Source: an optimization exercise on an open RTL-to-GDS flow (aim: small area). Production flows keep margins and buffers that such runs may drop. The RTL was checked by simulation tests, not by an equivalence proof against the original design. Some runs may be left out. An edit can pass the tests and still lose a function that they never use. The clock cells of runs 5 to 7 come from the design's own scripts or RTL, not from TritonCTS. The clock input has no modelled driver; a real chip could not lean on it and would need a root buffer or a full tree. No activity file was given, so power comes from the tool's default toggle rates.

### flow/run.sh
#!/bin/bash
# synth_recipe.tcl (not shown) runs the flow's synth.tcl, then flattens the netlist and writes it again
# the make line also repeats each setting of config.mk as NAME=value (left out here)
make -C /OpenROAD-flow-scripts/flow DESIGN_CONFIG=/design/flow/config.mk WORK_HOME=/design/flow/orfs CLKGATE_MAP_FILE= SYNTH_SCRIPT=/design/flow/synth_recipe.tcl finish
### flow/config.mk
export PLATFORM = sky130hd
export DESIGN_NAME = TopModule
export DESIGN_NICKNAME = TopModule
export VERILOG_FILES = /design/flow/design.v
export SDC_FILE = /design/flow/constraint.sdc
export NUM_CORES = 4
export LEC_CHECK = 0
export CAP_MARGIN = 20
export CORE_MARGIN = 2
export CORE_UTILIZATION = 40
export SLEW_MARGIN = 20
### flow/constraint.sdc
create_clock -name core_clock -period 10.0 [get_ports {clk}]
set_input_delay 2.0000 -clock core_clock [delete_from_list [all_inputs] [get_ports {clk}]]
set_output_delay 2.0000 -clock core_clock [all_outputs]
set_load 0.01 [all_outputs]
### flow/design.v
module Readwrite_Logic(
  input clk,
  input rst,
  input read_in,
  input write_in,
  input chipSelect,
  input A0In,
  input reg[7:0] inDataBus,
  output writeICW1,
  output writeICW2to4,
  output writeOCW1,
  output writeOCW2,
  output writeOCW3,
  output read_flag,
  output reg[7:0] internalDataBus
  );
reg A0Out;
reg delay_write;
wire posedge_write;
always @(posedge clk or negedge rst) begin
  if (!rst)
    delay_write <= 1'b1;
  else if (chipSelect)
    delay_write <= 1'b1;
  else
    delay_write <= write_in;
end
assign posedge_write = (~delay_write) & write_in;
assign read_flag = ~read_in & ~chipSelect;
always @(posedge clk or negedge rst) begin
  if (!rst)
    A0Out <= 1'b0;
  else
    A0Out <= A0In;
end
always @(posedge clk or negedge rst) begin
  if (~rst) begin
    internalDataBus <= 8'b00000000;
  end
  else if ( (~write_in) & (~chipSelect) ) begin
    internalDataBus <= inDataBus;
  end
  else begin
    internalDataBus <= internalDataBus;
  end     
end
assign writeICW1 = posedge_write & ~A0Out & internalDataBus[4] ;
assign writeICW2to4 = posedge_write & A0Out;
assign writeOCW1 = posedge_write & A0Out;
assign writeOCW2 = posedge_write & ~A0Out & ~internalDataBus[4] & ~internalDataBus[3];
assign writeOCW3 = posedge_write & ~A0Out & ~internalDataBus[4] & internalDataBus[3];
endmodule
module Control_Logic(
  input clk,
  input rst,
  input reg [7:0] internalDataBus,
  input writeICW1,
  input writeICW2to4,
  input writeOCW1,
  input writeOCW2,
  input writeOCW3,
  input read,
  input INTA,
  input [7:0]IRR_after_priority_resolver,
  input SP,
  input   wire   [2:0]   cascade_in,
  output  reg    [2:0]   cascade_out,
  output  wire            cascade_io,
  input [7:0] highest_level_in_service,
  output reg [7:0] IMR,
  output reg [2:0] priority_rotate,
  output reg [7:0] clear_IRR,
  output reg [7:0] end_of_interrupt,
  output  reg  out_control_logic_data,
  output  reg  [7:0] control_logic_data,
  output reg level_edge_triggered,
  output reg [1:0]RR_RIS,
  output reg INT,
  output reg freeze
  );
  reg IC4_bit;
  reg single_or_cascade_bit;
  reg auto_rotate;
  reg [7:0] master_or_slave_config;
  reg AEOI;
  reg [7:0] outAddress;
  reg [7:0] acknowledge_interrupt;
  reg cascade_slave;
  reg cascade_slave_enable;
  wire interrupt_from_slave_device;
  reg cascade_output_ack_2; 
  reg [7:0] interrupt_when_ack1;
  wire writeICW2 , writeICW3 , writeICW4 , writeOCW1afterInit , writeOCW2afterInit , writeOCW3afterInit;
  parameter CMD_ENDED_STATE = 2'b00, ICW2_STATE = 2'b01 , ICW3_STATE = 2'b10 , ICW4_STATE = 2'b11; 
  reg [1:0] initialization_state,initialization_nextState;
  assign writeICW2 = (initialization_state == ICW2_STATE) & writeICW2to4;
  assign writeICW3 = (initialization_state == ICW3_STATE) & writeICW2to4;
  assign writeICW4 = (initialization_state == ICW4_STATE) & writeICW2to4;
  assign writeOCW1afterInit = (initialization_state == CMD_ENDED_STATE) & writeOCW1;
  assign writeOCW2afterInit = (initialization_state == CMD_ENDED_STATE) & writeOCW2;  
  assign writeOCW3afterInit = (initialization_state == CMD_ENDED_STATE) & writeOCW3;
  always @(posedge clk or negedge rst) begin
    if(~rst)begin
      initialization_state<=CMD_ENDED_STATE;
    end
    else begin
      initialization_state<=initialization_nextState;  
    end
  end
   always @(initialization_state or writeICW1 or writeICW2to4 or single_or_cascade_bit or IC4_bit) begin
        if (writeICW1 == 1'b1)
            initialization_nextState = ICW2_STATE; 
        else if (writeICW2to4 == 1'b1) begin
            case(initialization_state)
                ICW2_STATE: begin
                    if (single_or_cascade_bit == 1'b0) 
                        initialization_nextState = ICW3_STATE;
                    else if (IC4_bit == 1'b1)
                        initialization_nextState = ICW4_STATE; 
                    else
                        initialization_nextState = CMD_ENDED_STATE;
                end
                ICW3_STATE: begin
                    if (IC4_bit == 1'b1)
                        initialization_nextState = ICW4_STATE;
                    else
                        initialization_nextState = CMD_ENDED_STATE;
                end
                ICW4_STATE: begin
                    initialization_nextState = CMD_ENDED_STATE;
                end
                default: begin
                    initialization_nextState = CMD_ENDED_STATE;
                end
            endcase
        end
        else
            initialization_nextState = initialization_state;
    end
    parameter CTRL_ENDED_STATE = 2'b00, ACK1_STATE = 2'b01 , ACK2_STATE = 2'b10; 
    reg [1:0] control_state,next_controlState;
    reg  delay_INTA;
    wire posedge_INTA,negedge_INTA,end_of_INTA_sequence;
    always @(posedge clk or negedge rst) begin
        if (~rst)
            delay_INTA <= 1'b1;
        else
            delay_INTA <= INTA;
    end
    assign posedge_INTA = ~delay_INTA &  INTA;
    assign negedge_INTA =  delay_INTA & ~INTA;
    always @(posedge clk or negedge rst) begin
        if (~rst)
            control_state <= CTRL_ENDED_STATE;
        else if (writeICW1 == 1'b1)
            control_state <= CTRL_ENDED_STATE;
        else
            control_state <= next_controlState;
    end
    always @(control_state or writeOCW2afterInit or negedge_INTA or posedge_INTA) begin
        case (control_state)
            CTRL_ENDED_STATE: begin
                if (writeOCW2afterInit == 1'b1)
                    next_controlState = CTRL_ENDED_STATE;
                else if (negedge_INTA == 1'b1)
                    next_controlState = ACK1_STATE;
                else
                    next_controlState = CTRL_ENDED_STATE;
            end
            ACK1_STATE: begin
                if (negedge_INTA == 1'b1)
                    next_controlState = ACK2_STATE;
                else
                    next_controlState = ACK1_STATE;
            end
            ACK2_STATE: begin
                if (posedge_INTA == 1'b1)
                    next_controlState = CTRL_ENDED_STATE;
                else
                    next_controlState = ACK2_STATE;
            end
            default: begin
                next_controlState = CTRL_ENDED_STATE;
            end
        endcase
    end
    assign end_of_INTA_sequence =  (control_state != CTRL_ENDED_STATE) & (next_controlState == CTRL_ENDED_STATE);
    always @(posedge clk or negedge rst) begin
      if (~rst) begin
         level_edge_triggered <= 1'b0;
         single_or_cascade_bit <= 1'b0;
         IC4_bit <= 1'b0;
      end
      else if (writeICW1 == 1'b1) begin
          level_edge_triggered <= internalDataBus[3];
          single_or_cascade_bit <= internalDataBus[1];
          IC4_bit <= internalDataBus[0];
      end
      else begin
          level_edge_triggered <= level_edge_triggered;
          single_or_cascade_bit <= single_or_cascade_bit;
          IC4_bit <= IC4_bit;
      end
    end
    always @(posedge clk or negedge rst) begin
        if (~rst)
            outAddress <= 8'b00000000;
        else if (writeICW1 == 1'b1) 
            outAddress <= 8'b00000000; 
        else if (writeICW2 == 1'b1) 
            outAddress <= internalDataBus;
        else
            outAddress <= outAddress;
    end
    always @(posedge clk or negedge rst) begin
        if (~rst)
            master_or_slave_config <= 8'b00000000; 
        else if (writeICW1 == 1'b1)
            master_or_slave_config <= 8'b00000000;
        else if (writeICW3 == 1'b1)
            master_or_slave_config <= internalDataBus;
        else
            master_or_slave_config <= master_or_slave_config;
    end
    always @(posedge clk or negedge rst) begin
        if (~rst)
            AEOI <= 1'b0;
        else if (writeICW1 == 1'b1)
            AEOI <= 1'b0;
        else if (writeICW4 == 1'b1)
            AEOI <= internalDataBus[1];
        else
            AEOI <= AEOI;
    end
    always @(posedge clk or negedge rst) begin
        if (~rst)
            IMR <= 8'b11111111;
        else if (writeICW1 == 1'b1) 
            IMR <= 8'b11111111;
        else if (writeOCW1afterInit == 1'b1)
            IMR <= internalDataBus;
        else
            IMR <= IMR;
    end
    always @(writeICW1 or AEOI or end_of_INTA_sequence or writeOCW2afterInit 
            or internalDataBus or highest_level_in_service) begin
        if (writeICW1 == 1'b1)
            end_of_interrupt = 8'b11111111; 
        else if ((AEOI == 1'b1) && (end_of_INTA_sequence == 1'b1)) 
            end_of_interrupt = highest_level_in_service;
        else if (writeOCW2afterInit == 1'b1) begin
            case (internalDataBus[6:5])
                2'b01:   end_of_interrupt = highest_level_in_service;
                2'b11: begin   
                case (internalDataBus[2:0])
                    3'b000:  end_of_interrupt = 8'b00000001;
                    3'b001:  end_of_interrupt = 8'b00000010;
                    3'b010:  end_of_interrupt = 8'b00000100;
                    3'b011:  end_of_interrupt = 8'b00001000;
                    3'b100:  end_of_interrupt = 8'b00010000;
                    3'b101:  end_of_interrupt = 8'b00100000;
                    3'b110:  end_of_interrupt = 8'b01000000;
                    3'b111:  end_of_interrupt = 8'b10000000;
                    default: end_of_interrupt = 8'b00000000;
                endcase
                end
                default: end_of_interrupt = 8'b00000000;
            endcase
        end
        else
            end_of_interrupt = 8'b00000000;
    end
    always @(posedge clk or negedge rst) begin
        if (~rst)
            auto_rotate <= 1'b0;
        else if (writeICW1 == 1'b1)
            auto_rotate <= 1'b0;
        else if (writeOCW2afterInit == 1'b1) begin
            case (internalDataBus[7:5])
                3'b100:  auto_rotate <= 1'b1;
                3'b000:  auto_rotate <= 1'b0;
                default: auto_rotate <= auto_rotate;
            endcase
        end
        else
            auto_rotate <= auto_rotate;
    end
    always @(posedge clk or negedge rst) begin
        if (~rst)
            priority_rotate <= 3'b111;
        else if (writeICW1 == 1'b1)
            priority_rotate <= 3'b111;
        else if ((auto_rotate == 1'b1) && (end_of_INTA_sequence == 1'b1)) begin
            if (highest_level_in_service[0] == 1'b1) priority_rotate <= 3'b000;
            else if (highest_level_in_service[1] == 1'b1) priority_rotate <= 3'b001;
            else if (highest_level_in_service[2] == 1'b1) priority_rotate <= 3'b010;
            else if (highest_level_in_service[3] == 1'b1) priority_rotate <= 3'b011;
            else if (highest_level_in_service[4] == 1'b1) priority_rotate <= 3'b100;
            else if (highest_level_in_service[5] == 1'b1) priority_rotate <= 3'b101;
            else if (highest_level_in_service[6] == 1'b1) priority_rotate <= 3'b110;
            else if (highest_level_in_service[7] == 1'b1) priority_rotate <= 3'b111;
            else  priority_rotate <= 3'b111;
        end
        else if (writeOCW2afterInit == 1'b1) begin
            case (internalDataBus[7:5])
                3'b101:begin 
                        if (highest_level_in_service[0] == 1'b1) priority_rotate <= 3'b000;
                        else if (highest_level_in_service[1] == 1'b1) priority_rotate <= 3'b001;
                        else if (highest_level_in_service[2] == 1'b1) priority_rotate <= 3'b010;
                        else if (highest_level_in_service[3] == 1'b1) priority_rotate <= 3'b011;
                        else if (highest_level_in_service[4] == 1'b1) priority_rotate <= 3'b100;
                        else if (highest_level_in_service[5] == 1'b1) priority_rotate <= 3'b101;
                        else if (highest_level_in_service[6] == 1'b1) priority_rotate <= 3'b110;
                        else if (highest_level_in_service[7] == 1'b1) priority_rotate <= 3'b111;
                        else  priority_rotate <= 3'b111;
                end
                default: priority_rotate <= priority_rotate;
            endcase
        end
        else
            priority_rotate <= priority_rotate;
    end
    always @(posedge clk or negedge rst) begin
        if (~rst) begin
            RR_RIS[1:0] <= 2'b10;
        end
        else if (writeICW1 == 1'b1) begin
            RR_RIS[1:0] <= 2'b10;
        end
        else if (writeOCW3afterInit == 1'b1) begin
            RR_RIS[1:0] <= internalDataBus[1:0];
        end
        else begin
            RR_RIS <= RR_RIS;
        end
    end
    always @(single_or_cascade_bit or SP) begin
        if (single_or_cascade_bit == 1'b1)
            cascade_slave = 1'b0;
        else
            cascade_slave = ~SP;
    end
    assign cascade_io = cascade_slave;
    always @(cascade_slave or master_or_slave_config or cascade_in) begin
        if (cascade_slave == 1'b0)
            cascade_slave_enable = 1'b0;
        else if (master_or_slave_config[2:0] != cascade_in)
            cascade_slave_enable = 1'b0;
        else
            cascade_slave_enable = 1'b1;
    end
    assign interrupt_from_slave_device = (acknowledge_interrupt & master_or_slave_config) != 8'b00000000;
    always @(single_or_cascade_bit or cascade_slave or cascade_slave_enable or interrupt_from_slave_device) begin
        if (single_or_cascade_bit == 1'b1)
            cascade_output_ack_2 = 1'b1;
        else if (cascade_slave_enable == 1'b1)
            cascade_output_ack_2 = 1'b1;
        else if ((cascade_slave == 1'b0) && (interrupt_from_slave_device == 1'b0))
            cascade_output_ack_2 = 1'b1;
        else
            cascade_output_ack_2 = 1'b0;
    end
    always @(*) begin
        if (cascade_slave == 1'b1)
            cascade_out = 3'b000;
        else if ((control_state != ACK1_STATE) && (control_state != ACK2_STATE))
            cascade_out = 3'b000;
        else if (interrupt_from_slave_device == 1'b0)
            cascade_out = 3'b000;
        else begin
            if      (acknowledge_interrupt[0] == 1'b1) cascade_out = 3'b000;
            else if (acknowledge_interrupt[1] == 1'b1) cascade_out = 3'b001;
            else if (acknowledge_interrupt[2] == 1'b1) cascade_out = 3'b010;
            else if (acknowledge_interrupt[3] == 1'b1) cascade_out = 3'b011;
            else if (acknowledge_interrupt[4] == 1'b1) cascade_out = 3'b100;
            else if (acknowledge_interrupt[5] == 1'b1) cascade_out = 3'b101;
            else if (acknowledge_interrupt[6] == 1'b1) cascade_out = 3'b110;
            else if (acknowledge_interrupt[7] == 1'b1) cascade_out = 3'b111;
            else  cascade_out = 3'b111;
        end
    end
    always @(posedge clk or negedge rst) begin
        if (~rst)
            INT <= 1'b0;
        else if (writeICW1 == 1'b1)
            INT <= 1'b0;
        else if (IRR_after_priority_resolver != 8'b00000000)
            INT <= 1'b1;
        else if (end_of_INTA_sequence == 1'b1)
            INT <= 1'b0;
        else
            INT <= INT;
    end
    always @(posedge clk or negedge rst) begin
        if (~rst)
            freeze <= 1'b1;
        else if (next_controlState == CTRL_ENDED_STATE)
            freeze <= 1'b0;
        else
            freeze <= freeze;
    end  
    always @(writeICW1 or IRR_after_priority_resolver)begin
        if (writeICW1 == 1'b1)
            clear_IRR = 8'b11111111;
        else
            clear_IRR = IRR_after_priority_resolver;
    end
    always @(posedge clk or negedge rst) begin
        if (~rst)
            acknowledge_interrupt <= 8'b00000000;
        else if (writeICW1 == 1'b1)
            acknowledge_interrupt <= 8'b00000000;
        else if (end_of_INTA_sequence)
            acknowledge_interrupt <= 8'b00000000;
        else if(IRR_after_priority_resolver != 8'b00000000)
            acknowledge_interrupt <= IRR_after_priority_resolver;
        else
            acknowledge_interrupt <= acknowledge_interrupt;
    end
    always @(posedge clk or negedge rst) begin
        if (~rst)
            interrupt_when_ack1 <= 8'b00000000;
        else if (writeICW1 == 1'b1)
            interrupt_when_ack1 <= 8'b00000000;
        else if (control_state == ACK1_STATE)
            interrupt_when_ack1 <= IRR_after_priority_resolver;
        else
            interrupt_when_ack1 <= interrupt_when_ack1;
    end
        always @(INTA or control_state or cascade_output_ack_2 or cascade_slave or interrupt_when_ack1 
                or highest_level_in_service or outAddress) begin
        if (INTA == 1'b0) begin
            if(control_state == ACK2_STATE) begin
                    if (cascade_output_ack_2 == 1'b1) begin
                        out_control_logic_data = 1'b1;
                        if (cascade_slave == 1'b1) begin
                            if      (interrupt_when_ack1[0] == 1'b1) control_logic_data[2:0] = 3'b000;
                            else if (interrupt_when_ack1[1] == 1'b1) control_logic_data[2:0] = 3'b001;
                            else if (interrupt_when_ack1[2] == 1'b1) control_logic_data[2:0] = 3'b010;
                            else if (interrupt_when_ack1[3] == 1'b1) control_logic_data[2:0] = 3'b011;
                            else if (interrupt_when_ack1[4] == 1'b1) control_logic_data[2:0] = 3'b100;
                            else if (interrupt_when_ack1[5] == 1'b1) control_logic_data[2:0] = 3'b101;
                            else if (interrupt_when_ack1[6] == 1'b1) control_logic_data[2:0] = 3'b110;
                            else if (interrupt_when_ack1[7] == 1'b1) control_logic_data[2:0] = 3'b111;
                            else  control_logic_data[2:0] = 3'b111;
                        end
                        else begin
                            if      (highest_level_in_service[0] == 1'b1) control_logic_data[2:0] = 3'b000;
                            else if (highest_level_in_service[1] == 1'b1) control_logic_data[2:0] = 3'b001;
                            else if (highest_level_in_service[2] == 1'b1) control_logic_data[2:0] = 3'b010;
                            else if (highest_level_in_service[3] == 1'b1) control_logic_data[2:0] = 3'b011;
                            else if (highest_level_in_service[4] == 1'b1) control_logic_data[2:0] = 3'b100;
                            else if (highest_level_in_service[5] == 1'b1) control_logic_data[2:0] = 3'b101;
                            else if (highest_level_in_service[6] == 1'b1) control_logic_data[2:0] = 3'b110;
                            else if (highest_level_in_service[7] == 1'b1) control_logic_data[2:0] = 3'b111;
                            else  control_logic_data[2:0] = 3'b111;
                        end
                        control_logic_data = {outAddress[7:3], control_logic_data[2:0]};
                    end
                    else begin
                        out_control_logic_data = 1'b0;
                        control_logic_data     = 8'b00000000;
                    end
                end
            else begin
                out_control_logic_data = 1'b0;
                control_logic_data     = 8'b00000000;
            end
        end
        else begin
            out_control_logic_data = 1'b0;
            control_logic_data     = 8'b00000000;
        end
    end
endmodule
module Interrupt_Request_Reg (
    input   wire           clk,
    input   wire           rst,
    input   wire           level_or_edge_toriggered_config,  
    input   wire           freeze,  
    input   wire   [7:0]   clear_IRR,  
    input   wire   [7:0]   interrupt_request_pin,  
    output  reg   [7:0]   interrupt_request_register  
);
    reg     [7:0]   delay_request;  
    wire    [7:0]   posedge_edge_request;  
    genvar index;
    generate
    for (index = 0; index <= 7; index = index + 1) begin
        always @(posedge clk or negedge rst) begin
        if (~rst)
            delay_request[index] <= 1'b0;
        else if (clear_IRR[index])
            delay_request[index] <= 1'b0;
        else if (~interrupt_request_pin[index])
            delay_request[index] <= 1'b1;
        else
            delay_request[index] <= delay_request[index];
        end
        assign posedge_edge_request[index] = (delay_request[index] == 1'b1) & (interrupt_request_pin[index] == 1'b1);
        always @(posedge clk or negedge rst) begin
            if (~rst)
                interrupt_request_register[index] <= 1'b0;
            else if (clear_IRR[index])
                interrupt_request_register[index] <= 1'b0;
            else if (freeze)
                interrupt_request_register[index] <= interrupt_request_register[index];
            else if (level_or_edge_toriggered_config)
                interrupt_request_register[index] <= interrupt_request_pin[index];  
            else
                interrupt_request_register[index] <= posedge_edge_request[index];  
        end
    end
    endgenerate
endmodule
module Priority_Resolver (
    input   wire   [2:0]   priority_rotate,  
    input   wire   [7:0]   interrupt_mask,  
    input   reg   [7:0]   interrupt_request_register,  
    input   reg   [7:0]   in_service_register,  
    output  reg   [7:0]   interrupt  
);
    wire   [7:0]   masked_IRR;
    assign masked_IRR = interrupt_request_register & ~interrupt_mask;
    reg   [7:0]   rotate_right_IRR;
    reg   [7:0]   rotate_right_ISR;
    reg   [7:0]   priority_mask;
    reg  [7:0]    highest_priority_rotate;
    always @(masked_IRR or priority_rotate) begin
      case (priority_rotate)
            3'b000:  rotate_right_IRR = { masked_IRR[0],   masked_IRR[7:1] };
            3'b001:  rotate_right_IRR = { masked_IRR[1:0], masked_IRR[7:2] };
            3'b010:  rotate_right_IRR = { masked_IRR[2:0], masked_IRR[7:3] };
            3'b011:  rotate_right_IRR = { masked_IRR[3:0], masked_IRR[7:4] };
            3'b100:  rotate_right_IRR = { masked_IRR[4:0], masked_IRR[7:5] };
            3'b101:  rotate_right_IRR = { masked_IRR[5:0], masked_IRR[7:6] };
            3'b110:  rotate_right_IRR = { masked_IRR[6:0], masked_IRR[7]   };
            3'b111:  rotate_right_IRR = masked_IRR;
            default: rotate_right_IRR = masked_IRR;
      endcase
    end
    always @(in_service_register or priority_rotate) begin
        case (priority_rotate)
            3'b000:  rotate_right_ISR = { in_service_register[0],   in_service_register[7:1] };
            3'b001:  rotate_right_ISR = { in_service_register[1:0], in_service_register[7:2] };
            3'b010:  rotate_right_ISR = { in_service_register[2:0], in_service_register[7:3] };
            3'b011:  rotate_right_ISR = { in_service_register[3:0], in_service_register[7:4] };
            3'b100:  rotate_right_ISR = { in_service_register[4:0], in_service_register[7:5] };
            3'b101:  rotate_right_ISR = { in_service_register[5:0], in_service_register[7:6] };
            3'b110:  rotate_right_ISR = { in_service_register[6:0], in_service_register[7]   };
            3'b111:  rotate_right_ISR = in_service_register;
            default: rotate_right_ISR = in_service_register;
        endcase
    end
    always @(rotate_right_ISR) begin
        if      (rotate_right_ISR[0] == 1'b1) priority_mask = 8'b00000000;
        else if (rotate_right_ISR[1] == 1'b1) priority_mask = 8'b00000001;
        else if (rotate_right_ISR[2] == 1'b1) priority_mask = 8'b00000011;
        else if (rotate_right_ISR[3] == 1'b1) priority_mask = 8'b00000111;
        else if (rotate_right_ISR[4] == 1'b1) priority_mask = 8'b00001111;
        else if (rotate_right_ISR[5] == 1'b1) priority_mask = 8'b00011111;
        else if (rotate_right_ISR[6] == 1'b1) priority_mask = 8'b00111111;
        else if (rotate_right_ISR[7] == 1'b1) priority_mask = 8'b01111111;
        else                                  priority_mask = 8'b11111111;
    end
    always @(rotate_right_IRR or priority_mask) begin
      if      (rotate_right_IRR[0] == 1'b1)    highest_priority_rotate = 8'b00000001;
      else if (rotate_right_IRR[1] == 1'b1)    highest_priority_rotate = 8'b00000010;
      else if (rotate_right_IRR[2] == 1'b1)    highest_priority_rotate = 8'b00000100;
      else if (rotate_right_IRR[3] == 1'b1)    highest_priority_rotate = 8'b00001000;
      else if (rotate_right_IRR[4] == 1'b1)    highest_priority_rotate = 8'b00010000;
      else if (rotate_right_IRR[5] == 1'b1)    highest_priority_rotate = 8'b00100000;
      else if (rotate_right_IRR[6] == 1'b1)    highest_priority_rotate = 8'b01000000;
      else if (rotate_right_IRR[7] == 1'b1)    highest_priority_rotate = 8'b10000000;
      else                                     highest_priority_rotate = 8'b00000000;
      highest_priority_rotate = highest_priority_rotate & priority_mask;
    end
    always @(priority_rotate or highest_priority_rotate) begin
       case (priority_rotate)
            3'b000:  interrupt = { highest_priority_rotate[6:0], highest_priority_rotate[7]   };
            3'b001:  interrupt = { highest_priority_rotate[5:0], highest_priority_rotate[7:6] };
            3'b010:  interrupt = { highest_priority_rotate[4:0], highest_priority_rotate[7:5] };
            3'b011:  interrupt = { highest_priority_rotate[3:0], highest_priority_rotate[7:4] };
            3'b100:  interrupt = { highest_priority_rotate[2:0], highest_priority_rotate[7:3] };
            3'b101:  interrupt = { highest_priority_rotate[1:0], highest_priority_rotate[7:2] };
            3'b110:  interrupt = { highest_priority_rotate[0],   highest_priority_rotate[7:1] };
            3'b111:  interrupt = highest_priority_rotate;
            default: interrupt = highest_priority_rotate;
        endcase
    end
endmodule
module Interrupt_Service_Reg (
    input   wire           clk,
    input   wire           rst,
    input   wire   [2:0]   priority_rotate,
    input   wire   [7:0]   interrupt,
    input   wire   [7:0]   end_of_interrupt,
    output  reg   [7:0]   in_service_register,
    output  reg   [7:0]   highest_level_in_service
);
    wire   [7:0]   next_ISR;
    assign next_ISR = (in_service_register & ~end_of_interrupt)
                                     | (interrupt);
    always @(posedge clk or negedge rst) begin
        if (~rst)
            in_service_register <= 8'b00000000;
        else
            in_service_register <= next_ISR;
    end
    reg   [7:0]   next_chosen_level_ISR;
    always @(next_ISR or priority_rotate) begin
        next_chosen_level_ISR = next_ISR;
        case (priority_rotate)
            3'b000:  next_chosen_level_ISR = { next_chosen_level_ISR[0],   next_chosen_level_ISR[7:1] };
            3'b001:  next_chosen_level_ISR = { next_chosen_level_ISR[1:0], next_chosen_level_ISR[7:2] };
            3'b010:  next_chosen_level_ISR = { next_chosen_level_ISR[2:0], next_chosen_level_ISR[7:3] };
            3'b011:  next_chosen_level_ISR = { next_chosen_level_ISR[3:0], next_chosen_level_ISR[7:4] };
            3'b100:  next_chosen_level_ISR = { next_chosen_level_ISR[4:0], next_chosen_level_ISR[7:5] };
            3'b101:  next_chosen_level_ISR = { next_chosen_level_ISR[5:0], next_chosen_level_ISR[7:6] };
            3'b110:  next_chosen_level_ISR = { next_chosen_level_ISR[6:0], next_chosen_level_ISR[7]   };
            3'b111:  next_chosen_level_ISR = next_chosen_level_ISR;
            default: next_chosen_level_ISR = next_chosen_level_ISR;
        endcase
        if      (next_chosen_level_ISR[0] == 1'b1)    next_chosen_level_ISR = 8'b00000001;
        else if (next_chosen_level_ISR[1] == 1'b1)    next_chosen_level_ISR = 8'b00000010;
        else if (next_chosen_level_ISR[2] == 1'b1)    next_chosen_level_ISR = 8'b00000100;
        else if (next_chosen_level_ISR[3] == 1'b1)    next_chosen_level_ISR = 8'b00001000;
        else if (next_chosen_level_ISR[4] == 1'b1)    next_chosen_level_ISR = 8'b00010000;
        else if (next_chosen_level_ISR[5] == 1'b1)    next_chosen_level_ISR = 8'b00100000;
        else if (next_chosen_level_ISR[6] == 1'b1)    next_chosen_level_ISR = 8'b01000000;
        else if (next_chosen_level_ISR[7] == 1'b1)    next_chosen_level_ISR = 8'b10000000;
        else                                          next_chosen_level_ISR = 8'b00000000;
        case (priority_rotate)
            3'b000:  next_chosen_level_ISR = { next_chosen_level_ISR[6:0], next_chosen_level_ISR[7]   };
            3'b001:  next_chosen_level_ISR = { next_chosen_level_ISR[5:0], next_chosen_level_ISR[7:6] };
            3'b010:  next_chosen_level_ISR = { next_chosen_level_ISR[4:0], next_chosen_level_ISR[7:5] };
            3'b011:  next_chosen_level_ISR = { next_chosen_level_ISR[3:0], next_chosen_level_ISR[7:4] };
            3'b100:  next_chosen_level_ISR = { next_chosen_level_ISR[2:0], next_chosen_level_ISR[7:3] };
            3'b101:  next_chosen_level_ISR = { next_chosen_level_ISR[1:0], next_chosen_level_ISR[7:2] };
            3'b110:  next_chosen_level_ISR = { next_chosen_level_ISR[0],   next_chosen_level_ISR[7:1] };
            3'b111:  next_chosen_level_ISR = next_chosen_level_ISR;
            default: next_chosen_level_ISR = next_chosen_level_ISR;
        endcase
    end
    always @(posedge clk or negedge rst) begin
        if (~rst)
            highest_level_in_service <= 8'b00000000;
        else
            highest_level_in_service <= next_chosen_level_ISR;
    end
endmodule
module TopModule (
    input              clk,
    input              rst,
    input              chipSelect,
    input              read_in,
    input              write_in,
    input              A0In,
    input      [7:0]   inDataBus,
    output reg [7:0]   outDataBus,
    output reg         ioDataBus, 
    input      [2:0]   cascade_in,
    output     [2:0]   cascade_out,
    output             cascade_io,
    input              SP,
    input              interrupt_acknowledge_n,
    output             interrupt_to_cpu,
    input      [7:0]   interrupt_request
);
     wire [7:0]internal_data_bus;
     wire      writeICW1;
     wire      writeICW2to4;
     wire      writeOCW1;
     wire      writeOCW2;
     wire      write_operation_control_word_3;
     wire      writeOCW3;
     wire      read;
    Readwrite_Logic readwrite_Logic (
        .clk                              (clk),
        .rst                              (rst),
        .chipSelect                       (chipSelect),
        .read_in                          (read_in),
        .write_in                         (write_in),
        .A0In                             (A0In),
        .inDataBus                        (inDataBus),
        .internalDataBus                  (internal_data_bus),
        .writeICW1                        (writeICW1),
        .writeICW2to4                     (writeICW2to4),
        .writeOCW1                        (writeOCW1),
        .writeOCW2                        (writeOCW2),
        .writeOCW3                        (writeOCW3),
        .read_flag                        (read)
    );
    wire        out_control_data;
    wire        [7:0]control_data;
    wire        level_or_edge_toriggered_config;
    wire        enable_read_register;
    wire        read_register_isr_or_irr;
    wire[7:0]   interrupt;
    wire[7:0]   highest_level_in_service;
    wire[7:0]   interrupt_mask;
    wire[7:0]   end_of_interrupt;
    wire[2:0]   priority_rotate;
    wire        freeze;
    wire[7:0]   clear_IRR;
    wire [1:0]RR_RIS;
    Control_Logic control_Logic (
        .clk                              (clk),
        .rst                              (rst),
        .cascade_in                       (cascade_in),
        .cascade_out                      (cascade_out),
        .cascade_io                       (cascade_io),
        .SP                               (SP),
        .INTA                             (interrupt_acknowledge_n),
        .INT                              (interrupt_to_cpu),
        .internalDataBus                  (internal_data_bus),
        .writeICW1                        (writeICW1),
        .writeICW2to4                     (writeICW2to4),
        .writeOCW1                        (writeOCW1),
        .writeOCW2                        (writeOCW2),
        .writeOCW3                        (writeOCW3),
        .read                             (read),
        .out_control_logic_data           (out_control_data),
        .control_logic_data               (control_data),
        .level_edge_triggered             (level_or_edge_toriggered_config),
        .RR_RIS                           (RR_RIS),
        .IRR_after_priority_resolver      (interrupt),
        .highest_level_in_service         (highest_level_in_service),
        .IMR                              (interrupt_mask),
        .end_of_interrupt                 (end_of_interrupt),
        .priority_rotate                  (priority_rotate),
        .freeze                           (freeze),
        .clear_IRR                        (clear_IRR)
    );
    wire [7:0]   interrupt_request_register; 
    Interrupt_Request_Reg interrupt_request_reg (
        .clk                                (clk),
        .rst                                (rst),
        .level_or_edge_toriggered_config    (level_or_edge_toriggered_config),
        .freeze                             (freeze),
        .clear_IRR                          (clear_IRR),
        .interrupt_request_pin              (interrupt_request),
        .interrupt_request_register         (interrupt_request_register)
    );
    wire [7:0]   in_service_register; 
    Priority_Resolver priority_resolver (
        .priority_rotate                    (priority_rotate),
        .interrupt_mask                     (interrupt_mask),
        .interrupt_request_register         (interrupt_request_register),
        .in_service_register                (in_service_register),
        .interrupt                          (interrupt)
    );
    Interrupt_Service_Reg interrupt_service_reg (
        .clk                              (clk),
        .rst                              (rst),
        .priority_rotate                    (priority_rotate),
        .interrupt                          (interrupt),
        .end_of_interrupt                   (end_of_interrupt),
        .in_service_register                (in_service_register),
        .highest_level_in_service           (highest_level_in_service)
    );
    always @(out_control_data or control_data or  read or A0In or interrupt_mask or RR_RIS or
    interrupt_request_register or in_service_register ) begin
        if (out_control_data == 1'b1) begin  
            ioDataBus  = 1'b0; 
            outDataBus = control_data;
        end
        else if (read == 1'b0) begin
            ioDataBus  = 1'b1;
            outDataBus = 8'b00000000;
        end
        else if (A0In == 1'b1) begin  
            ioDataBus  = 1'b0;
            outDataBus = interrupt_mask;
        end
        else if (RR_RIS == 2'b10) begin  
            ioDataBus  = 1'b0;
            outDataBus = interrupt_request_register;
        end
        else if (RR_RIS == 2'b11) begin  
            ioDataBus  = 1'b0;
            outDataBus = in_service_register;
        end
        else begin
            ioDataBus  = 1'b1;
            outDataBus = 8'b00000000;
        end
    end
endmodule
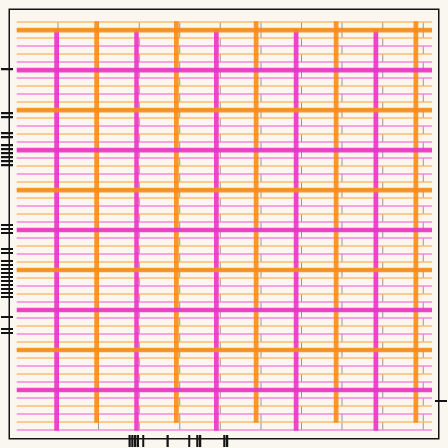
**Above:** run 1 (supply network).
Pins as bars on the die edge. Tap cells in gray.
magenta -> VSS
orange -> VDD
met5 straps = 10
met4 straps = 10
tap cells = 265
Worst VDD drop: 0.000114 V
area of the core: 0.0196 sq mm
Die Wd: 146 microns
die height: 146 microns

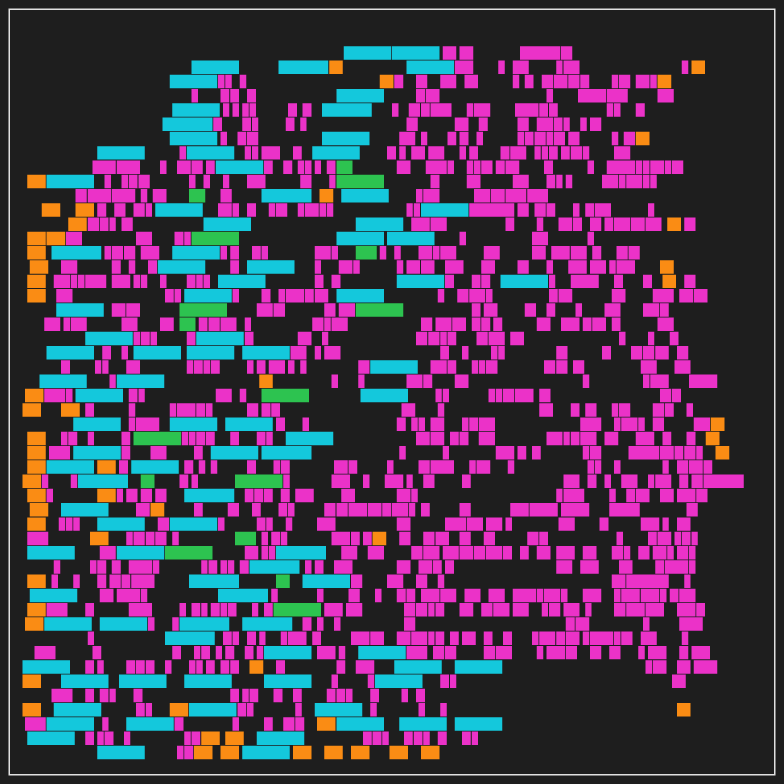
**Above:** run 1 (cell classes on the final placement).
orange -> remaining buffers and delay cells  # cells 56
magenta -> remaining logic cells  # cells 864
green -> clock drivers and dummy loads  # cells 16
cyan -> registers  # cells 95

==> impl_metrics.tcl, run 1 <==
set metrics [dict create \
    outcome "finished clean" \
    highest_layer "met4" \
    yosysMostFrequentCell "nand2_1" \
    tightestPinTransition_ps 1200 \
    synth_cell_types 100 \
    cp_top_family "compound AO/OA/AOI/OAI gates" \
    finalHoldViolCount 0 \
    synth_common_cells "128 x nand2_1, 120 x nor2_1, 86 x a21oi_1" \
    synth_seq_area_share 0.299 \
    whs_path_depth 2 \
    regArea_sq_mm 0.00240 \
    fmaxAchievable_ghz 0.148 \
    grtUsageMet3 0.0539 \
    cp.required_ps 10230 \
    rr_endpoint "interrupt_service_reg.highest_level_in_service[5]$_DFF_PN0_" \
    postCtsSetupBuffers 0 \
    grt_pass1_vias 8062 \
    final_max_slew_viol_count 0 \
    r2r-start "control_Logic.priority_rotate[2]$_DFFE_PN1P_" \
    synth_nets 1062 \
    drc 0 \
    synthSimpleGateAreaFrac 0.277 \
    synth.largest_area_cell "dfrtp_1" \
    netlist_area_sq_mm 0.00801 \
    leakage_nw 3.41 \
    ys.flop_type "dfrtp_1" \
    synth_fa_ha_area_frac 0.0125 \
    fillers 2036 \
    grt_max_degree 79 \
    reg2reg_depth 16 \
    wire_per_inst_microns 25.1 \
    syn-mean-instance-area_sq_um 7.80 \
    cts_buffers 9 \
    synth_top_area_frac 0.250 \
    routed_via_density 6.74 \
    grt_use_met1 0.412 \
    fin_crit_ps 6780 \
    portBuffers 40 \
    start_kind "flip-flop" \
    start_util 0.409 \
    critPathMaxFanout 47 \
    clockBufferDepth 2 \
    wl_met3_mm 2.89 \
    rows 51 \
    final_nets 1061 \
    routabilityCongestion 0.995 \
    synthXorXnorAreaFrac 0.00328 \
    top_level_ports 41 \
    post-route-period-util 0.678 \
    cts_resized 0 \
    max_stage_delay_ps 760 \
    cts_sinks 95 \
    p_per_area_mw_per_mm2 373 \
    holdBufCountCts 0 \
    grt_antenna_before_repair 0 \
    dr_wl_met2_mm 14.4 \
    critical_path_class "reg2reg" \
    min-delay-start "control_Logic.priority_rotate[1]$_DFFE_PN1P_" \
    setup_tns_ps 0 \
    critPathCaptureType "flip-flop" \
]
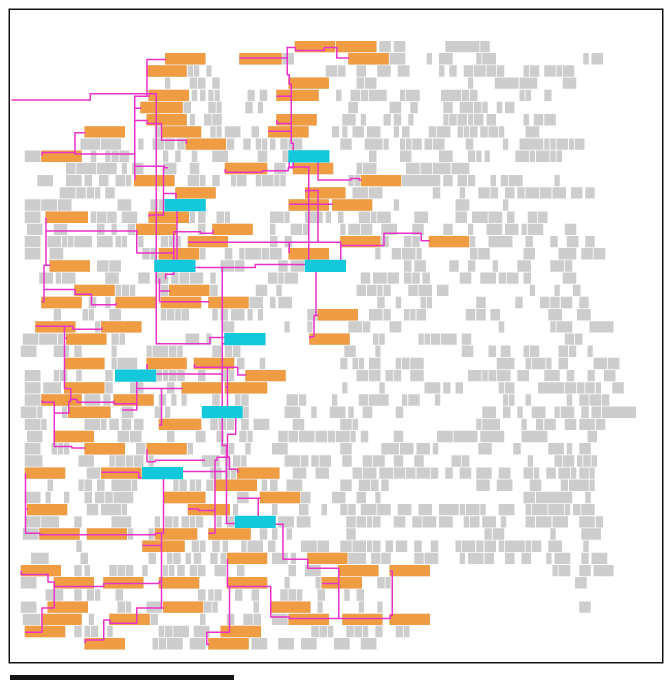
**Above:** run 1 (routed clock nets over the placement).
The bar under the picture is 50 microns long.
cyan -> clock-net drivers  # count 9
magenta -> clock wires  # length 1250 microns
orange -> flip-flops  # count 95
routed clock nets = 10
clock power share: 0.104
clock network power: 341 uW
Clock Latency Late Sink: 350 ps
clock skew: 9.21 ps

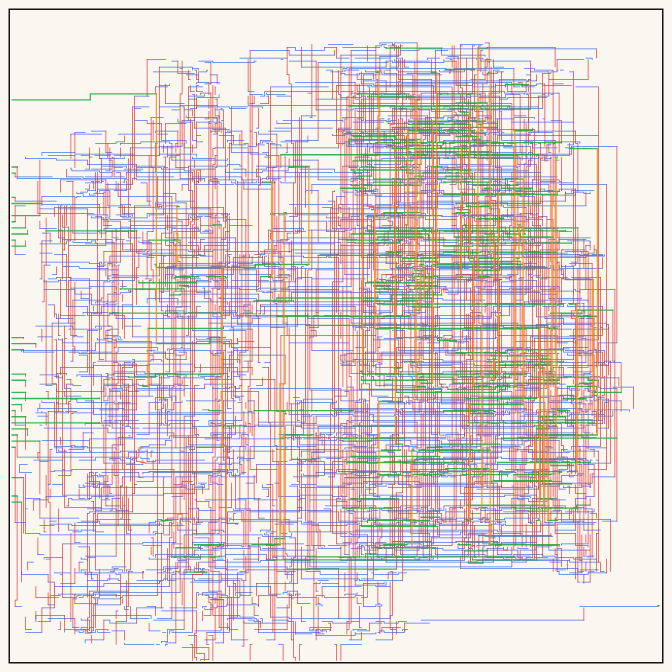
**Above:** run 1 (metal layers overlaid).
red -> M2  # wire length 14400 microns
blue -> M1  # wire length 13800 microns
orange -> M4  # wire length 1500 microns
green -> M3  # wire length 2890 microns
drt total wl: 32.6 mm
via count: 8737
Tot GR Track Use: 0.301

## run 1: state kept, by name, summed over array words and instances, names as in the netlist, 2 cells and up
| name | flops |
|---|---|
| control_Logic.interrupt_when_ack1 | 7 |
| interrupt_request_reg.interrupt_request_register | 8 |
| control_Logic.outAddress | 5 |
| control_Logic.priority_rotate | 3 |
| control_Logic.RR_RIS | 2 |
| interrupt_service_reg.in_service_register | 8 |
| control_Logic.IMR | 8 |
| interrupt_request_reg.delay_request | 8 |
| control_Logic.control_state | 2 |
| control_Logic.acknowledge_interrupt | 8 |
| readwrite_Logic.internalDataBus | 8 |
| control_Logic.master_or_slave_config | 8 |
| control_Logic.initialization_state | 2 |
| interrupt_service_reg.highest_level_in_service | 8 |
## run 1: area by class of cell
cell class                 instances  share of cell area
clock buffer                       9              0.0257
clock inverter                     7             0.00727
inverter                          32              0.0137
multi-input combinational        832               0.584
sequential                        95               0.273
tap                              265              0.0378
timing repair buffer              56              0.0590
## run 1: tightest hold or removal path, stage by stage, from the launching register on
cell and delay (ps):
dfstp_2 370, nor2_1 90, a31oi_1 50
## run 1: report_power, final
| group | switching, mW | internal, mW |
|---|---|---|
| Clock | 0.166 | 0.175 |
| Combinational | 1.49 | 0.716 |
| Sequential | 0.200 | 0.524 |
| Total | 1.86 | 1.41 |
## run 1: how the worst max path moves through the flow
stage / startpoint / endpoint / slack (ps)
after detailed placement: interrupt_acknowledge_n / interrupt_service_reg.highest_level_in_service[6]$_DFF_PN0_ / 3040
final: control_Logic.priority_rotate[2]$_DFFE_PN1P_ / interrupt_service_reg.highest_level_in_service[5]$_DFF_PN0_ / 3220
after global placement: interrupt_acknowledge_n / interrupt_service_reg.highest_level_in_service[6]$_DFF_PN0_ / 3170
after global routing: write_in / interrupt_service_reg.highest_level_in_service[7]$_DFF_PN0_ / 3100
after CTS: interrupt_acknowledge_n / interrupt_service_reg.highest_level_in_service[6]$_DFF_PN0_ / 3370
after floorplan: write_in / interrupt_service_reg.highest_level_in_service[3]$_DFF_PN0_ / 4650
## run 1: per-stage QoR
step	setup slack [ps]	cell area, sq um	utilization	total power, mW
floorplan	4650	8010	-	2.20
CTS	3370	8770	0.448	3.18
global placement	3170	8480	0.433	2.87
finish	3220	8780	0.448	3.27
global route	3100	8780	0.448	3.43
detailed placement	3040	8490	0.433	2.82
**Run 1: track usage over the die**

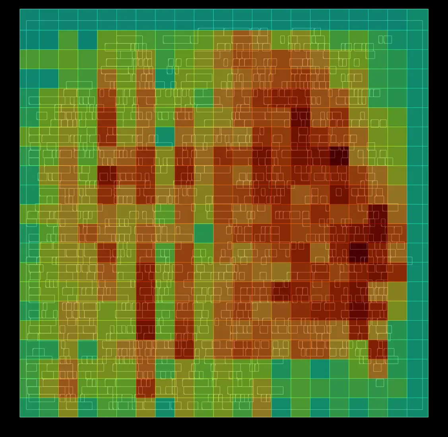

## Run 2: files that changed since run 1, shown whole
==> flow/design.v <==
module TopModule (
    input              clk,
    input              rst,
    input              chipSelect,
    input              read_in,
    input              write_in,
    input              A0In,
    input      [7:0]   inDataBus,
    output reg [7:0]   outDataBus,
    output reg         ioDataBus,
    input      [2:0]   cascade_in,
    output reg [2:0]   cascade_out,
    output             cascade_io,
    input              SP,
    input              interrupt_acknowledge_n,
    output reg         interrupt_to_cpu,
    input      [7:0]   interrupt_request
);
    integer i;
    reg       delay_write;
    reg       a0_q;
    reg [7:0] data_q;
    always @(posedge clk or negedge rst) begin
        if (!rst) delay_write <= 1'b1;
        else      delay_write <= chipSelect | write_in;
    end
    always @(posedge clk) begin
        a0_q   <= A0In;
        data_q <= inDataBus;
    end
    wire write_pulse = ~delay_write & write_in;
    wire write_a1    = write_pulse & a0_q;
    wire write_a0    = write_pulse & ~a0_q;
    wire write_icw1  = write_a0 & data_q[4];
    wire write_ocw2  = write_a0 & ~data_q[4] & ~data_q[3];
    wire write_ocw3  = write_a0 & ~data_q[4] & data_q[3];
    reg [1:0] init_state;    
    reg       ic4;
    reg       single;
    reg       ltim;
    wire init_done  = (init_state == 2'd0);
    wire write_icw2 = write_a1 & (init_state == 2'd1);
    wire write_icw3 = write_a1 & (init_state == 2'd2);
    wire write_icw4 = write_a1 & (init_state == 2'd3);
    wire write_ocw1 = write_a1 & init_done;
    wire ocw2       = write_ocw2 & init_done;
    wire ocw3       = write_ocw3 & init_done;
    always @(posedge clk or negedge rst) begin
        if (!rst)
            init_state <= 2'd0;
        else if (write_icw1)
            init_state <= 2'd1;
        else if (write_a1) begin
            case (init_state)
                2'd1:    init_state <= ~single ? 2'd2 : (ic4 ? 2'd3 : 2'd0);
                2'd2:    init_state <= ic4 ? 2'd3 : 2'd0;
                default: init_state <= 2'd0;
            endcase
        end
    end
    always @(posedge clk) begin
        if (write_icw1) ic4 <= data_q[0];
    end
    always @(posedge clk or negedge rst) begin
        if (!rst) begin
            ltim   <= 1'b0;
            single <= 1'b0;
        end else if (write_icw1) begin
            ltim   <= data_q[3];
            single <= data_q[1];
        end
    end
    reg [7:3] vector_base;
    reg [7:0] icw3;
    reg       aeoi;
    reg [7:0] imr;
    reg       auto_rotate;
    reg [1:0] rr_ris;
    always @(posedge clk or negedge rst) begin
        if (!rst) begin
            vector_base <= 5'd0;
            icw3        <= 8'd0;
            aeoi        <= 1'b0;
            imr         <= 8'hff;
            auto_rotate <= 1'b0;
            rr_ris      <= 2'b10;
        end else if (write_icw1) begin
            vector_base <= 5'd0;
            icw3        <= 8'd0;
            aeoi        <= 1'b0;
            imr         <= 8'hff;
            auto_rotate <= 1'b0;
            rr_ris      <= 2'b10;
        end else begin
            if (write_icw2) vector_base <= data_q[7:3];
            if (write_icw3) icw3 <= data_q;
            if (write_icw4) aeoi <= data_q[1];
            if (write_ocw1) imr <= data_q;
            if (ocw2 & ~data_q[6] & ~data_q[5])
                auto_rotate <= data_q[7];
            if (ocw3) rr_ris <= data_q[1:0];
        end
    end
    reg       delay_inta;
    reg       ack1, ack2;    
    reg       freeze;
    always @(posedge clk or negedge rst) begin
        if (!rst) delay_inta <= 1'b1;
        else      delay_inta <= interrupt_acknowledge_n;
    end
    wire neg_inta = delay_inta & ~interrupt_acknowledge_n;
    wire pos_inta = ~delay_inta & interrupt_acknowledge_n;
    wire idle     = ~ack1 & ~ack2;
    wire go_ack1  = idle & neg_inta & ~ocw2;
    wire go_ack2  = ack1 & neg_inta;
    wire end_seq  = ack2 & pos_inta;
    wire next_idle = (idle & ~go_ack1) | end_seq;
    always @(posedge clk or negedge rst) begin
        if (!rst) begin
            ack1 <= 1'b0;
            ack2 <= 1'b0;
        end else if (write_icw1) begin
            ack1 <= 1'b0;
            ack2 <= 1'b0;
        end else begin
            ack1 <= go_ack1 | (ack1 & ~neg_inta);
            ack2 <= go_ack2 | (ack2 & ~pos_inta);
        end
    end
    always @(posedge clk or negedge rst) begin
        if (!rst) freeze <= 1'b1;
        else if (next_idle) freeze <= 1'b0;
    end
    reg  [7:0] irr;
    reg  [7:0] low_seen;
    reg  [7:0] isr;
    reg  [2:0] rotate;
    reg  [2:0] rotate_q;     
    reg  [7:0] interrupt;
    reg  [7:0] hlis;         
    wire [7:0] masked = irr & ~imr;
    wire [7:0] cand   = masked | isr;
    reg  [7:0] hi_part, grant, grant_hi, grant_all;
    reg        seen_hi, seen_all;
    always @(*) begin
        for (i = 0; i < 8; i = i + 1)
            hi_part[i] = cand[i] & (i > rotate);
        seen_hi = 1'b0; seen_all = 1'b0;
        for (i = 0; i < 8; i = i + 1) begin
            grant_hi[i]  = hi_part[i] & ~seen_hi;
            grant_all[i] = cand[i] & ~seen_all;
            seen_hi  = seen_hi | hi_part[i];
            seen_all = seen_all | cand[i];
        end
        grant     = seen_hi ? grant_hi : grant_all;
        interrupt = grant & ~isr;
    end
    reg  [7:0] h_hi, h_all;
    reg        hs_hi, hs_all;
    always @(*) begin
        hs_hi = 1'b0; hs_all = 1'b0;
        for (i = 0; i < 8; i = i + 1) begin
            h_hi[i]  = isr[i] & (i > rotate_q) & ~hs_hi;
            h_all[i] = isr[i] & ~hs_all;
            hs_hi  = hs_hi | (isr[i] & (i > rotate_q));
            hs_all = hs_all | isr[i];
        end
        hlis = hs_hi ? h_hi : h_all;
    end
    wire [2:0] hlis_level = ~{ |(hlis & 8'h0f), |(hlis & 8'h33), |(hlis & 8'h55) };
    wire [2:0] int_level  = ~{ |(interrupt & 8'h0f), |(interrupt & 8'h33), |(interrupt & 8'h55) };
    wire       int_any    = |interrupt;
    reg [7:0] eoi;
    always @(*) begin
        if (write_icw1)
            eoi = 8'hff;
        else if (aeoi & end_seq)
            eoi = hlis;
        else if (ocw2 & ~data_q[6] & data_q[5])
            eoi = hlis;
        else if (ocw2 & data_q[6] & data_q[5])
            eoi = 8'd1 << data_q[2:0];
        else
            eoi = 8'd0;
    end
    always @(posedge clk or negedge rst) begin
        if (!rst) isr <= 8'd0;
        else      isr <= (isr & ~eoi) | interrupt;
    end
    always @(posedge clk) rotate_q <= rotate;
    always @(posedge clk or negedge rst) begin
        if (!rst)
            rotate <= 3'b111;
        else if (write_icw1)
            rotate <= 3'b111;
        else if (auto_rotate & end_seq)
            rotate <= hlis_level;
        else if (ocw2 & (data_q[7:5] == 3'b101))
            rotate <= hlis_level;
    end
    wire [7:0] clear_irr = interrupt | {8{write_icw1}};
    always @(posedge clk or negedge rst) begin
        if (!rst) begin
            low_seen <= 8'd0;
            irr      <= 8'd0;
        end else begin
            low_seen <= ~clear_irr & (low_seen | ~interrupt_request);
            for (i = 0; i < 8; i = i + 1)
                if (clear_irr[i])
                    irr[i] <= 1'b0;
                else if (!freeze)
                    irr[i] <= interrupt_request[i] & (ltim | low_seen[i]);
        end
    end
    always @(posedge clk or negedge rst) begin
        if (!rst)
            interrupt_to_cpu <= 1'b0;
        else if (write_icw1)
            interrupt_to_cpu <= 1'b0;
        else if (int_any)
            interrupt_to_cpu <= 1'b1;
        else if (end_seq)
            interrupt_to_cpu <= 1'b0;
    end
    reg       ack_valid;
    reg [2:0] ack_level;
    reg [2:0] ack1_level;    
    always @(posedge clk or negedge rst) begin
        if (!rst)
            ack_valid <= 1'b0;
        else if (write_icw1 | end_seq)
            ack_valid <= 1'b0;
        else if (int_any)
            ack_valid <= 1'b1;
    end
    always @(posedge clk) begin
        if (int_any) ack_level <= int_level;
        if (ack1)    ack1_level <= int_level;
    end
    wire cascade_slave = ~single & ~SP;
    assign cascade_io  = cascade_slave;
    wire slave_match = cascade_slave & (icw3[2:0] == cascade_in);
    wire from_slave  = ack_valid & icw3[ack_level];
    wire drive_vector = single | slave_match | (~cascade_slave & ~from_slave);
    always @(*) begin
        if (~cascade_slave & ~idle & from_slave)
            cascade_out = ack_level;
        else
            cascade_out = 3'b000;
    end
    wire out_vector = ~interrupt_acknowledge_n & ack2 & drive_vector;
    wire read       = ~read_in & ~chipSelect;
    always @(*) begin
        if (out_vector) begin
            ioDataBus  = 1'b0;
            outDataBus = {vector_base, cascade_slave ? ack1_level : hlis_level};
        end else if (!read) begin
            ioDataBus  = 1'b1;
            outDataBus = 8'd0;
        end else if (A0In) begin
            ioDataBus  = 1'b0;
            outDataBus = imr;
        end else if (rr_ris == 2'b10) begin
            ioDataBus  = 1'b0;
            outDataBus = irr;
        end else if (rr_ris == 2'b11) begin
            ioDataBus  = 1'b0;
            outDataBus = isr;
        end else begin
            ioDataBus  = 1'b1;
            outDataBus = 8'd0;
        end
    end
endmodule
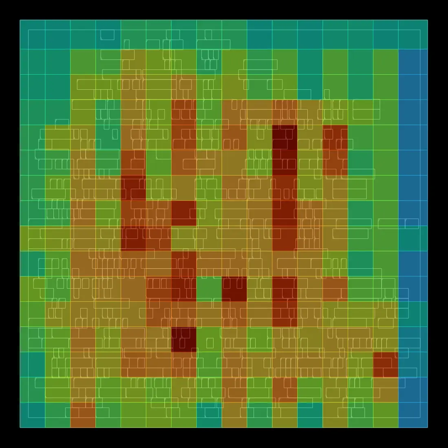
**Above:** run 2 (track usage over the die).
GRT Max-Usage Layer: met2
drt wl/cell: 18.7 microns
grt met1 use: 0.311
GRT met3 Usage: 0.0414

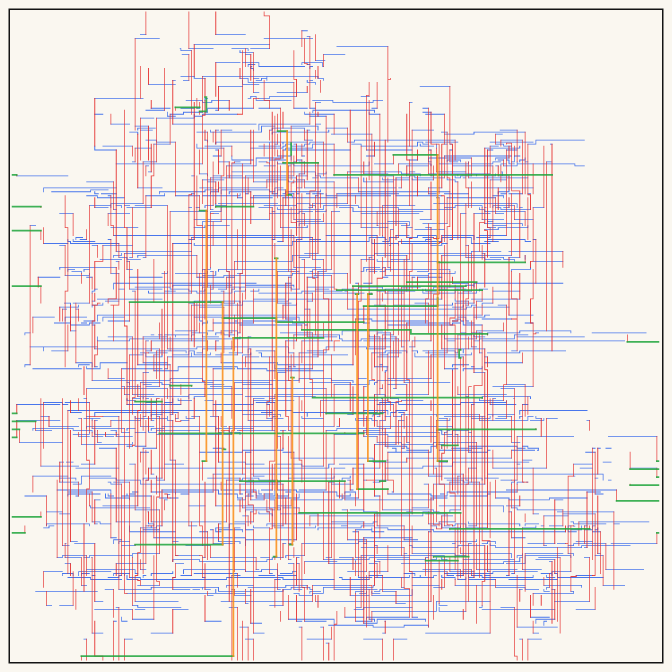
**Above:** run 2 (metal layers overlaid).
blue -> M1  # wire length 6160 microns
green -> M3  # wire length 534 microns
orange -> M4  # wire length 343 microns
red -> M2  # wire length 6180 microns
drt total wl: 13.2 mm
Tot GR Track Use: 0.223
via count: 4011

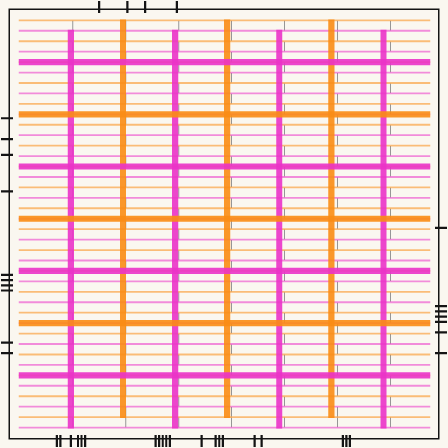
**Above:** run 2 (supply network).
Pins as bars on the die edge. Tap cells in gray.
magenta -> VSS
orange -> VDD
met4 straps = 7
rows = 39
signal pins = 41
met5 straps = 7

==> impl_metrics.tcl, run 2 <==
set metrics [dict create \
    holdBufCountCts 0 \
    postCtsSetupBuffers 0 \
    fillers 1147 \
    tightestPinTransition_ps 826 \
    outcome "finished clean" \
    clk_latency_ps 350 \
    critPathLaunch "cascade_in[2]" \
    syn-mean-instance-area_sq_um 8.69 \
    power_mw 1.49 \
    p_per_area_mw_per_mm2 277 \
    final_nets 590 \
    setup_tns_ps 0 \
    synth.largest_area_cell "dfrtp_1" \
    cp.required_ps 8000 \
    synth_nets 563 \
    cts_sinks 82 \
    leakage_nw 2.21 \
    ir_worst_vdd_v 0.000141 \
    grt_antenna_before_repair 0 \
    start_kind "primary input" \
    r2r-start "imr[0]$_DFFE_PN1P_" \
    critical_path_class "in2out" \
    die_w_microns 111 \
    yosysMostFrequentCell "nand2_1" \
    min-delay-start "icw3[6]$_DFFE_PN0P_" \
    final_max_slew_viol_count 0 \
    fin_crit_ps 6230 \
    pre_cts_slack_ps 3750 \
    ys.flop_type "dfrtp_1" \
    synth_cell_types 76 \
    die_y_microns 111 \
    core_sq_mm 0.0114 \
    start_util 0.407 \
    top_level_ports 41 \
    synth_common_cells "85 x nand2_1, 48 x dfrtp_1, 44 x nor2_1" \
    clockBufferDepth 2 \
    synth_top_area_frac 0.260 \
    finalHoldViolCount 0 \
    drc 0 \
    critPathCaptureType "primary output" \
    grt_pass1_vias 3909 \
    rows 39 \
    portBuffers 40 \
]
## run 2: cell families after synthesis
group,after synthesis,synth area share
multiplexers,15,0.0384
XOR/XNOR,3,0.00569
AND/OR/NAND/NOR,240,0.259
buffers and inverters,49,0.0482
flip-flops,82,0.443
AO/OA/AOI/OAI,139,0.195
adder cells (fa/ha/maj),4,0.0108
## run 2: cell type report
cell class	instances	area [sq um]	share of cell area
multi-input cells	401	2350	0.437
clock inverters	6	63.8	0.0118
flip-flops and latches	82	2050	0.380
repair buffers	42	410	0.0762
inverters	23	86.3	0.0160
well taps	143	179	0.0332
clock buffers	10	250	0.0464
## run 2: path summary, 6_finish.rpt
path / to / slack (ps) / depth (start not counted)
max reg2reg: ack_level[2]$_DFFE_PP_ / 7510 / 7
max in group asynchronous: icw3[1]$_DFFE_PN0P_ / 7630 / 2
max: outDataBus[3] / 3770 / 8
min: icw3[6]$_DFFE_PN0P_ / 470 / 2
min reg2reg: icw3[6]$_DFFE_PN0P_ / 470 / 2
min in group asynchronous: vector_base[5]$_DFFE_PN0P_ / 1820 / 2
## run 2: stage by stage
step / cell area [sq um] / utilization
final: 5390 / 0.474
after floorplan: 4620 / -
after detailed placement: 5070 / 0.446
after global routing: 5390 / 0.474
after global placement: 5070 / 0.446
after CTS: 5390 / 0.474
## run 2: worst max-delay path, cell delays in order
cell,delay [ps]
clkdlybuf4s50_1,410
xnor2_1,130
a31oi_1,190
a31oi_1,80
o21ai_2,560
nand3_1,150
o21ai_1,130
clkdlybuf4s50_1,560
## run 2: per-layer routing
layer / vias up / wire length [microns] / track usage
li1: 1946 / - / -
met1: 1953 / 6160 / 0.311
met2: 89 / 6180 / 0.345
met3: 23 / 534 / 0.0414
met4: 0 / 343 / 0.0897
met5: - / 0 / 0
## run 2: report_power, final
group / switching (mW) / total (mW) / leakage (nW) / internal [mW]
sequential: 0.160 / 0.614 / 0.884 / 0.455
combinational: 0.300 / 0.529 / 1.17 / 0.229
clock: 0.141 / 0.349 / 0.150 / 0.208
**Run 2: cell classes on the final placement**

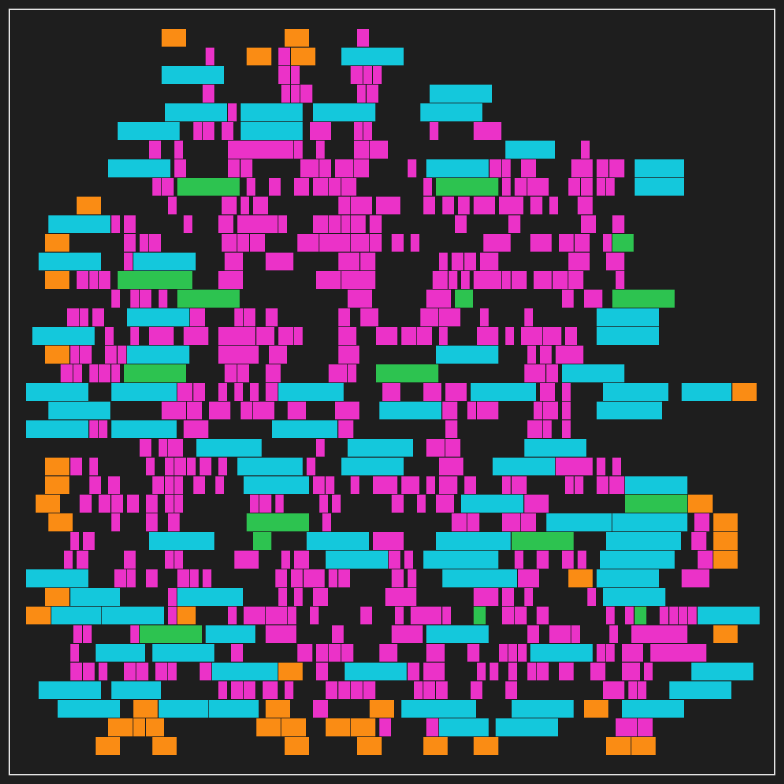

## Run 3: files that changed since run 2, shown whole
removed: flow/run.sh
==> flow/design.v <==
module TopModule (
    input              clk,
    input              rst,
    input              chipSelect,
    input              read_in,
    input              write_in,
    input              A0In,
    input      [7:0]   inDataBus,
    output reg [7:0]   outDataBus,
    output reg         ioDataBus,
    input      [2:0]   cascade_in,
    output reg [2:0]   cascade_out,
    output             cascade_io,
    input              SP,
    input              interrupt_acknowledge_n,
    output reg         interrupt_to_cpu,
    input      [7:0]   interrupt_request
);
    integer i;
    reg       write_low;     
    reg       a0_q;
    reg [7:0] data_q;
    always @(posedge clk or negedge rst) begin
        if (!rst) write_low <= 1'b0;
        else      write_low <= ~chipSelect & ~write_in;
    end
    always @(posedge clk) begin
        a0_q   <= A0In;
        data_q <= inDataBus;
    end
    wire write_pulse = write_low & write_in;
    wire write_a1    = write_pulse & a0_q;
    wire write_a0    = write_pulse & ~a0_q;
    wire write_icw1  = write_a0 & data_q[4];
    wire write_ocw2  = write_a0 & ~data_q[4] & ~data_q[3];
    wire write_ocw3  = write_a0 & ~data_q[4] & data_q[3];
    reg [1:0] init_state;    
    reg       ic4;
    reg       single;
    reg       ltim;
    wire init_done  = (init_state == 2'd0);
    wire write_icw2 = write_a1 & (init_state == 2'd1);
    wire write_icw3 = write_a1 & (init_state == 2'd2);
    wire write_icw4 = write_a1 & (init_state == 2'd3);
    wire write_ocw1 = write_a1 & init_done;
    wire ocw2       = write_ocw2 & init_done;
    wire ocw3       = write_ocw3 & init_done;
    always @(posedge clk or negedge rst) begin
        if (!rst)
            init_state <= 2'd0;
        else if (write_icw1)
            init_state <= 2'd1;
        else if (write_a1) begin
            case (init_state)
                2'd1:    init_state <= ~single ? 2'd2 : (ic4 ? 2'd3 : 2'd0);
                2'd2:    init_state <= ic4 ? 2'd3 : 2'd0;
                default: init_state <= 2'd0;
            endcase
        end
    end
    always @(posedge clk) begin
        if (write_icw1) ic4 <= data_q[0];
    end
    always @(posedge clk or negedge rst) begin
        if (!rst) begin
            ltim   <= 1'b0;
            single <= 1'b0;
        end else if (write_icw1) begin
            ltim   <= data_q[3];
            single <= data_q[1];
        end
    end
    reg [7:3] vector_base;
    reg [7:0] icw3;
    reg       aeoi;
    reg [7:0] imr_n;        
    reg       auto_rotate;
    reg [1:0] rr_ris;        
    always @(posedge clk or negedge rst) begin
        if (!rst) begin
            vector_base <= 5'd0;
            icw3        <= 8'd0;
            aeoi        <= 1'b0;
            imr_n       <= 8'h00;
            auto_rotate <= 1'b0;
            rr_ris      <= 2'b00;
        end else if (write_icw1) begin
            vector_base <= 5'd0;
            icw3        <= 8'd0;
            aeoi        <= 1'b0;
            imr_n       <= 8'h00;
            auto_rotate <= 1'b0;
            rr_ris      <= 2'b00;
        end else begin
            if (write_icw2) vector_base <= data_q[7:3];
            if (write_icw3) icw3 <= data_q;
            if (write_icw4) aeoi <= data_q[1];
            if (write_ocw1) imr_n <= ~data_q;
            if (ocw2 & ~data_q[6] & ~data_q[5])
                auto_rotate <= data_q[7];
            if (ocw3) rr_ris <= {~data_q[1], data_q[0]};
        end
    end
    reg       inta_low;      
    reg       ack1, ack2;    
    reg       thawed;        
    always @(posedge clk or negedge rst) begin
        if (!rst) inta_low <= 1'b0;
        else      inta_low <= ~interrupt_acknowledge_n;
    end
    wire neg_inta = ~inta_low & ~interrupt_acknowledge_n;
    wire pos_inta = inta_low & interrupt_acknowledge_n;
    wire idle     = ~ack1 & ~ack2;
    wire go_ack1  = idle & neg_inta & ~ocw2;
    wire go_ack2  = ack1 & neg_inta;
    wire end_seq  = ack2 & pos_inta;
    wire next_idle = (idle & ~go_ack1) | end_seq;
    always @(posedge clk or negedge rst) begin
        if (!rst) begin
            ack1 <= 1'b0;
            ack2 <= 1'b0;
        end else if (write_icw1) begin
            ack1 <= 1'b0;
            ack2 <= 1'b0;
        end else begin
            ack1 <= go_ack1 | (ack1 & ~neg_inta);
            ack2 <= go_ack2 | (ack2 & ~pos_inta);
        end
    end
    always @(posedge clk or negedge rst) begin
        if (!rst) thawed <= 1'b0;
        else if (next_idle) thawed <= 1'b1;
    end
    reg  [7:0] irr;
    reg  [7:0] low_seen;
    reg  [7:0] isr;
    reg  [2:0] rotate_n;     
    wire [2:0] rotate = ~rotate_n;
    reg  [2:0] rotate_q;     
    reg  [7:0] interrupt;
    reg  [7:0] hlis;         
    wire [7:0] masked = irr & imr_n;
    wire [7:0] cand   = masked | isr;
    reg  [7:0] hi_part, grant, grant_hi, grant_all;
    reg        seen_hi, seen_all;
    always @(*) begin
        for (i = 0; i < 8; i = i + 1)
            hi_part[i] = cand[i] & (i > rotate);
        seen_hi = 1'b0; seen_all = 1'b0;
        for (i = 0; i < 8; i = i + 1) begin
            grant_hi[i]  = hi_part[i] & ~seen_hi;
            grant_all[i] = cand[i] & ~seen_all;
            seen_hi  = seen_hi | hi_part[i];
            seen_all = seen_all | cand[i];
        end
        grant     = seen_hi ? grant_hi : grant_all;
        interrupt = grant & ~isr;
    end
    reg  [7:0] h_hi, h_all;
    reg        hs_hi, hs_all;
    always @(*) begin
        hs_hi = 1'b0; hs_all = 1'b0;
        for (i = 0; i < 8; i = i + 1) begin
            h_hi[i]  = isr[i] & (i > rotate_q) & ~hs_hi;
            h_all[i] = isr[i] & ~hs_all;
            hs_hi  = hs_hi | (isr[i] & (i > rotate_q));
            hs_all = hs_all | isr[i];
        end
        hlis = hs_hi ? h_hi : h_all;
    end
    wire [2:0] hlis_level = ~{ |(hlis & 8'h0f), |(hlis & 8'h33), |(hlis & 8'h55) };
    wire [2:0] int_level  = ~{ |(interrupt & 8'h0f), |(interrupt & 8'h33), |(interrupt & 8'h55) };
    wire       int_any    = |interrupt;
    reg [7:0] eoi;
    always @(*) begin
        if (write_icw1)
            eoi = 8'hff;
        else if (aeoi & end_seq)
            eoi = hlis;
        else if (ocw2 & ~data_q[6] & data_q[5])
            eoi = hlis;
        else if (ocw2 & data_q[6] & data_q[5])
            eoi = 8'd1 << data_q[2:0];
        else
            eoi = 8'd0;
    end
    always @(posedge clk or negedge rst) begin
        if (!rst) isr <= 8'd0;
        else      isr <= (isr & ~eoi) | interrupt;
    end
    always @(posedge clk) rotate_q <= rotate;
    always @(posedge clk or negedge rst) begin
        if (!rst)
            rotate_n <= 3'b000;
        else if (write_icw1)
            rotate_n <= 3'b000;
        else if (auto_rotate & end_seq)
            rotate_n <= ~hlis_level;
        else if (ocw2 & (data_q[7:5] == 3'b101))
            rotate_n <= ~hlis_level;
    end
    wire [7:0] clear_irr = interrupt | {8{write_icw1}};
    always @(posedge clk or negedge rst) begin
        if (!rst) begin
            low_seen <= 8'd0;
            irr      <= 8'd0;
        end else begin
            low_seen <= ~clear_irr & (low_seen | ~interrupt_request);
            for (i = 0; i < 8; i = i + 1)
                if (clear_irr[i])
                    irr[i] <= 1'b0;
                else if (thawed)
                    irr[i] <= interrupt_request[i] & (ltim | low_seen[i]);
        end
    end
    always @(posedge clk or negedge rst) begin
        if (!rst)
            interrupt_to_cpu <= 1'b0;
        else if (write_icw1)
            interrupt_to_cpu <= 1'b0;
        else if (int_any)
            interrupt_to_cpu <= 1'b1;
        else if (end_seq)
            interrupt_to_cpu <= 1'b0;
    end
    reg       from_slave;
    reg [2:0] ack_level;
    reg [2:0] ack1_level;    
    always @(posedge clk or negedge rst) begin
        if (!rst)
            from_slave <= 1'b0;
        else if (write_icw1 | end_seq)
            from_slave <= 1'b0;
        else if (int_any)
            from_slave <= |(interrupt & icw3);
    end
    always @(posedge clk) begin
        if (int_any) ack_level <= int_level;
        if (ack1)    ack1_level <= int_level;
    end
    wire cascade_slave = ~single & ~SP;
    assign cascade_io  = cascade_slave;
    wire slave_match = cascade_slave & (icw3[2:0] == cascade_in);
    wire drive_vector = single | slave_match | (~cascade_slave & ~from_slave);
    always @(*) begin
        if (~cascade_slave & ~idle & from_slave)
            cascade_out = ack_level;
        else
            cascade_out = 3'b000;
    end
    wire out_vector = ~interrupt_acknowledge_n & ack2 & drive_vector;
    wire read       = ~read_in & ~chipSelect;
    always @(*) begin
        if (out_vector) begin
            ioDataBus  = 1'b0;
            outDataBus = {vector_base, cascade_slave ? ack1_level : hlis_level};
        end else if (!read) begin
            ioDataBus  = 1'b1;
            outDataBus = 8'd0;
        end else if (A0In) begin
            ioDataBus  = 1'b0;
            outDataBus = ~imr_n;
        end else if (rr_ris == 2'b00) begin
            ioDataBus  = 1'b0;
            outDataBus = irr;
        end else if (rr_ris == 2'b01) begin
            ioDataBus  = 1'b0;
            outDataBus = isr;
        end else begin
            ioDataBus  = 1'b1;
            outDataBus = 8'd0;
        end
    end
endmodule
==> flow/flow/run.sh <==
#!/bin/bash
# Own layout flow: the standard ORFS flow with these changes:
#  - synthesis is the standard one, but ABC maps the logic with an area-oriented
#    script (flow/area.abc) instead of ORFS's speed script; registers are untouched;
#  - port buffers use the smallest buffer cell;
#  - clock tree built from clkbuf_4 without dummy loads, then the clock buffers
#    whose sinks see a slow edge are upsized to clkbuf_8 (flow/fix_cts.tcl).
set -euo pipefail
W=$(pwd)
F=$W/flow
export MY_ABC_SCRIPT=$F/area.abc
export RES=$W/orfs/results/sky130hd/TopModule/base

# synthesis script: the standard flow's, with the abc command overridden
{ head -n 1 synth_recipe.tcl; cat "$F/abc_override.tcl"; tail -n +2 synth_recipe.tcl; } > my_synth.tcl
# config: the standard flow's, plus the extra settings
{ cat config.mk; echo; cat "$F/extra.mk"; } > my_config.mk
sed -e "s#$W/synth_recipe.tcl#$W/my_synth.tcl#g" -e "s#$W/config.mk#$W/my_config.mk#g" standard.sh > my_standard.sh

bash my_standard.sh synth > synth.log 2>&1
bash my_standard.sh cts > place_cts.log 2>&1
openroad -no_init -exit "$F/fix_cts.tcl" > fix_cts.log 2>&1
bash my_standard.sh finish > route_finish.log 2>&1
test -f out/final.def
==> flow/flow/abc_override.tcl <==
proc abc {args} {
  set i [lsearch -exact $args -script]
  if {$i >= 0} { set args [lreplace $args $i [expr {$i + 1}] -script $::env(MY_ABC_SCRIPT)] }
  yosys abc {*}$args
}
==> flow/flow/area.abc <==
strash
&get -n
&deepsyn -T 10
&dch -f
&nf -a -R 1000
&put
topo
==> flow/flow/extra.mk <==
export BUFFER_PORTS_ARGS = -buffer_cell sky130_fd_sc_hd__buf_1
export CTS_ARGS = -sink_clustering_enable -repair_clock_nets -buf_list sky130_fd_sc_hd__clkbuf_4 -dont_use_dummy_load
==> flow/flow/fix_cts.tcl <==
# After CTS: upsize the clock buffers (clkbuf_4) whose sinks see a slow clock
# edge to clkbuf_8, then legalise the placement again.
read_liberty $::env(FLOW_HOME)/platforms/sky130hd/lib/sky130_fd_sc_hd__tt_025C_1v80.lib
read_db $::env(RES)/4_cts.odb
read_sdc $::env(RES)/4_cts.sdc
source $::env(FLOW_HOME)/platforms/sky130hd/setRC.tcl
set_propagated_clock [all_clocks]
estimate_parasitics -placement
set big [[ord::get_db] findMaster sky130_fd_sc_hd__clkbuf_8]
foreach inst [[ord::get_db_block] getInsts] {
  if {[[$inst getMaster] getName] ne "sky130_fd_sc_hd__clkbuf_4"} { continue }
  set net [[$inst findITerm X] getNet]
  if {$net eq "NULL"} { continue }
  set worst 0
  foreach it [$net getITerms] {
    if {[$it getIoType] eq "INPUT"} {
      set pin [get_pins [$it getName]]
      foreach e {rise fall} {
        set s [expr {[sta::time_ui_sta [get_property $pin slew_max_$e]] * 1e12}]
        if {$s > $worst} { set worst $s }
      }
    }
  }
  if {$worst > 120} {
    puts "upsize [$inst getName]: worst sink slew $worst ps"
    $inst swapMaster $big
  }
}
detailed_placement
check_placement
estimate_parasitics -placement
set worst 0
foreach pin [all_registers -clock_pins] {
  foreach e {rise fall} {
    set s [expr {[sta::time_ui_sta [get_property $pin slew_max_$e]] * 1e12}]
    if {$s > $worst} { set worst $s }
  }
}
puts "worst flip-flop clock pin slew after upsizing: $worst ps"
write_db $::env(RES)/4_cts.odb
==> flow/standard.sh <==
#!/bin/bash
# synth_recipe.tcl (not shown) runs the flow's synth.tcl, then flattens the netlist and writes it again
# the make line also repeats each setting of config.mk as NAME=value (left out here)
make -C /OpenROAD-flow-scripts/flow DESIGN_CONFIG=/design/flow/config.mk WORK_HOME=/design/flow/orfs CLKGATE_MAP_FILE= SYNTH_SCRIPT=/design/flow/synth_recipe.tcl "${@:-finish}"
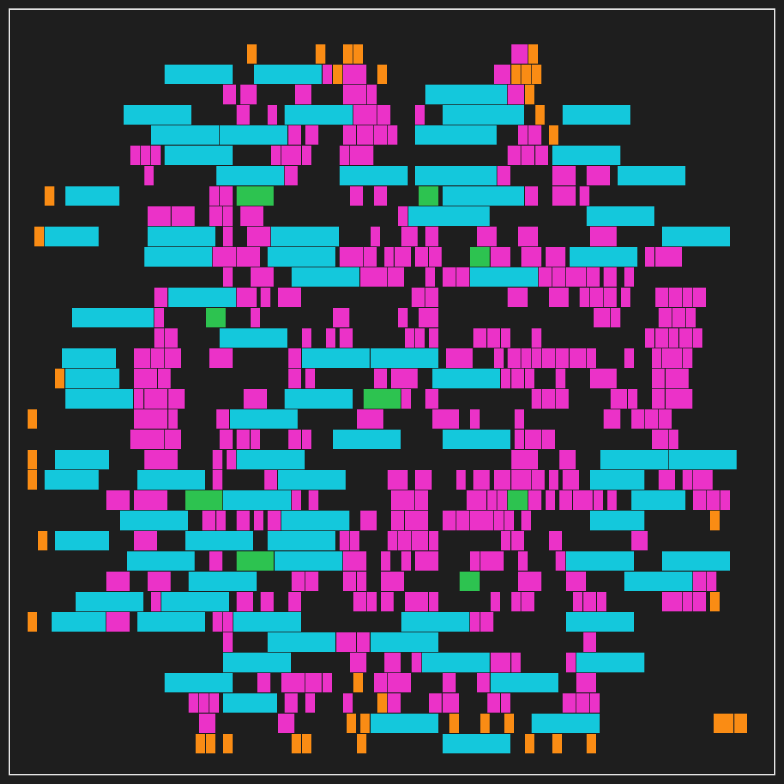
**Above:** run 3 (cell classes on the final placement).
green -> clock-net drivers  # cells 9
orange -> remaining buffers and delay cells  # cells 41
magenta -> remaining logic cells  # cells 336
cyan -> registers  # cells 82
row count: 35
cell area after layout: 0.00429 sq mm
fraction of area in registers: 0.472
area of the core: 0.00933 sq mm
utilization after layout: 0.460

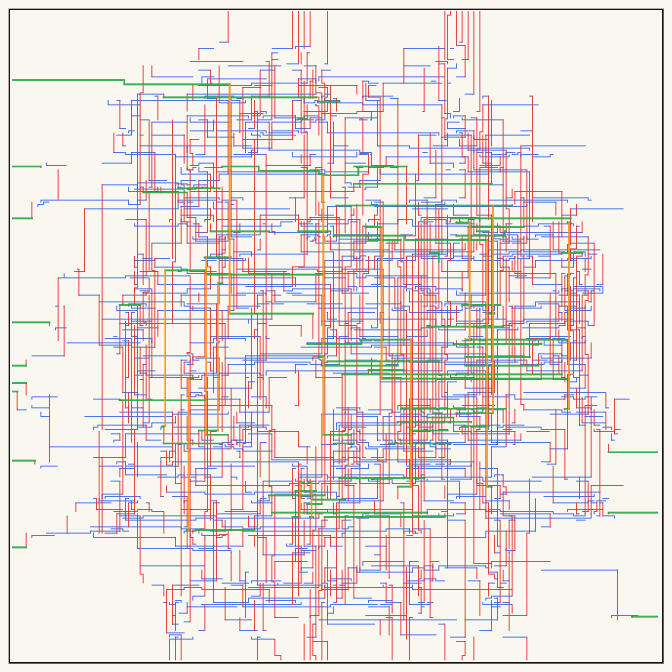
**Above:** run 3 (metal layers overlaid).
orange -> M4  # wire length 351 microns
green -> M3  # wire length 714 microns
red -> M2  # wire length 5050 microns
blue -> M1  # wire length 4770 microns
Tot GR Track Use: 0.227
drt total wl: 10.9 mm
drt wl/cell: 18.2 microns

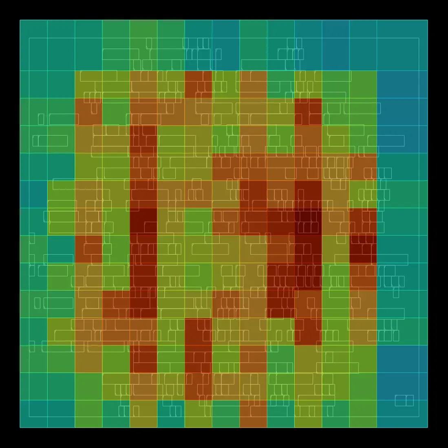
**Above:** run 3 (track usage over the die).
GRT met3 Usage: 0.0438
grt met1 use: 0.311
met2 Usage GRT: 0.352

==> impl_metrics.tcl, run 3 <==
set metrics [dict create \
    outcome "finished clean" \
    grt_pass1_wl_mm 17.8 \
    fillers 913 \
    portBuffers 40 \
    p_int_uw 638 \
    grt_pass1_vias 3406 \
    switching_share 0.414 \
    p_clk_frac 0.149 \
    p_switching_uw 450 \
    reg2reg_slack_ps 6410 \
    p_per_area_mw_per_mm2 254 \
    yosysMostFrequentCell "dfrtp_1" \
    multi_input_area_sq_mm 0.00177 \
    synth_cell_types 44 \
    start_util 0.416 \
    final_cell_mix "63 x dfrtp_1, 55 x nor2_1, 43 x nand2_1, 39 x buf_1, 37 x a21oi_1" \
    synth_top_area_frac 0.407 \
    die_w_microns 102 \
    regArea_sq_mm 0.00203 \
    cp.required_ps 8000 \
    final_nets 501 \
    finalHoldViolCount 0 \
    syn-mean-instance-area_sq_um 9.28 \
    pwr-share-comb 0.338 \
    vias 3521 \
    clk_latency_ps 370 \
    drc 0 \
    postCtsSetupBuffers 0 \
    critical_path_class "in2out" \
    final_max_slew_viol_count 0 \
    clockBufferDepth 2 \
    rsz0062_at_grt "no" \
    start_kind "primary input" \
    critPathCaptureType "primary output" \
    leakage_nw 1.72 \
    synthToLayoutAreaGrowth_pct 10.6 \
    synth_common_cells "63 x dfrtp_1, 55 x nor2_1, 43 x nand2_1" \
    fin_crit_ps 6170 \
    top_level_ports 41 \
    holdBufCountCts 0 \
    cts_sinks 82 \
    ys.flop_type "dfrtp_1" \
    synth.largest_area_cell "dfrtp_1" \
    whs_ps 518 \
    async_flop_share 0.768 \
    power_mw 1.09 \
    dpl_cell_area_sq_mm 0.00420 \
    die_y_microns 102 \
    setup_tns_ps 0 \
]
-- run 3: worst paths after layout --
| check | start | end | depth (start not counted) |
|---|---|---|---|
| worst max-delay path | chipSelect | outDataBus[2] | 8 |
| worst min-delay path | low_seen[3]$_DFF_PN0_ | low_seen[3]$_DFF_PN0_ | 2 |
| worst max register to register | irr[1]$_DFFE_PN0P_ | ack_level[0]$_DFFE_PP_ | 14 |
| worst min register to register | low_seen[3]$_DFF_PN0_ | low_seen[3]$_DFF_PN0_ | 2 |
| max in group asynchronous | rst | isr[6]$_DFF_PN0_ | 2 |
| min in group asynchronous | rst | irr[1]$_DFFE_PN0P_ | 2 |
-- run 3: cells by family (layout without fill, tap and decap cells) --
group,count (synthesis),in the layout,share of synthesized area
AOI/OAI and AO/OA,128,128,0.220
adders and majority gates,4,4,0.0129
DFF,82,82,0.523
and+or+nand+nor,179,179,0.216
xor gates and xnor gates,3,3,0.00678
buffers and inverters,22,72,0.0213
-- run 3: final cells by class --
cell class	instances	area share
flip-flops and latches	82	0.472
multi-input cells	314	0.412
well taps	129	0.0376
repair buffers	41	0.0370
clock buffers	9	0.0216
inverters	22	0.0192
-- run 3: per-layer routing --
metal,up-vias,global-route usage,part of all wire
li1,1655,-,-
met1,1692,0.311,0.44
met2,138,0.352,0.46
met3,36,0.0438,0.065
met4,0,0.0974,0.032
met5,-,0,0
-- run 3: power groups by stage --
stage	registers [mW]	clock network, mW	logic [mW]
after floorplan	0.515	0	0.273
after global placement	0.560	0	0.358
after detailed placement	0.559	0	0.364
after CTS	0.553	0.146	0.365
after global routing	0.570	0.184	0.414
final	0.558	0.162	0.368
-- run 3: stage by stage --
stage               setup WS, ps  utilization
CTS                         3890        0.457
global placement            3970        0.450
global route                3640        0.460
floorplan                   4540            -
finish                      3830        0.460
detailed placement          3890        0.450
-- run 3: critical path, stage by stage --
cell      delay (ps)
buf_1            110
or3_1            390
nor3b_1          900
a22oi_1          150
o211ai_1         190
o21ai_0          130
a21oi_1          120
buf_1            170
**Run 3: routed clock nets over the placement**

The bar under the picture is 20 microns long.
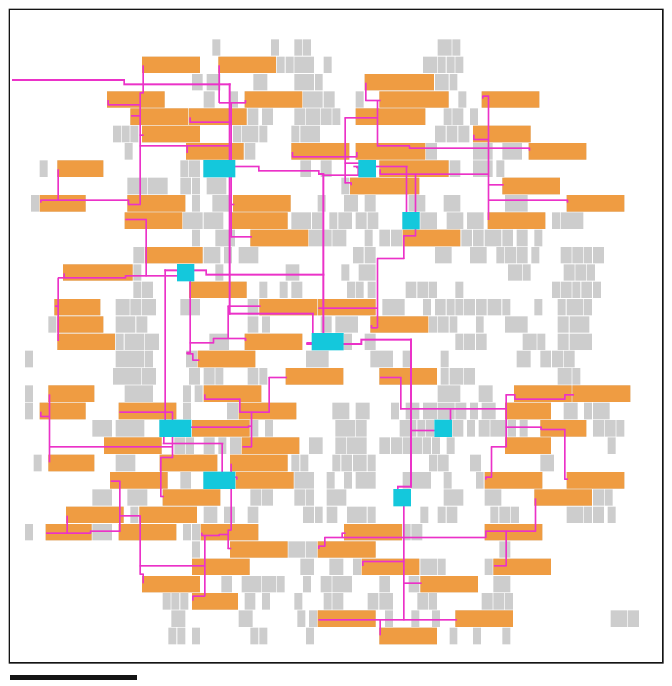

==> inputs of run 4 (changes only) <==
--- a/flow/flow/fix_cts.tcl
+++ b/flow/flow/fix_cts.tcl
@@ -21,7 +21,7 @@
       }
     }
   }
-  if {$worst > 120} {
+  if {$worst > 105} {
     puts "upsize [$inst getName]: worst sink slew $worst ps"
     $inst swapMaster $big
   }
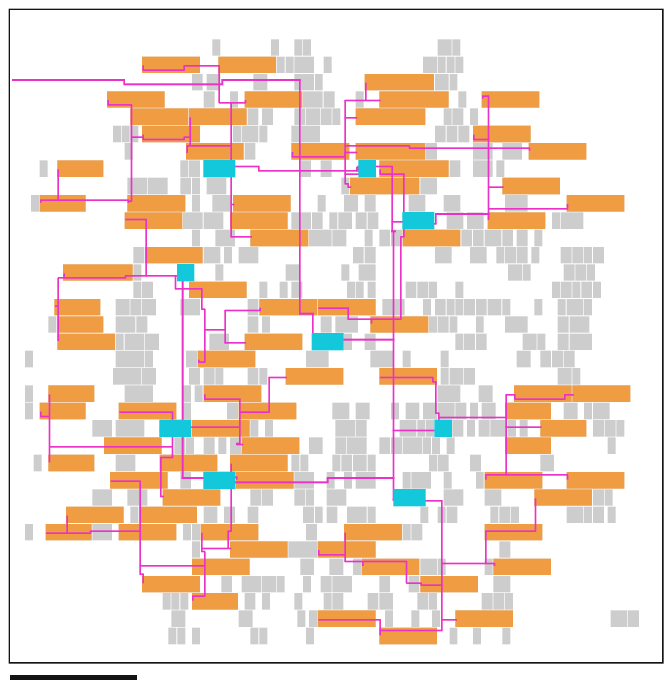
**Above:** run 4 (routed clock nets over the placement).
The bar under the picture is 20 microns long.
orange -> flip-flops  # count 82
magenta -> clock wires  # length 976 microns
cyan -> clock-net drivers  # count 9
routed clock nets = 10
flops lie = widely spread
clock network power: 171 uW
Clock Latency Late Sink: 370 ps

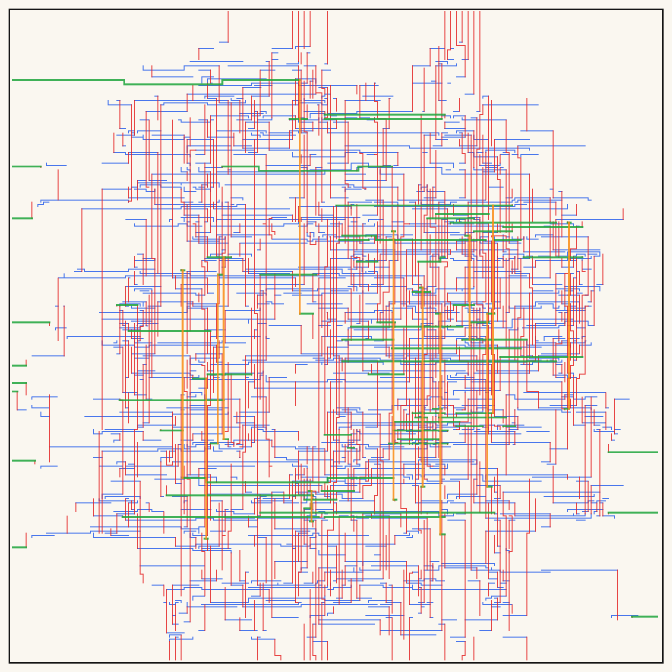
**Above:** run 4 (metal layers overlaid).
blue -> M1  # wire length 4760 microns
orange -> M4  # wire length 368 microns
red -> M2  # wire length 5000 microns
green -> M3  # wire length 699 microns

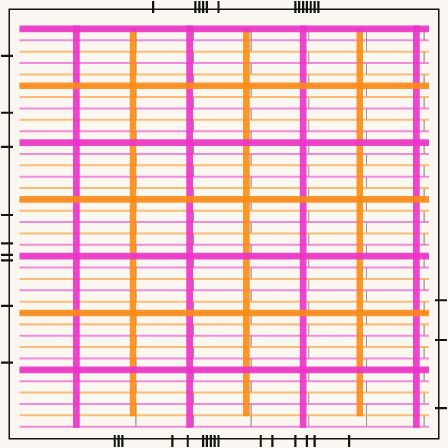
**Above:** run 4 (supply network).
Pins as bars on the die edge. Tap cells in gray.
magenta -> VSS
orange -> VDD
met4 straps = 7
rows = 35
met1 rails = 36
die height: 102 microns
Worst VDD drop: 0.0000831 V
Die Wd: 102 microns

==> impl_metrics.tcl, run 4 <==
set metrics [dict create \
    outcome "finished clean" \
    grt_use_total 0.225 \
    top_level_ports 41 \
    core_sq_mm 0.00933 \
    switching_share 0.410 \
    async_flop_share 0.768 \
    cts_sinks 82 \
    grt_pass1_vias 3416 \
    start_kind "primary input" \
    r2r-start "rotate_n[2]$_DFFE_PN0P_" \
    synthToLayoutAreaGrowth_pct 11.1 \
    multi_input_area_sq_mm 0.00177 \
    critPathLaunch "chipSelect" \
    p_clk_frac 0.156 \
    syn-mean-instance-area_sq_um 9.28 \
    holdBufCountCts 0 \
    synth.largest_area_cell "dfrtp_1" \
    yosysMostFrequentCell "dfrtp_1" \
    synth_cell_types 44 \
    grt_pass1_wl_mm 17.8 \
    critPathCaptureType "primary output" \
    rsz0062_at_grt "no" \
    drc 0 \
    finalHoldViolCount 0 \
    cp.required_ps 8000 \
    wire_per_inst_microns 18.1 \
    portBuffers 40 \
    leakage_nw 1.72 \
    ys.flop_type "dfrtp_1" \
    fin_crit_ps 6150 \
    vias 3514 \
    postCtsSetupBuffers 0 \
    regArea_sq_mm 0.00203 \
    fillers 910 \
    synth_common_cells "63 x dfrtp_1, 55 x nor2_1, 43 x nand2_1" \
    wl_mm 10.8 \
    fin_ws_ps 3850 \
    pre_cts_slack_ps 3890 \
    final_max_slew_viol_count 0 \
    rows 35 \
]
## run 4: path summary, 6_finish.rpt
kind,end,slack (ps),depth (start not counted)
worst min register to register,low_seen[3]$_DFF_PN0_,510,2
max in group asynchronous,rotate_n[1]$_DFFE_PN0P_,7630,2
worst max-delay path,outDataBus[2],3850,8
min in group asynchronous,irr[5]$_DFFE_PN0P_,1800,2
worst max register to register,ack_level[0]$_DFFE_PP_,6450,14
worst min-delay path,low_seen[3]$_DFF_PN0_,510,2
## run 4: kinds of logic (layout without fill, tap and decap cells)
| group | Yosys count | after routing | share of synthesized area |
|---|---|---|---|
| buffers and inverters | 22 | 72 | 0.0213 |
| flip-flops | 82 | 82 | 0.523 |
| AO/OA/AOI/OAI | 128 | 128 | 0.220 |
| adder cells (fa/ha/maj) | 4 | 4 | 0.0129 |
| AND/OR/NAND/NOR | 179 | 179 | 0.216 |
| XOR/XNOR | 3 | 3 | 0.00678 |
## run 4: stage by stage
step / hold WS [ps] / area (sq um) / util
after floorplan: 465 / 3880 / -
after global placement: 487 / 4200 / 0.450
after detailed placement: 488 / 4200 / 0.450
after CTS: 516 / 4270 / 0.457
after global routing: 527 / 4310 / 0.462
final: 513 / 4310 / 0.462
## run 4: area by class of cell
| type | count | share of cell area |
|---|---|---|
| clock buffers | 9 | 0.0244 |
| inverters | 22 | 0.0192 |
| multi-input cells | 314 | 0.412 |
| well taps | 129 | 0.0375 |
| flip-flops and latches | 82 | 0.471 |
| repair buffers | 41 | 0.0369 |
## run 4: metal layers
layer  GRT usage  share of wire  vias up
li1            -              -     1658
met1       0.311           0.44     1672
met2       0.349           0.46      153
met3      0.0390          0.064       31
met4      0.0995          0.034        0
met5           0              0        -
## run 4: power groups by stage
stage / clock, mW / sequential (mW) / combinational, mW
after floorplan: 0 / 0.515 / 0.273
after global routing: 0.192 / 0.570 / 0.415
after detailed placement: 0 / 0.559 / 0.364
after global placement: 0 / 0.560 / 0.358
after CTS: 0.146 / 0.553 / 0.365
final: 0.171 / 0.558 / 0.367
## run 4: critical path: stages
cell      delay, ps
buf_1           110
or3_1           400
nor3_1          820
a22oi_1         220
o211ai_1        170
o21ai_0         130
a21oi_1         120
buf_1           170
**Run 4: cell classes on the final placement**

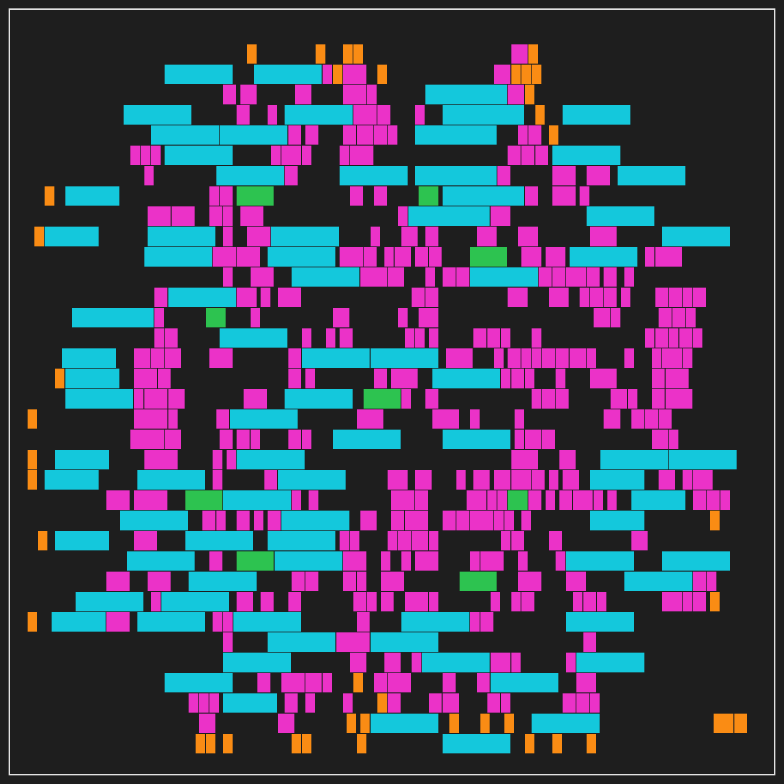

==> inputs of run 5 (changes only) <==
==> flow/flow/run.sh (replaced) <==
#!/bin/bash
# Own layout flow: the standard ORFS flow with these changes:
#  - synthesis is the standard one, but ABC maps the logic with an area-oriented
#    script, tried with several seeds (flow/abc_override.tcl), instead of ORFS's
#    speed script; registers are untouched;
#  - port buffers use the smallest buffer cell;
#  - the clock tree is built by flow/clock_tree.tcl in place of ORFS's CTS step.
set -euo pipefail
W=$(pwd)
F=$W/flow
export MY_ABC_SEEDS="1 2 3 4 5 6"
export MY_ABC_TIME=10
export RES=$W/orfs/results/sky130hd/TopModule/base

# synthesis script: the standard flow's, with the abc command overridden
{ head -n 1 synth_recipe.tcl; cat "$F/abc_override.tcl"; tail -n +2 synth_recipe.tcl; } > my_synth.tcl
# config: the standard flow's, plus the extra settings
{ cat config.mk; echo; cat "$F/extra.mk"; } > my_config.mk
sed -e "s#$W/synth_recipe.tcl#$W/my_synth.tcl#g" -e "s#$W/config.mk#$W/my_config.mk#g" standard.sh > my_standard.sh

bash my_standard.sh synth > synth.log 2>&1
bash my_standard.sh place > place.log 2>&1
openroad -no_init -exit "$F/clock_tree.tcl" > clock_tree.log 2>&1
bash my_standard.sh finish > route_finish.log 2>&1
test -f out/final.def
==> flow/flow/abc_override.tcl (replaced) <==
# ABC maps the logic with an area-oriented script in place of ORFS's: deep
# AIG restructuring then area-oriented mapping, tried with several random
# seeds; the mapping with the smallest cell area is kept.
proc abc {args} {
  set i [lsearch -exact $args -script]
  if {$i >= 0} { set args [lreplace $args $i [expr {$i + 1}]] }
  set libargs {}
  foreach lib $::env(LIB_FILES) { lappend libargs -liberty $lib }
  design -save abc_input
  set best_area -1
  foreach seed $::env(MY_ABC_SEEDS) {
    design -load abc_input
    set script [file join $::env(OBJECTS_DIR) abc_seed_$seed.script]
    set f [open $script w]
    puts $f "strash\n&get -n\n&deepsyn -T $::env(MY_ABC_TIME) -S $seed\n&dch -f\n&nf -a -R 1000\n&put\ntopo"
    close $f
    yosys abc -script $script {*}$args
    set stat [tee -q -s result.string stat {*}$libargs]
    if {![regexp {Chip area for module[^:]*:\s*([0-9.]+)} $stat -> area]} { error "no area from stat" }
    puts "ABC seed $seed: cell area $area"
    if {$best_area < 0 || $area < $best_area} {
      set best_area $area
      design -save abc_best
    }
  }
  design -load abc_best
  puts "ABC: kept the mapping with cell area $best_area"
}
==> flow/flow/clock_tree.tcl (new file) <==
# Clock tree built by hand in place of ORFS's CTS step: the flip-flops are
# split into groups_n groups of equal size by recursive bisection; each group
# gets a clkbuf_8 at its centre, and one clkbuf_4 root, driven by the clock
# port, drives the group buffers. Group buffers whose flip-flops still see a
# slow clock edge are then upsized to clkbuf_16.
set groups_n 5
set slew_limit_ps 112

proc split_groups {items k} {
  # Split items into k groups of near-equal size, cutting across the longer
  # side of their bounding box each time.
  if {$k == 1} { return [list $items] }
  set xs [lmap s $items {lindex $s 1}]
  set ys [lmap s $items {lindex $s 2}]
  set dx [expr {[tcl::mathfunc::max {*}$xs] - [tcl::mathfunc::min {*}$xs]}]
  set dy [expr {[tcl::mathfunc::max {*}$ys] - [tcl::mathfunc::min {*}$ys]}]
  set idx [expr {$dx >= $dy ? 1 : 2}]
  set sorted [lsort -real -index $idx $items]
  set k1 [expr {$k / 2}]
  set n1 [expr {int(round([llength $sorted] * double($k1) / $k))}]
  return [concat [split_groups [lrange $sorted 0 [expr {$n1 - 1}]] $k1] \
                 [split_groups [lrange $sorted $n1 end] [expr {$k - $k1}]]]
}

proc worst_sink_slew {net} {
  set worst 0
  foreach it [$net getITerms] {
    if {[$it getIoType] ne "INPUT"} { continue }
    set pin [get_pins [$it getName]]
    foreach e {rise fall} {
      set s [expr {[sta::time_ui_sta [get_property $pin slew_max_$e]] * 1e12}]
      if {$s > $worst} { set worst $s }
    }
  }
  return $worst
}

read_liberty $::env(FLOW_HOME)/platforms/sky130hd/lib/sky130_fd_sc_hd__tt_025C_1v80.lib
read_db $::env(RES)/3_place.odb
read_sdc $::env(RES)/3_place.sdc
source $::env(FLOW_HOME)/platforms/sky130hd/setRC.tcl

set db [ord::get_db]
set block [ord::get_db_block]
set clknet [$block findNet clk]
set bufm [$db findMaster sky130_fd_sc_hd__clkbuf_8]
set rootm [$db findMaster sky130_fd_sc_hd__clkbuf_4]
set bigm [$db findMaster sky130_fd_sc_hd__clkbuf_16]

set sinks {}
foreach it [$clknet getITerms] {
  set bb [[$it getInst] getBBox]
  lappend sinks [list $it [expr {([$bb xMin] + [$bb xMax]) / 2.0}] [expr {([$bb yMin] + [$bb yMax]) / 2.0}]]
}
set groups [split_groups $sinks $groups_n]

set rootnet [odb::dbNet_create $block clknet_root]
$rootnet setSigType CLOCK
set leaves {}
set n 0
set lx 0.0
set ly 0.0
foreach g $groups {
  set sx 0.0
  set sy 0.0
  foreach s $g { set sx [expr {$sx + [lindex $s 1]}]; set sy [expr {$sy + [lindex $s 2]}] }
  set cx [expr {$sx / [llength $g]}]
  set cy [expr {$sy / [llength $g]}]
  set buf [odb::dbInst_create $block $bufm clkbuf_leaf_$n]
  set net [odb::dbNet_create $block clknet_leaf_$n]
  $net setSigType CLOCK
  foreach s $g {
    set it [lindex $s 0]
    $it disconnect
    $it connect $net
  }
  [$buf findITerm X] connect $net
  [$buf findITerm A] connect $rootnet
  $buf setLocation [expr {int($cx)}] [expr {int($cy)}]
  $buf setPlacementStatus PLACED
  lappend leaves $buf
  set lx [expr {$lx + $cx}]
  set ly [expr {$ly + $cy}]
  incr n
}
set root [odb::dbInst_create $block $rootm clkbuf_root]
[$root findITerm A] connect $clknet
[$root findITerm X] connect $rootnet
$root setLocation [expr {int($lx / $n)}] [expr {int($ly / $n)}]
$root setPlacementStatus PLACED
puts "clock tree: [llength $sinks] flip-flops in $n groups of [join [lmap g $groups {llength $g}] {, }]"

detailed_placement
set_propagated_clock [all_clocks]
estimate_parasitics -placement
foreach buf $leaves {
  set w [worst_sink_slew [[$buf findITerm X] getNet]]
  if {$w > $slew_limit_ps} {
    puts "upsize [$buf getName]: worst flip-flop clock slew $w ps"
    $buf swapMaster $bigm
  }
}
detailed_placement
check_placement
estimate_parasitics -placement
set worst 0
foreach pin [all_registers -clock_pins] {
  foreach e {rise fall} {
    set s [expr {[sta::time_ui_sta [get_property $pin slew_max_$e]] * 1e12}]
    if {$s > $worst} { set worst $s }
  }
}
puts "worst flip-flop clock pin slew: $worst ps"
report_clock_skew
report_worst_slack -min
report_worst_slack -max
write_db $::env(RES)/4_1_cts.odb
write_db $::env(RES)/4_cts.odb
write_sdc $::env(RES)/4_cts.sdc
==> flow/flow/extra.mk (replaced) <==
export BUFFER_PORTS_ARGS = -buffer_cell sky130_fd_sc_hd__buf_1
removed: flow/flow/area.abc
removed: flow/flow/fix_cts.tcl
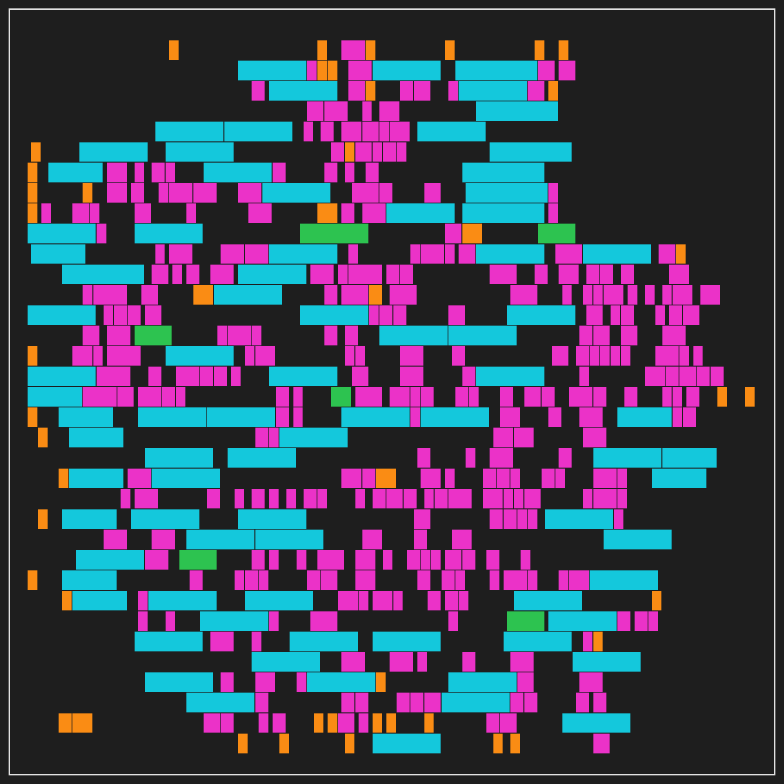
**Above:** run 5 (cell classes on the final placement).
green -> clock-net drivers  # cells 6
magenta -> remaining logic cells  # cells 318
cyan -> registers  # cells 82
orange -> remaining buffers and delay cells  # cells 46

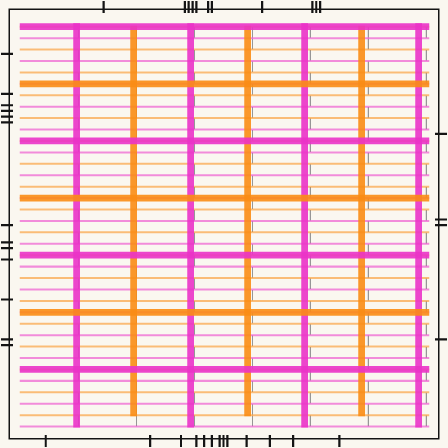
**Above:** run 5 (supply network).
Pins as bars on the die edge. Tap cells in gray.
magenta -> VSS
orange -> VDD
met5 straps = 7
rows = 35
met4 straps = 7
signal pins = 41

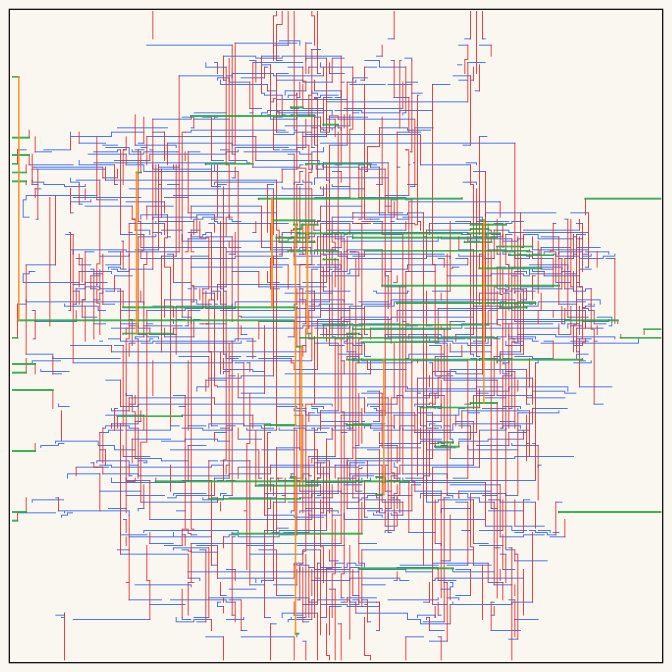
**Above:** run 5 (metal layers overlaid).
blue -> M1  # wire length 4900 microns
green -> M3  # wire length 688 microns
red -> M2  # wire length 4990 microns
orange -> M4  # wire length 224 microns

==> impl_metrics.tcl, run 5 <==
set metrics [dict create \
    top_level_ports 41 \
    cp_top_family "simple AND/OR/NAND/NOR gates" \
    start_kind "primary input" \
    synthToLayoutAreaGrowth_pct 11.7 \
    ir_worst_vdd_v 0.000102 \
    rows 35 \
    outcome "finished clean" \
    wl_mm 10.8 \
    die_w_microns 102 \
    fin_area_sq_mm 0.00428 \
    fin_crit_ps 6170 \
    synth.largest_area_cell "dfrtp_1" \
    grt_use_total 0.216 \
    die_y_microns 102 \
    crit_chain "buf_1 -> xor2_1 -> nor4_1 -> o31ai_1 -> nor2_1 -> nor4_2 -> a22oi_1 -> o21ai_0 -> a21oi_1 -> o21ai_0 -> buf_1" \
    async_flop_share 0.768 \
    grt_pass1_vias 3282 \
    grt_pass1_wl_mm 17.6 \
    synth_common_cells "63 x dfrtp_1, 51 x nand2_1, 36 x o21ai_0" \
    drc 0 \
    final_antenna_net_count 0 \
    syn-mean-instance-area_sq_um 9.58 \
    max_stage_delay_ps 560 \
    core_sq_mm 0.00928 \
    leakage_nw 1.72 \
    wire_per_inst_microns 18.6 \
    fillers 917 \
    finalHoldViolCount 0 \
    pre_cts_slack_ps 3770 \
    synth_cell_types 46 \
    rsz0062_at_grt "no" \
    final_max_slew_viol_count 0 \
    critPathCaptureType "primary output" \
    dpl_cell_area_sq_mm 0.00420 \
    portBuffers 40 \
]
-- run 5: cell type report --
class | instances | area [sq um] | area share
inverter | 20 | 75.1 | 0.0175
timing repair buffer | 46 | 194 | 0.0453
buffer | 6 | 87.6 | 0.0204
sequential | 82 | 2030 | 0.473
tap | 129 | 161 | 0.0377
multi-input combinational | 298 | 1740 | 0.406
-- run 5: cell families (layout without fill, tap and decap cells) --
logic type	Yosys count	after routing	synth area share
buffers and inverters	20	72	0.0196
flip-flops	82	82	0.529
adder cells (fa/ha/maj)	4	4	0.0131
XOR/XNOR	3	3	0.00686
AND/OR/NAND/NOR	164	164	0.207
AO/OA/AOI/OAI	127	127	0.225
-- run 5: stage by stage --
stage / power [mW] / cells / hold WS (ps) / utilization
after floorplan: 0.773 / 400 / 456 / -
after global placement: 0.897 / 574 / 482 / 0.451
after detailed placement: 0.902 / 575 / 483 / 0.452
after global routing: 1.14 / 581 / 540 / 0.461
final: 1.07 / 581 / 498 / 0.461
-- run 5: worst paths after layout --
check,startpoint,endpoint,slack [ps],depth (start not counted)
setup reg to reg,isr[2]$_DFF_PN0_,from_slave$_DFFE_PN0P_,6470,14
max in group asynchronous,rst,from_slave$_DFFE_PN0P_,7670,2
setup / recovery,cascade_in[1],outDataBus[1],3830,11
min in group asynchronous,rst,low_seen[7]$_DFF_PN0_,1750,2
hold reg to reg,imr_n[7]$_DFFE_PN0P_,imr_n[7]$_DFFE_PN0P_,500,2
hold / removal,imr_n[7]$_DFFE_PN0P_,imr_n[7]$_DFFE_PN0P_,500,2
-- run 5: worst register-to-register path: cells and delay by family, from the launching register on --
kind                   cells  cell delay (ps)
DFF                        1              470
AOI/OAI and AO/OA          6             1110
and+or+nand+nor            7             1700
buffers and inverters      1              110
-- run 5: metal layers --
| metal | part of all wire | wire length [microns] | vias up | global-route usage |
|---|---|---|---|---|
| li1 | - | - | 1603 | - |
| met1 | 0.45 | 4900 | 1612 | 0.322 |
| met2 | 0.46 | 4990 | 121 | 0.347 |
| met3 | 0.064 | 687 | 20 | 0.0233 |
| met4 | 0.021 | 223 | 0 | 0.0400 |
| met5 | 0 | 0 | - | 0 |
-- run 5: where the power goes --
part           internal [mW]  total, mW  switching (mW)  leakage [nW]
sequential             0.428      0.536           0.108         0.931
combinational          0.146      0.371           0.225         0.743
clock                 0.0584      0.159           0.101        0.0457
**Run 5: routed clock nets over the placement**

The bar under the picture is 20 microns long.
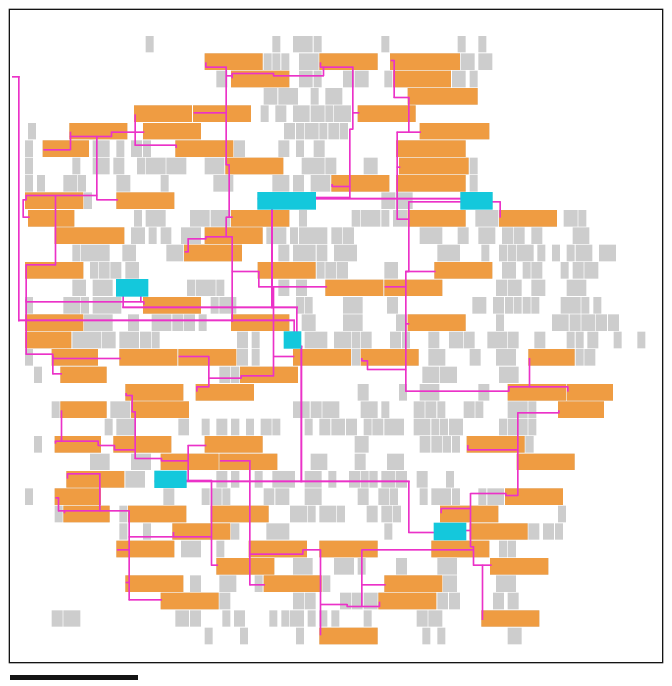

==> inputs of run 6 (changes only) <==
--- a/flow/design.v
+++ b/flow/design.v
@@ -101,15 +101,15 @@
             if (ocw3) rr_ris <= {~data_q[1], data_q[0]};
         end
     end
-    reg       inta_low;      
+    reg       delay_inta;    
     reg       ack1, ack2;    
     reg       thawed;        
     always @(posedge clk or negedge rst) begin
-        if (!rst) inta_low <= 1'b0;
-        else      inta_low <= ~interrupt_acknowledge_n;
-    end
-    wire neg_inta = ~inta_low & ~interrupt_acknowledge_n;
-    wire pos_inta = inta_low & interrupt_acknowledge_n;
+        if (!rst) delay_inta <= 1'b1;
+        else      delay_inta <= interrupt_acknowledge_n;
+    end
+    wire neg_inta = delay_inta & ~interrupt_acknowledge_n;
+    wire pos_inta = ~delay_inta & interrupt_acknowledge_n;
     wire idle     = ~ack1 & ~ack2;
     wire go_ack1  = idle & neg_inta & ~ocw2;
     wire go_ack2  = ack1 & neg_inta;
@@ -134,8 +134,7 @@
     reg  [7:0] irr;
     reg  [7:0] low_seen;
     reg  [7:0] isr;
-    reg  [2:0] rotate_n;     
-    wire [2:0] rotate = ~rotate_n;
+    reg  [2:0] rotate;       
     reg  [2:0] rotate_q;     
     reg  [7:0] interrupt;
     reg  [7:0] hlis;         
@@ -191,13 +190,13 @@
     always @(posedge clk) rotate_q <= rotate;
     always @(posedge clk or negedge rst) begin
         if (!rst)
-            rotate_n <= 3'b000;
+            rotate <= 3'b111;
         else if (write_icw1)
-            rotate_n <= 3'b000;
+            rotate <= 3'b111;
         else if (auto_rotate & end_seq)
-            rotate_n <= ~hlis_level;
+            rotate <= hlis_level;
         else if (ocw2 & (data_q[7:5] == 3'b101))
-            rotate_n <= ~hlis_level;
+            rotate <= hlis_level;
     end
     wire [7:0] clear_irr = interrupt | {8{write_icw1}};
     always @(posedge clk or negedge rst) begin
--- a/flow/flow/run.sh
+++ b/flow/flow/run.sh
@@ -8,8 +8,8 @@
 set -euo pipefail
 W=$(pwd)
 F=$W/flow
-export MY_ABC_SEEDS="1 2 3 4 5 6"
-export MY_ABC_TIME=10
+export MY_ABC_SEEDS="1 2 3 4 5 6 7 8"
+export MY_ABC_TIME=15
 export RES=$W/orfs/results/sky130hd/TopModule/base
 
 # synthesis script: the standard flow's, with the abc command overridden
--- a/flow/flow/abc_override.tcl
+++ b/flow/flow/abc_override.tcl
@@ -26,3 +26,7 @@
   design -load abc_best
   puts "ABC: kept the mapping with cell area $best_area"
 }
+
+# Leave half and full adders to ABC as well: the design has no arithmetic,
+# and the adder cells ORFS extracts are larger than ABC's gates.
+proc extract_fa {args} {}
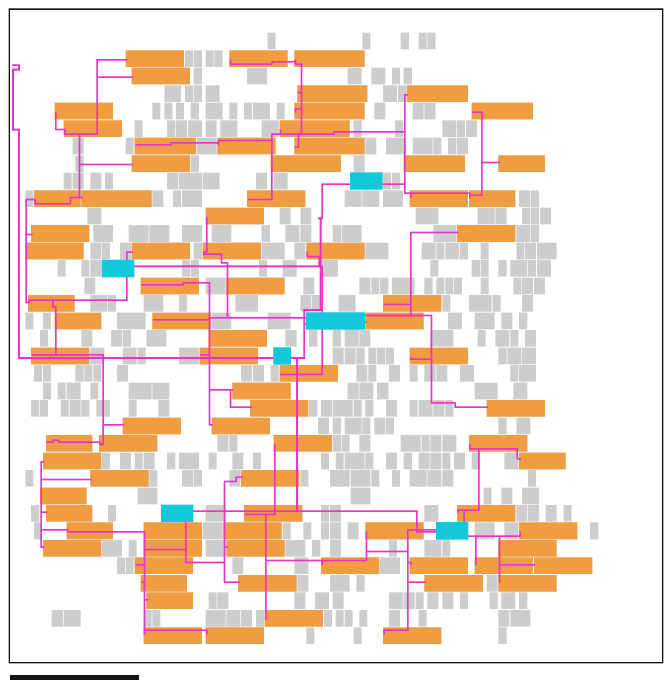
**Above:** run 6 (routed clock nets over the placement).
The bar under the picture is 20 microns long.
cyan -> clock-net drivers  # count 6
magenta -> clock wires  # length 956 microns
orange -> flip-flops  # count 82
routed clock nets = 7
flops lie = widely spread
clock power share: 0.160
Clock Latency Late Sink: 410 ps

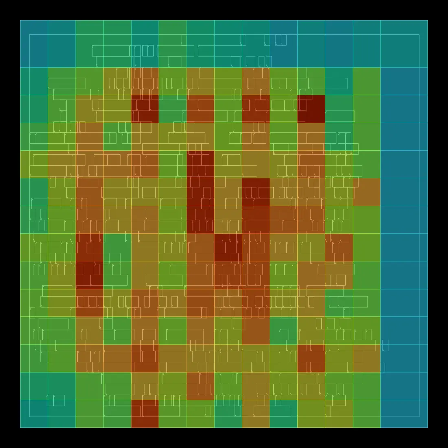
**Above:** run 6 (track usage over the die).
grt met1 use: 0.292
met2 Usage GRT: 0.366
drt wl/cell: 18.4 microns

==> impl_metrics.tcl, run 6 <==
set metrics [dict create \
    synth_common_cells "67 x nor2_1, 59 x dfrtp_1, 54 x nand2_1" \
    leakage_nw 1.72 \
    arrival_ps 4240 \
    max_stage_delay_ps 950 \
    core_sq_mm 0.00924 \
    crit_chain "buf_1 -> or3_1 -> nor3b_1 -> a22oi_1 -> o211ai_1 -> o21ai_0 -> a21oi_1 -> buf_1" \
    critPathCaptureType "primary output" \
    holdPathEnd "rotate_q[0]$_DFF_P_" \
    synth_cell_types 45 \
    drc 0 \
    switching_share 0.395 \
    final_cell_mix "67 x nor2_1, 59 x dfrtp_1, 54 x nand2_1, 39 x buf_1, 29 x a21oi_1" \
    die_w_microns 101 \
    whs_path_depth 0 \
    seqPwrFrac 0.524 \
    ir_worst_vdd_v 0.0000987 \
    grt_pass1_vias 3304 \
    top_level_ports 41 \
    rsz0062_at_grt "no" \
    p_int_uw 603 \
    final_cells 585 \
    cp_top_family "simple AND/OR/NAND/NOR gates" \
    final_antenna_net_count 0 \
    fin_crit_ps 6240 \
    async_flop_share 0.768 \
    fillers 918 \
    r2r-start "isr[3]$_DFF_PN0_" \
    synth.largest_area_cell "dfrtp_1" \
    reg2reg_depth 14 \
    outcome "finished clean" \
    synthToLayoutAreaGrowth_pct 11.1 \
    rows 35 \
    whs_ps 505 \
    grt_pass1_wl_mm 17.3 \
    reg2reg_slack_ps 6460 \
    rr_endpoint "ack_level[1]$_DFFE_PP_" \
    syn-mean-instance-area_sq_um 9.30 \
]
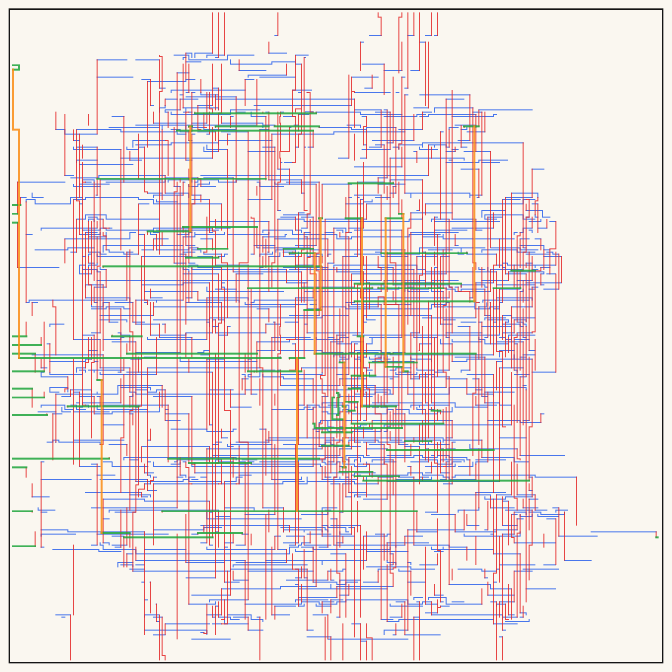
**Above:** run 6 (metal layers overlaid).
blue -> M1  # wire length 4640 microns
red -> M2  # wire length 5190 microns
green -> M3  # wire length 655 microns
orange -> M4  # wire length 260 microns
via count: 3416
drt total wl: 10.7 mm
Tot GR Track Use: 0.213

==> run 6: area by class of cell <==
type / instances / area, sq um / share of cell area
plain buffers: 6 / 87.6 / 0.0208
inverters: 9 / 33.8 / 0.00801
multi-input cells: 317 / 1730 / 0.411
flip-flops and latches: 82 / 2030 / 0.482
well taps: 129 / 161 / 0.0383
repair buffers: 42 / 166 / 0.0395
==> run 6: worst max-delay path by stage <==
stage / startpoint / cells past startpoint / slack, ps / endpoint
after detailed placement: chipSelect / 8 / 3800 / outDataBus[0]
final: chipSelect / 8 / 3760 / outDataBus[0]
after global routing: chipSelect / 8 / 3650 / outDataBus[0]
after global placement: chipSelect / 8 / 3860 / outDataBus[0]
after floorplan: chipSelect / 6 / 4500 / outDataBus[0]
==> run 6: logic make-up after synthesis <==
group,synth area share
muxes,0.00264
and+or+nand+nor,0.228
xor gates and xnor gates,0.00693
buffers and inverters,0.00890
DFF,0.535
AOI/OAI and AO/OA,0.218
==> run 6: power by group through the flow <==
stage / sequential [mW] / clock [mW] / combinational [mW]
floorplan: 0.485 / 0 / 0.238
detailed placement: 0.525 / 0 / 0.314
global route: 0.533 / 0.177 / 0.356
finish: 0.522 / 0.159 / 0.316
global placement: 0.523 / 0 / 0.310
==> run 6: worst reg2reg max path: stages, from the launching register on <==
cell	delay [ps]
dfrtp_1	500
nor2_1	220
and3_1	240
o221ai_1	150
nor2_1	130
o32ai_1	100
a21oi_1	270
nand2_1	130
nor2_1	150
a21oi_1	110
nor2_1	90
a22oi_1	70
nor3_1	650
nor3_1	220
nand2_1	220
==> run 6: layer usage <==
metal  wire [microns]  track usage
met2             5190        0.366
met3              655       0.0214
met1             4640        0.292
met4              260       0.0520
met5                0            0
==> run 6: stage by stage <==
stage | power (mW) | util | area, sq um | setup slack, ps
floorplan | 0.724 | - | 3790 | 4500
global placement | 0.834 | 0.445 | 4120 | 3860
detailed placement | 0.840 | 0.446 | 4120 | 3800
global route | 1.07 | 0.456 | 4220 | 3650
finish | 0.998 | 0.456 | 4220 | 3760
**Run 6: cell classes on the final placement**

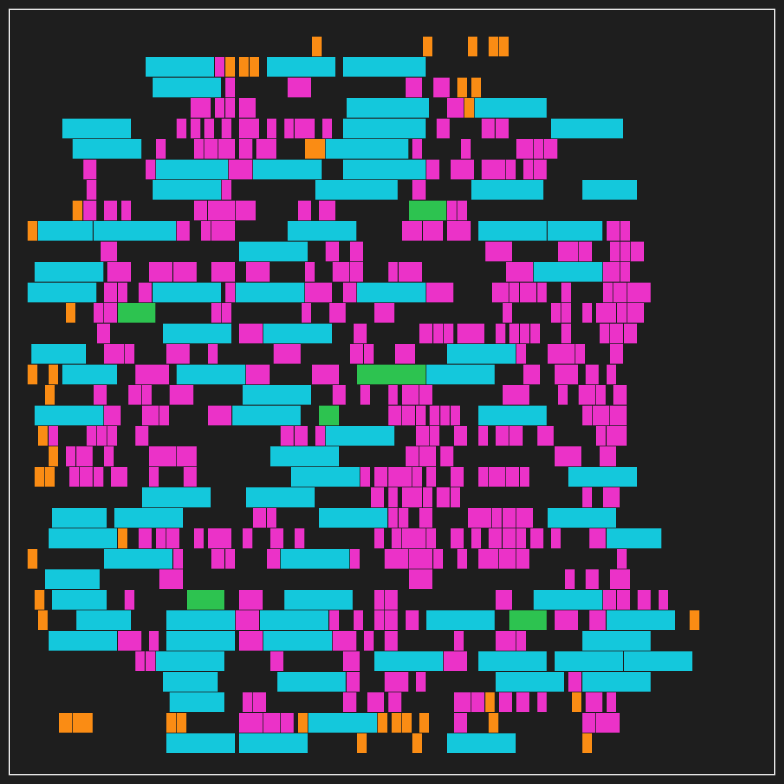

==> inputs of run 7 (changes only) <==
--- a/flow/config.mk
+++ b/flow/config.mk
@@ -8,4 +8,5 @@
 export CAP_MARGIN = 20
 export CORE_MARGIN = 2
 export CORE_UTILIZATION = 40
+export GPL_TIMING_DRIVEN = 0
 export SLEW_MARGIN = 20
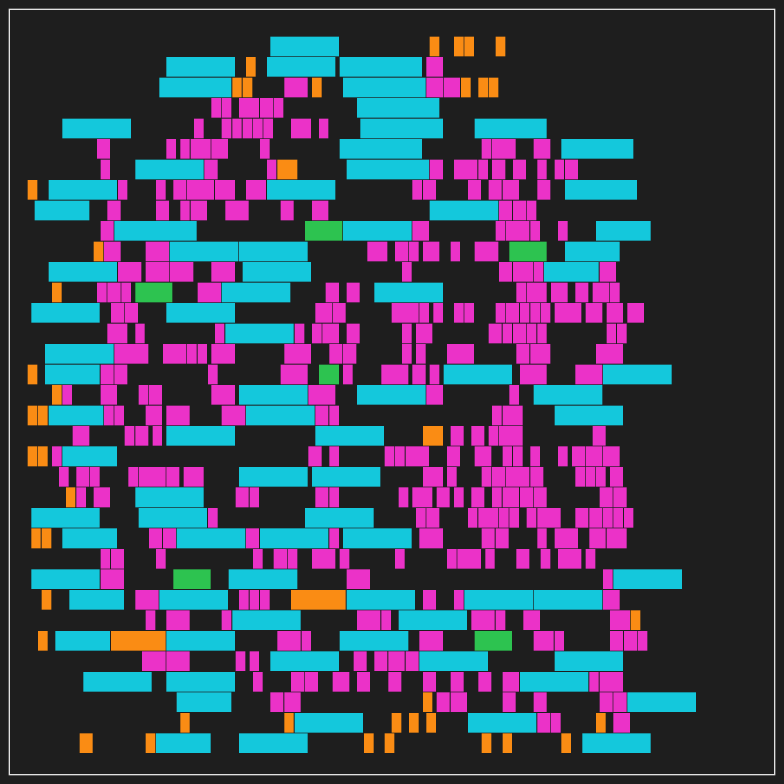
**Above:** run 7 (cell classes on the final placement).
green -> clock-net drivers  # cells 6
cyan -> registers  # cells 82
magenta -> remaining logic cells  # cells 326
orange -> remaining buffers and delay cells  # cells 44
utilization after layout: 0.459
fraction of area in registers: 0.479
area of the core: 0.00924 sq mm
cell area after layout: 0.00424 sq mm

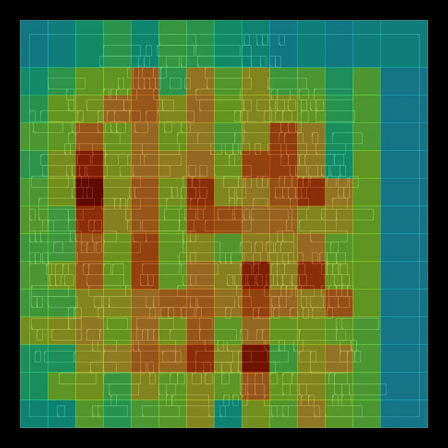
**Above:** run 7 (track usage over the die).
met2 Usage GRT: 0.339
drt wl/cell: 17.7 microns

==> impl_metrics.tcl, run 7 <==
set metrics [dict create \
    outcome "finished clean" \
    grt_pass1_vias 3131 \
    r2r-start "isr[2]$_DFF_PN0_" \
    grt_pass1_wl_mm 16.5 \
    cp_top_family "simple AND/OR/NAND/NOR gates" \
    synthToLayoutAreaGrowth_pct 11.8 \
    ir_worst_vdd_v 0.000113 \
    leakage_nw 1.73 \
    whs_path_depth 0 \
    rows 35 \
    synth.largest_area_cell "dfrtp_1" \
    clk_latency_ps 420 \
    crit_chain "buf_1 -> or3_1 -> nor3b_1 -> a22oi_1 -> o211ai_1 -> o21ai_0 -> a21oi_1 -> buf_1" \
    fin_crit_ps 6300 \
    async_flop_share 0.768 \
    syn-mean-instance-area_sq_um 9.30 \
    critPathCapture "outDataBus[0]" \
    grt_use_total 0.203 \
    reg2reg_slack_ps 6530 \
    routabilityCongestion 0.888 \
    final_cell_mix "67 x nor2_1, 59 x dfrtp_1, 54 x nand2_1, 39 x buf_1, 29 x a21oi_1" \
    synth_cell_types 45 \
    seqPwrFrac 0.523 \
    switching_share 0.394 \
    drc 0 \
    critPathLaunch "chipSelect" \
    die_w_microns 101 \
    rsz0062_at_grt "no" \
    holdPathEnd "rotate_q[0]$_DFF_P_" \
    arrival_ps 4300 \
    rr_endpoint "ack_level[0]$_DFFE_PP_" \
    p_clk_frac 0.152 \
    wl_mm 10.4 \
    whs_ps 485 \
    p_int_uw 597 \
    cp.depth 8 \
    final_antenna_net_count 0 \
]
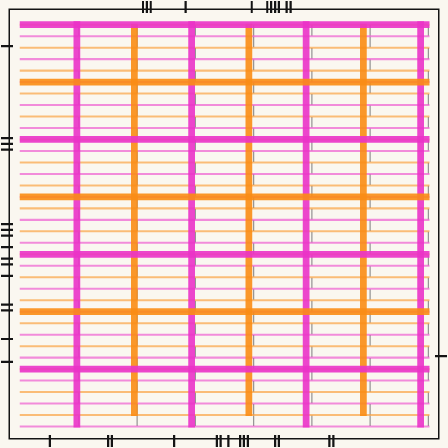
**Above:** run 7 (supply network).
Pins as bars on the die edge. Tap cells in gray.
orange -> VDD
magenta -> VSS
met1 rails = 36
met5 straps = 7

-- run 7: changes by cell type in the layout (fill, tap and decap cells not counted), sizes merged --
cell	change
buf	+3
clkbuf	-1
-- run 7: power groups by stage --
stage,Sequential [mW],Clock [mW],Combinational (mW)
2_1_floorplan,0.485,0,0.238
3_3_place_gp,0.516,0,0.309
3_5_place_dp,0.518,0,0.316
5_1_grt,0.525,0.165,0.362
6_report,0.515,0.150,0.320
-- run 7: metal layers --
metal,up-vias,track usage,wire length (microns)
li1,1615,-,-
met1,1673,0.289,4680
met2,117,0.339,4940
met3,19,0.0186,543
met4,0,0.0437,246
met5,-,0,0
-- run 7: worst register-to-register path, cell delays in order, from the launching register on --
cell	delay, ps
dfrtp_1	490
nor2_1	200
and3_1	240
o221ai_1	160
nor2_1	130
o32ai_1	110
a21oi_1	250
nand2_1	130
nor2_1	140
a21oi_1	100
nor2_1	90
a22oi_1	70
nor3_1	670
nor3_1	190
nand2_1	200
-- run 7: metrics by stage --
stage	instance area, sq um	worst slack, ps	std cells
2_1_floorplan	3790	4500	408
3_3_place_gp	4110	3460	577
3_5_place_dp	4160	3750	581
5_1_grt	4240	3570	587
6_report	4240	3700	587
-- run 7: area by class of cell --
class / instances / area (sq um)
Fill cell: 899 / 5000
Sequential cell: 82 / 2030
Multi-Input combinational cell: 317 / 1730
Timing Repair Buffer: 44 / 206
Tap cell: 129 / 161
Buffer: 6 / 76.3
Inverter: 9 / 33.8
-- run 7: kinds of logic after synthesis --
family                    after synthesis  synth area share
xor gates and xnor gates                3           0.00693
AOI/OAI and AO/OA                     121             0.218
and+or+nand+nor                       192             0.228
DFF                                    82             0.535
muxes                                   1           0.00264
buffers and inverters                   9           0.00890

[static timing again, ports no longer ideal]
No port has a modelled driver above. Below, the same layouts with a new extraction and two added sets of constraints. Step 1 assumes that a clkbuf_16 drives the clock port and a buf_2 every other input. Step 2 also shifts input and output timing later by t, the mid clock arrival at the registers, as if the neighbouring blocks saw the same clock. a / b / c = no drivers / after step 1 / after step 2; a / b = the first two.
run	t, ns	setup WS [ns]	worst data-port slew with drivers (ns)
run 1	0.390	3.223 / 3.223 / 2.943	0.04
run 2	0.381	3.766 / 3.739 / 3.739	0.03
run 3	0.386	3.830 / 3.810 / 3.810	0.03
run 4	0.384	3.848 / 3.828 / 3.828	0.03
run 5	0.439	3.835 / 3.806 / 3.806	0.03
run 6	0.432	3.757 / 3.735 / 3.735	0.03
run 7	0.436	3.695 / 3.675 / 3.675	0.03
After both steps setup and hold are still met in every run listed. For run 1, which loses most, drivers alone change the setup slack by 0.000 ns; drivers and shift together by -0.280 ns.
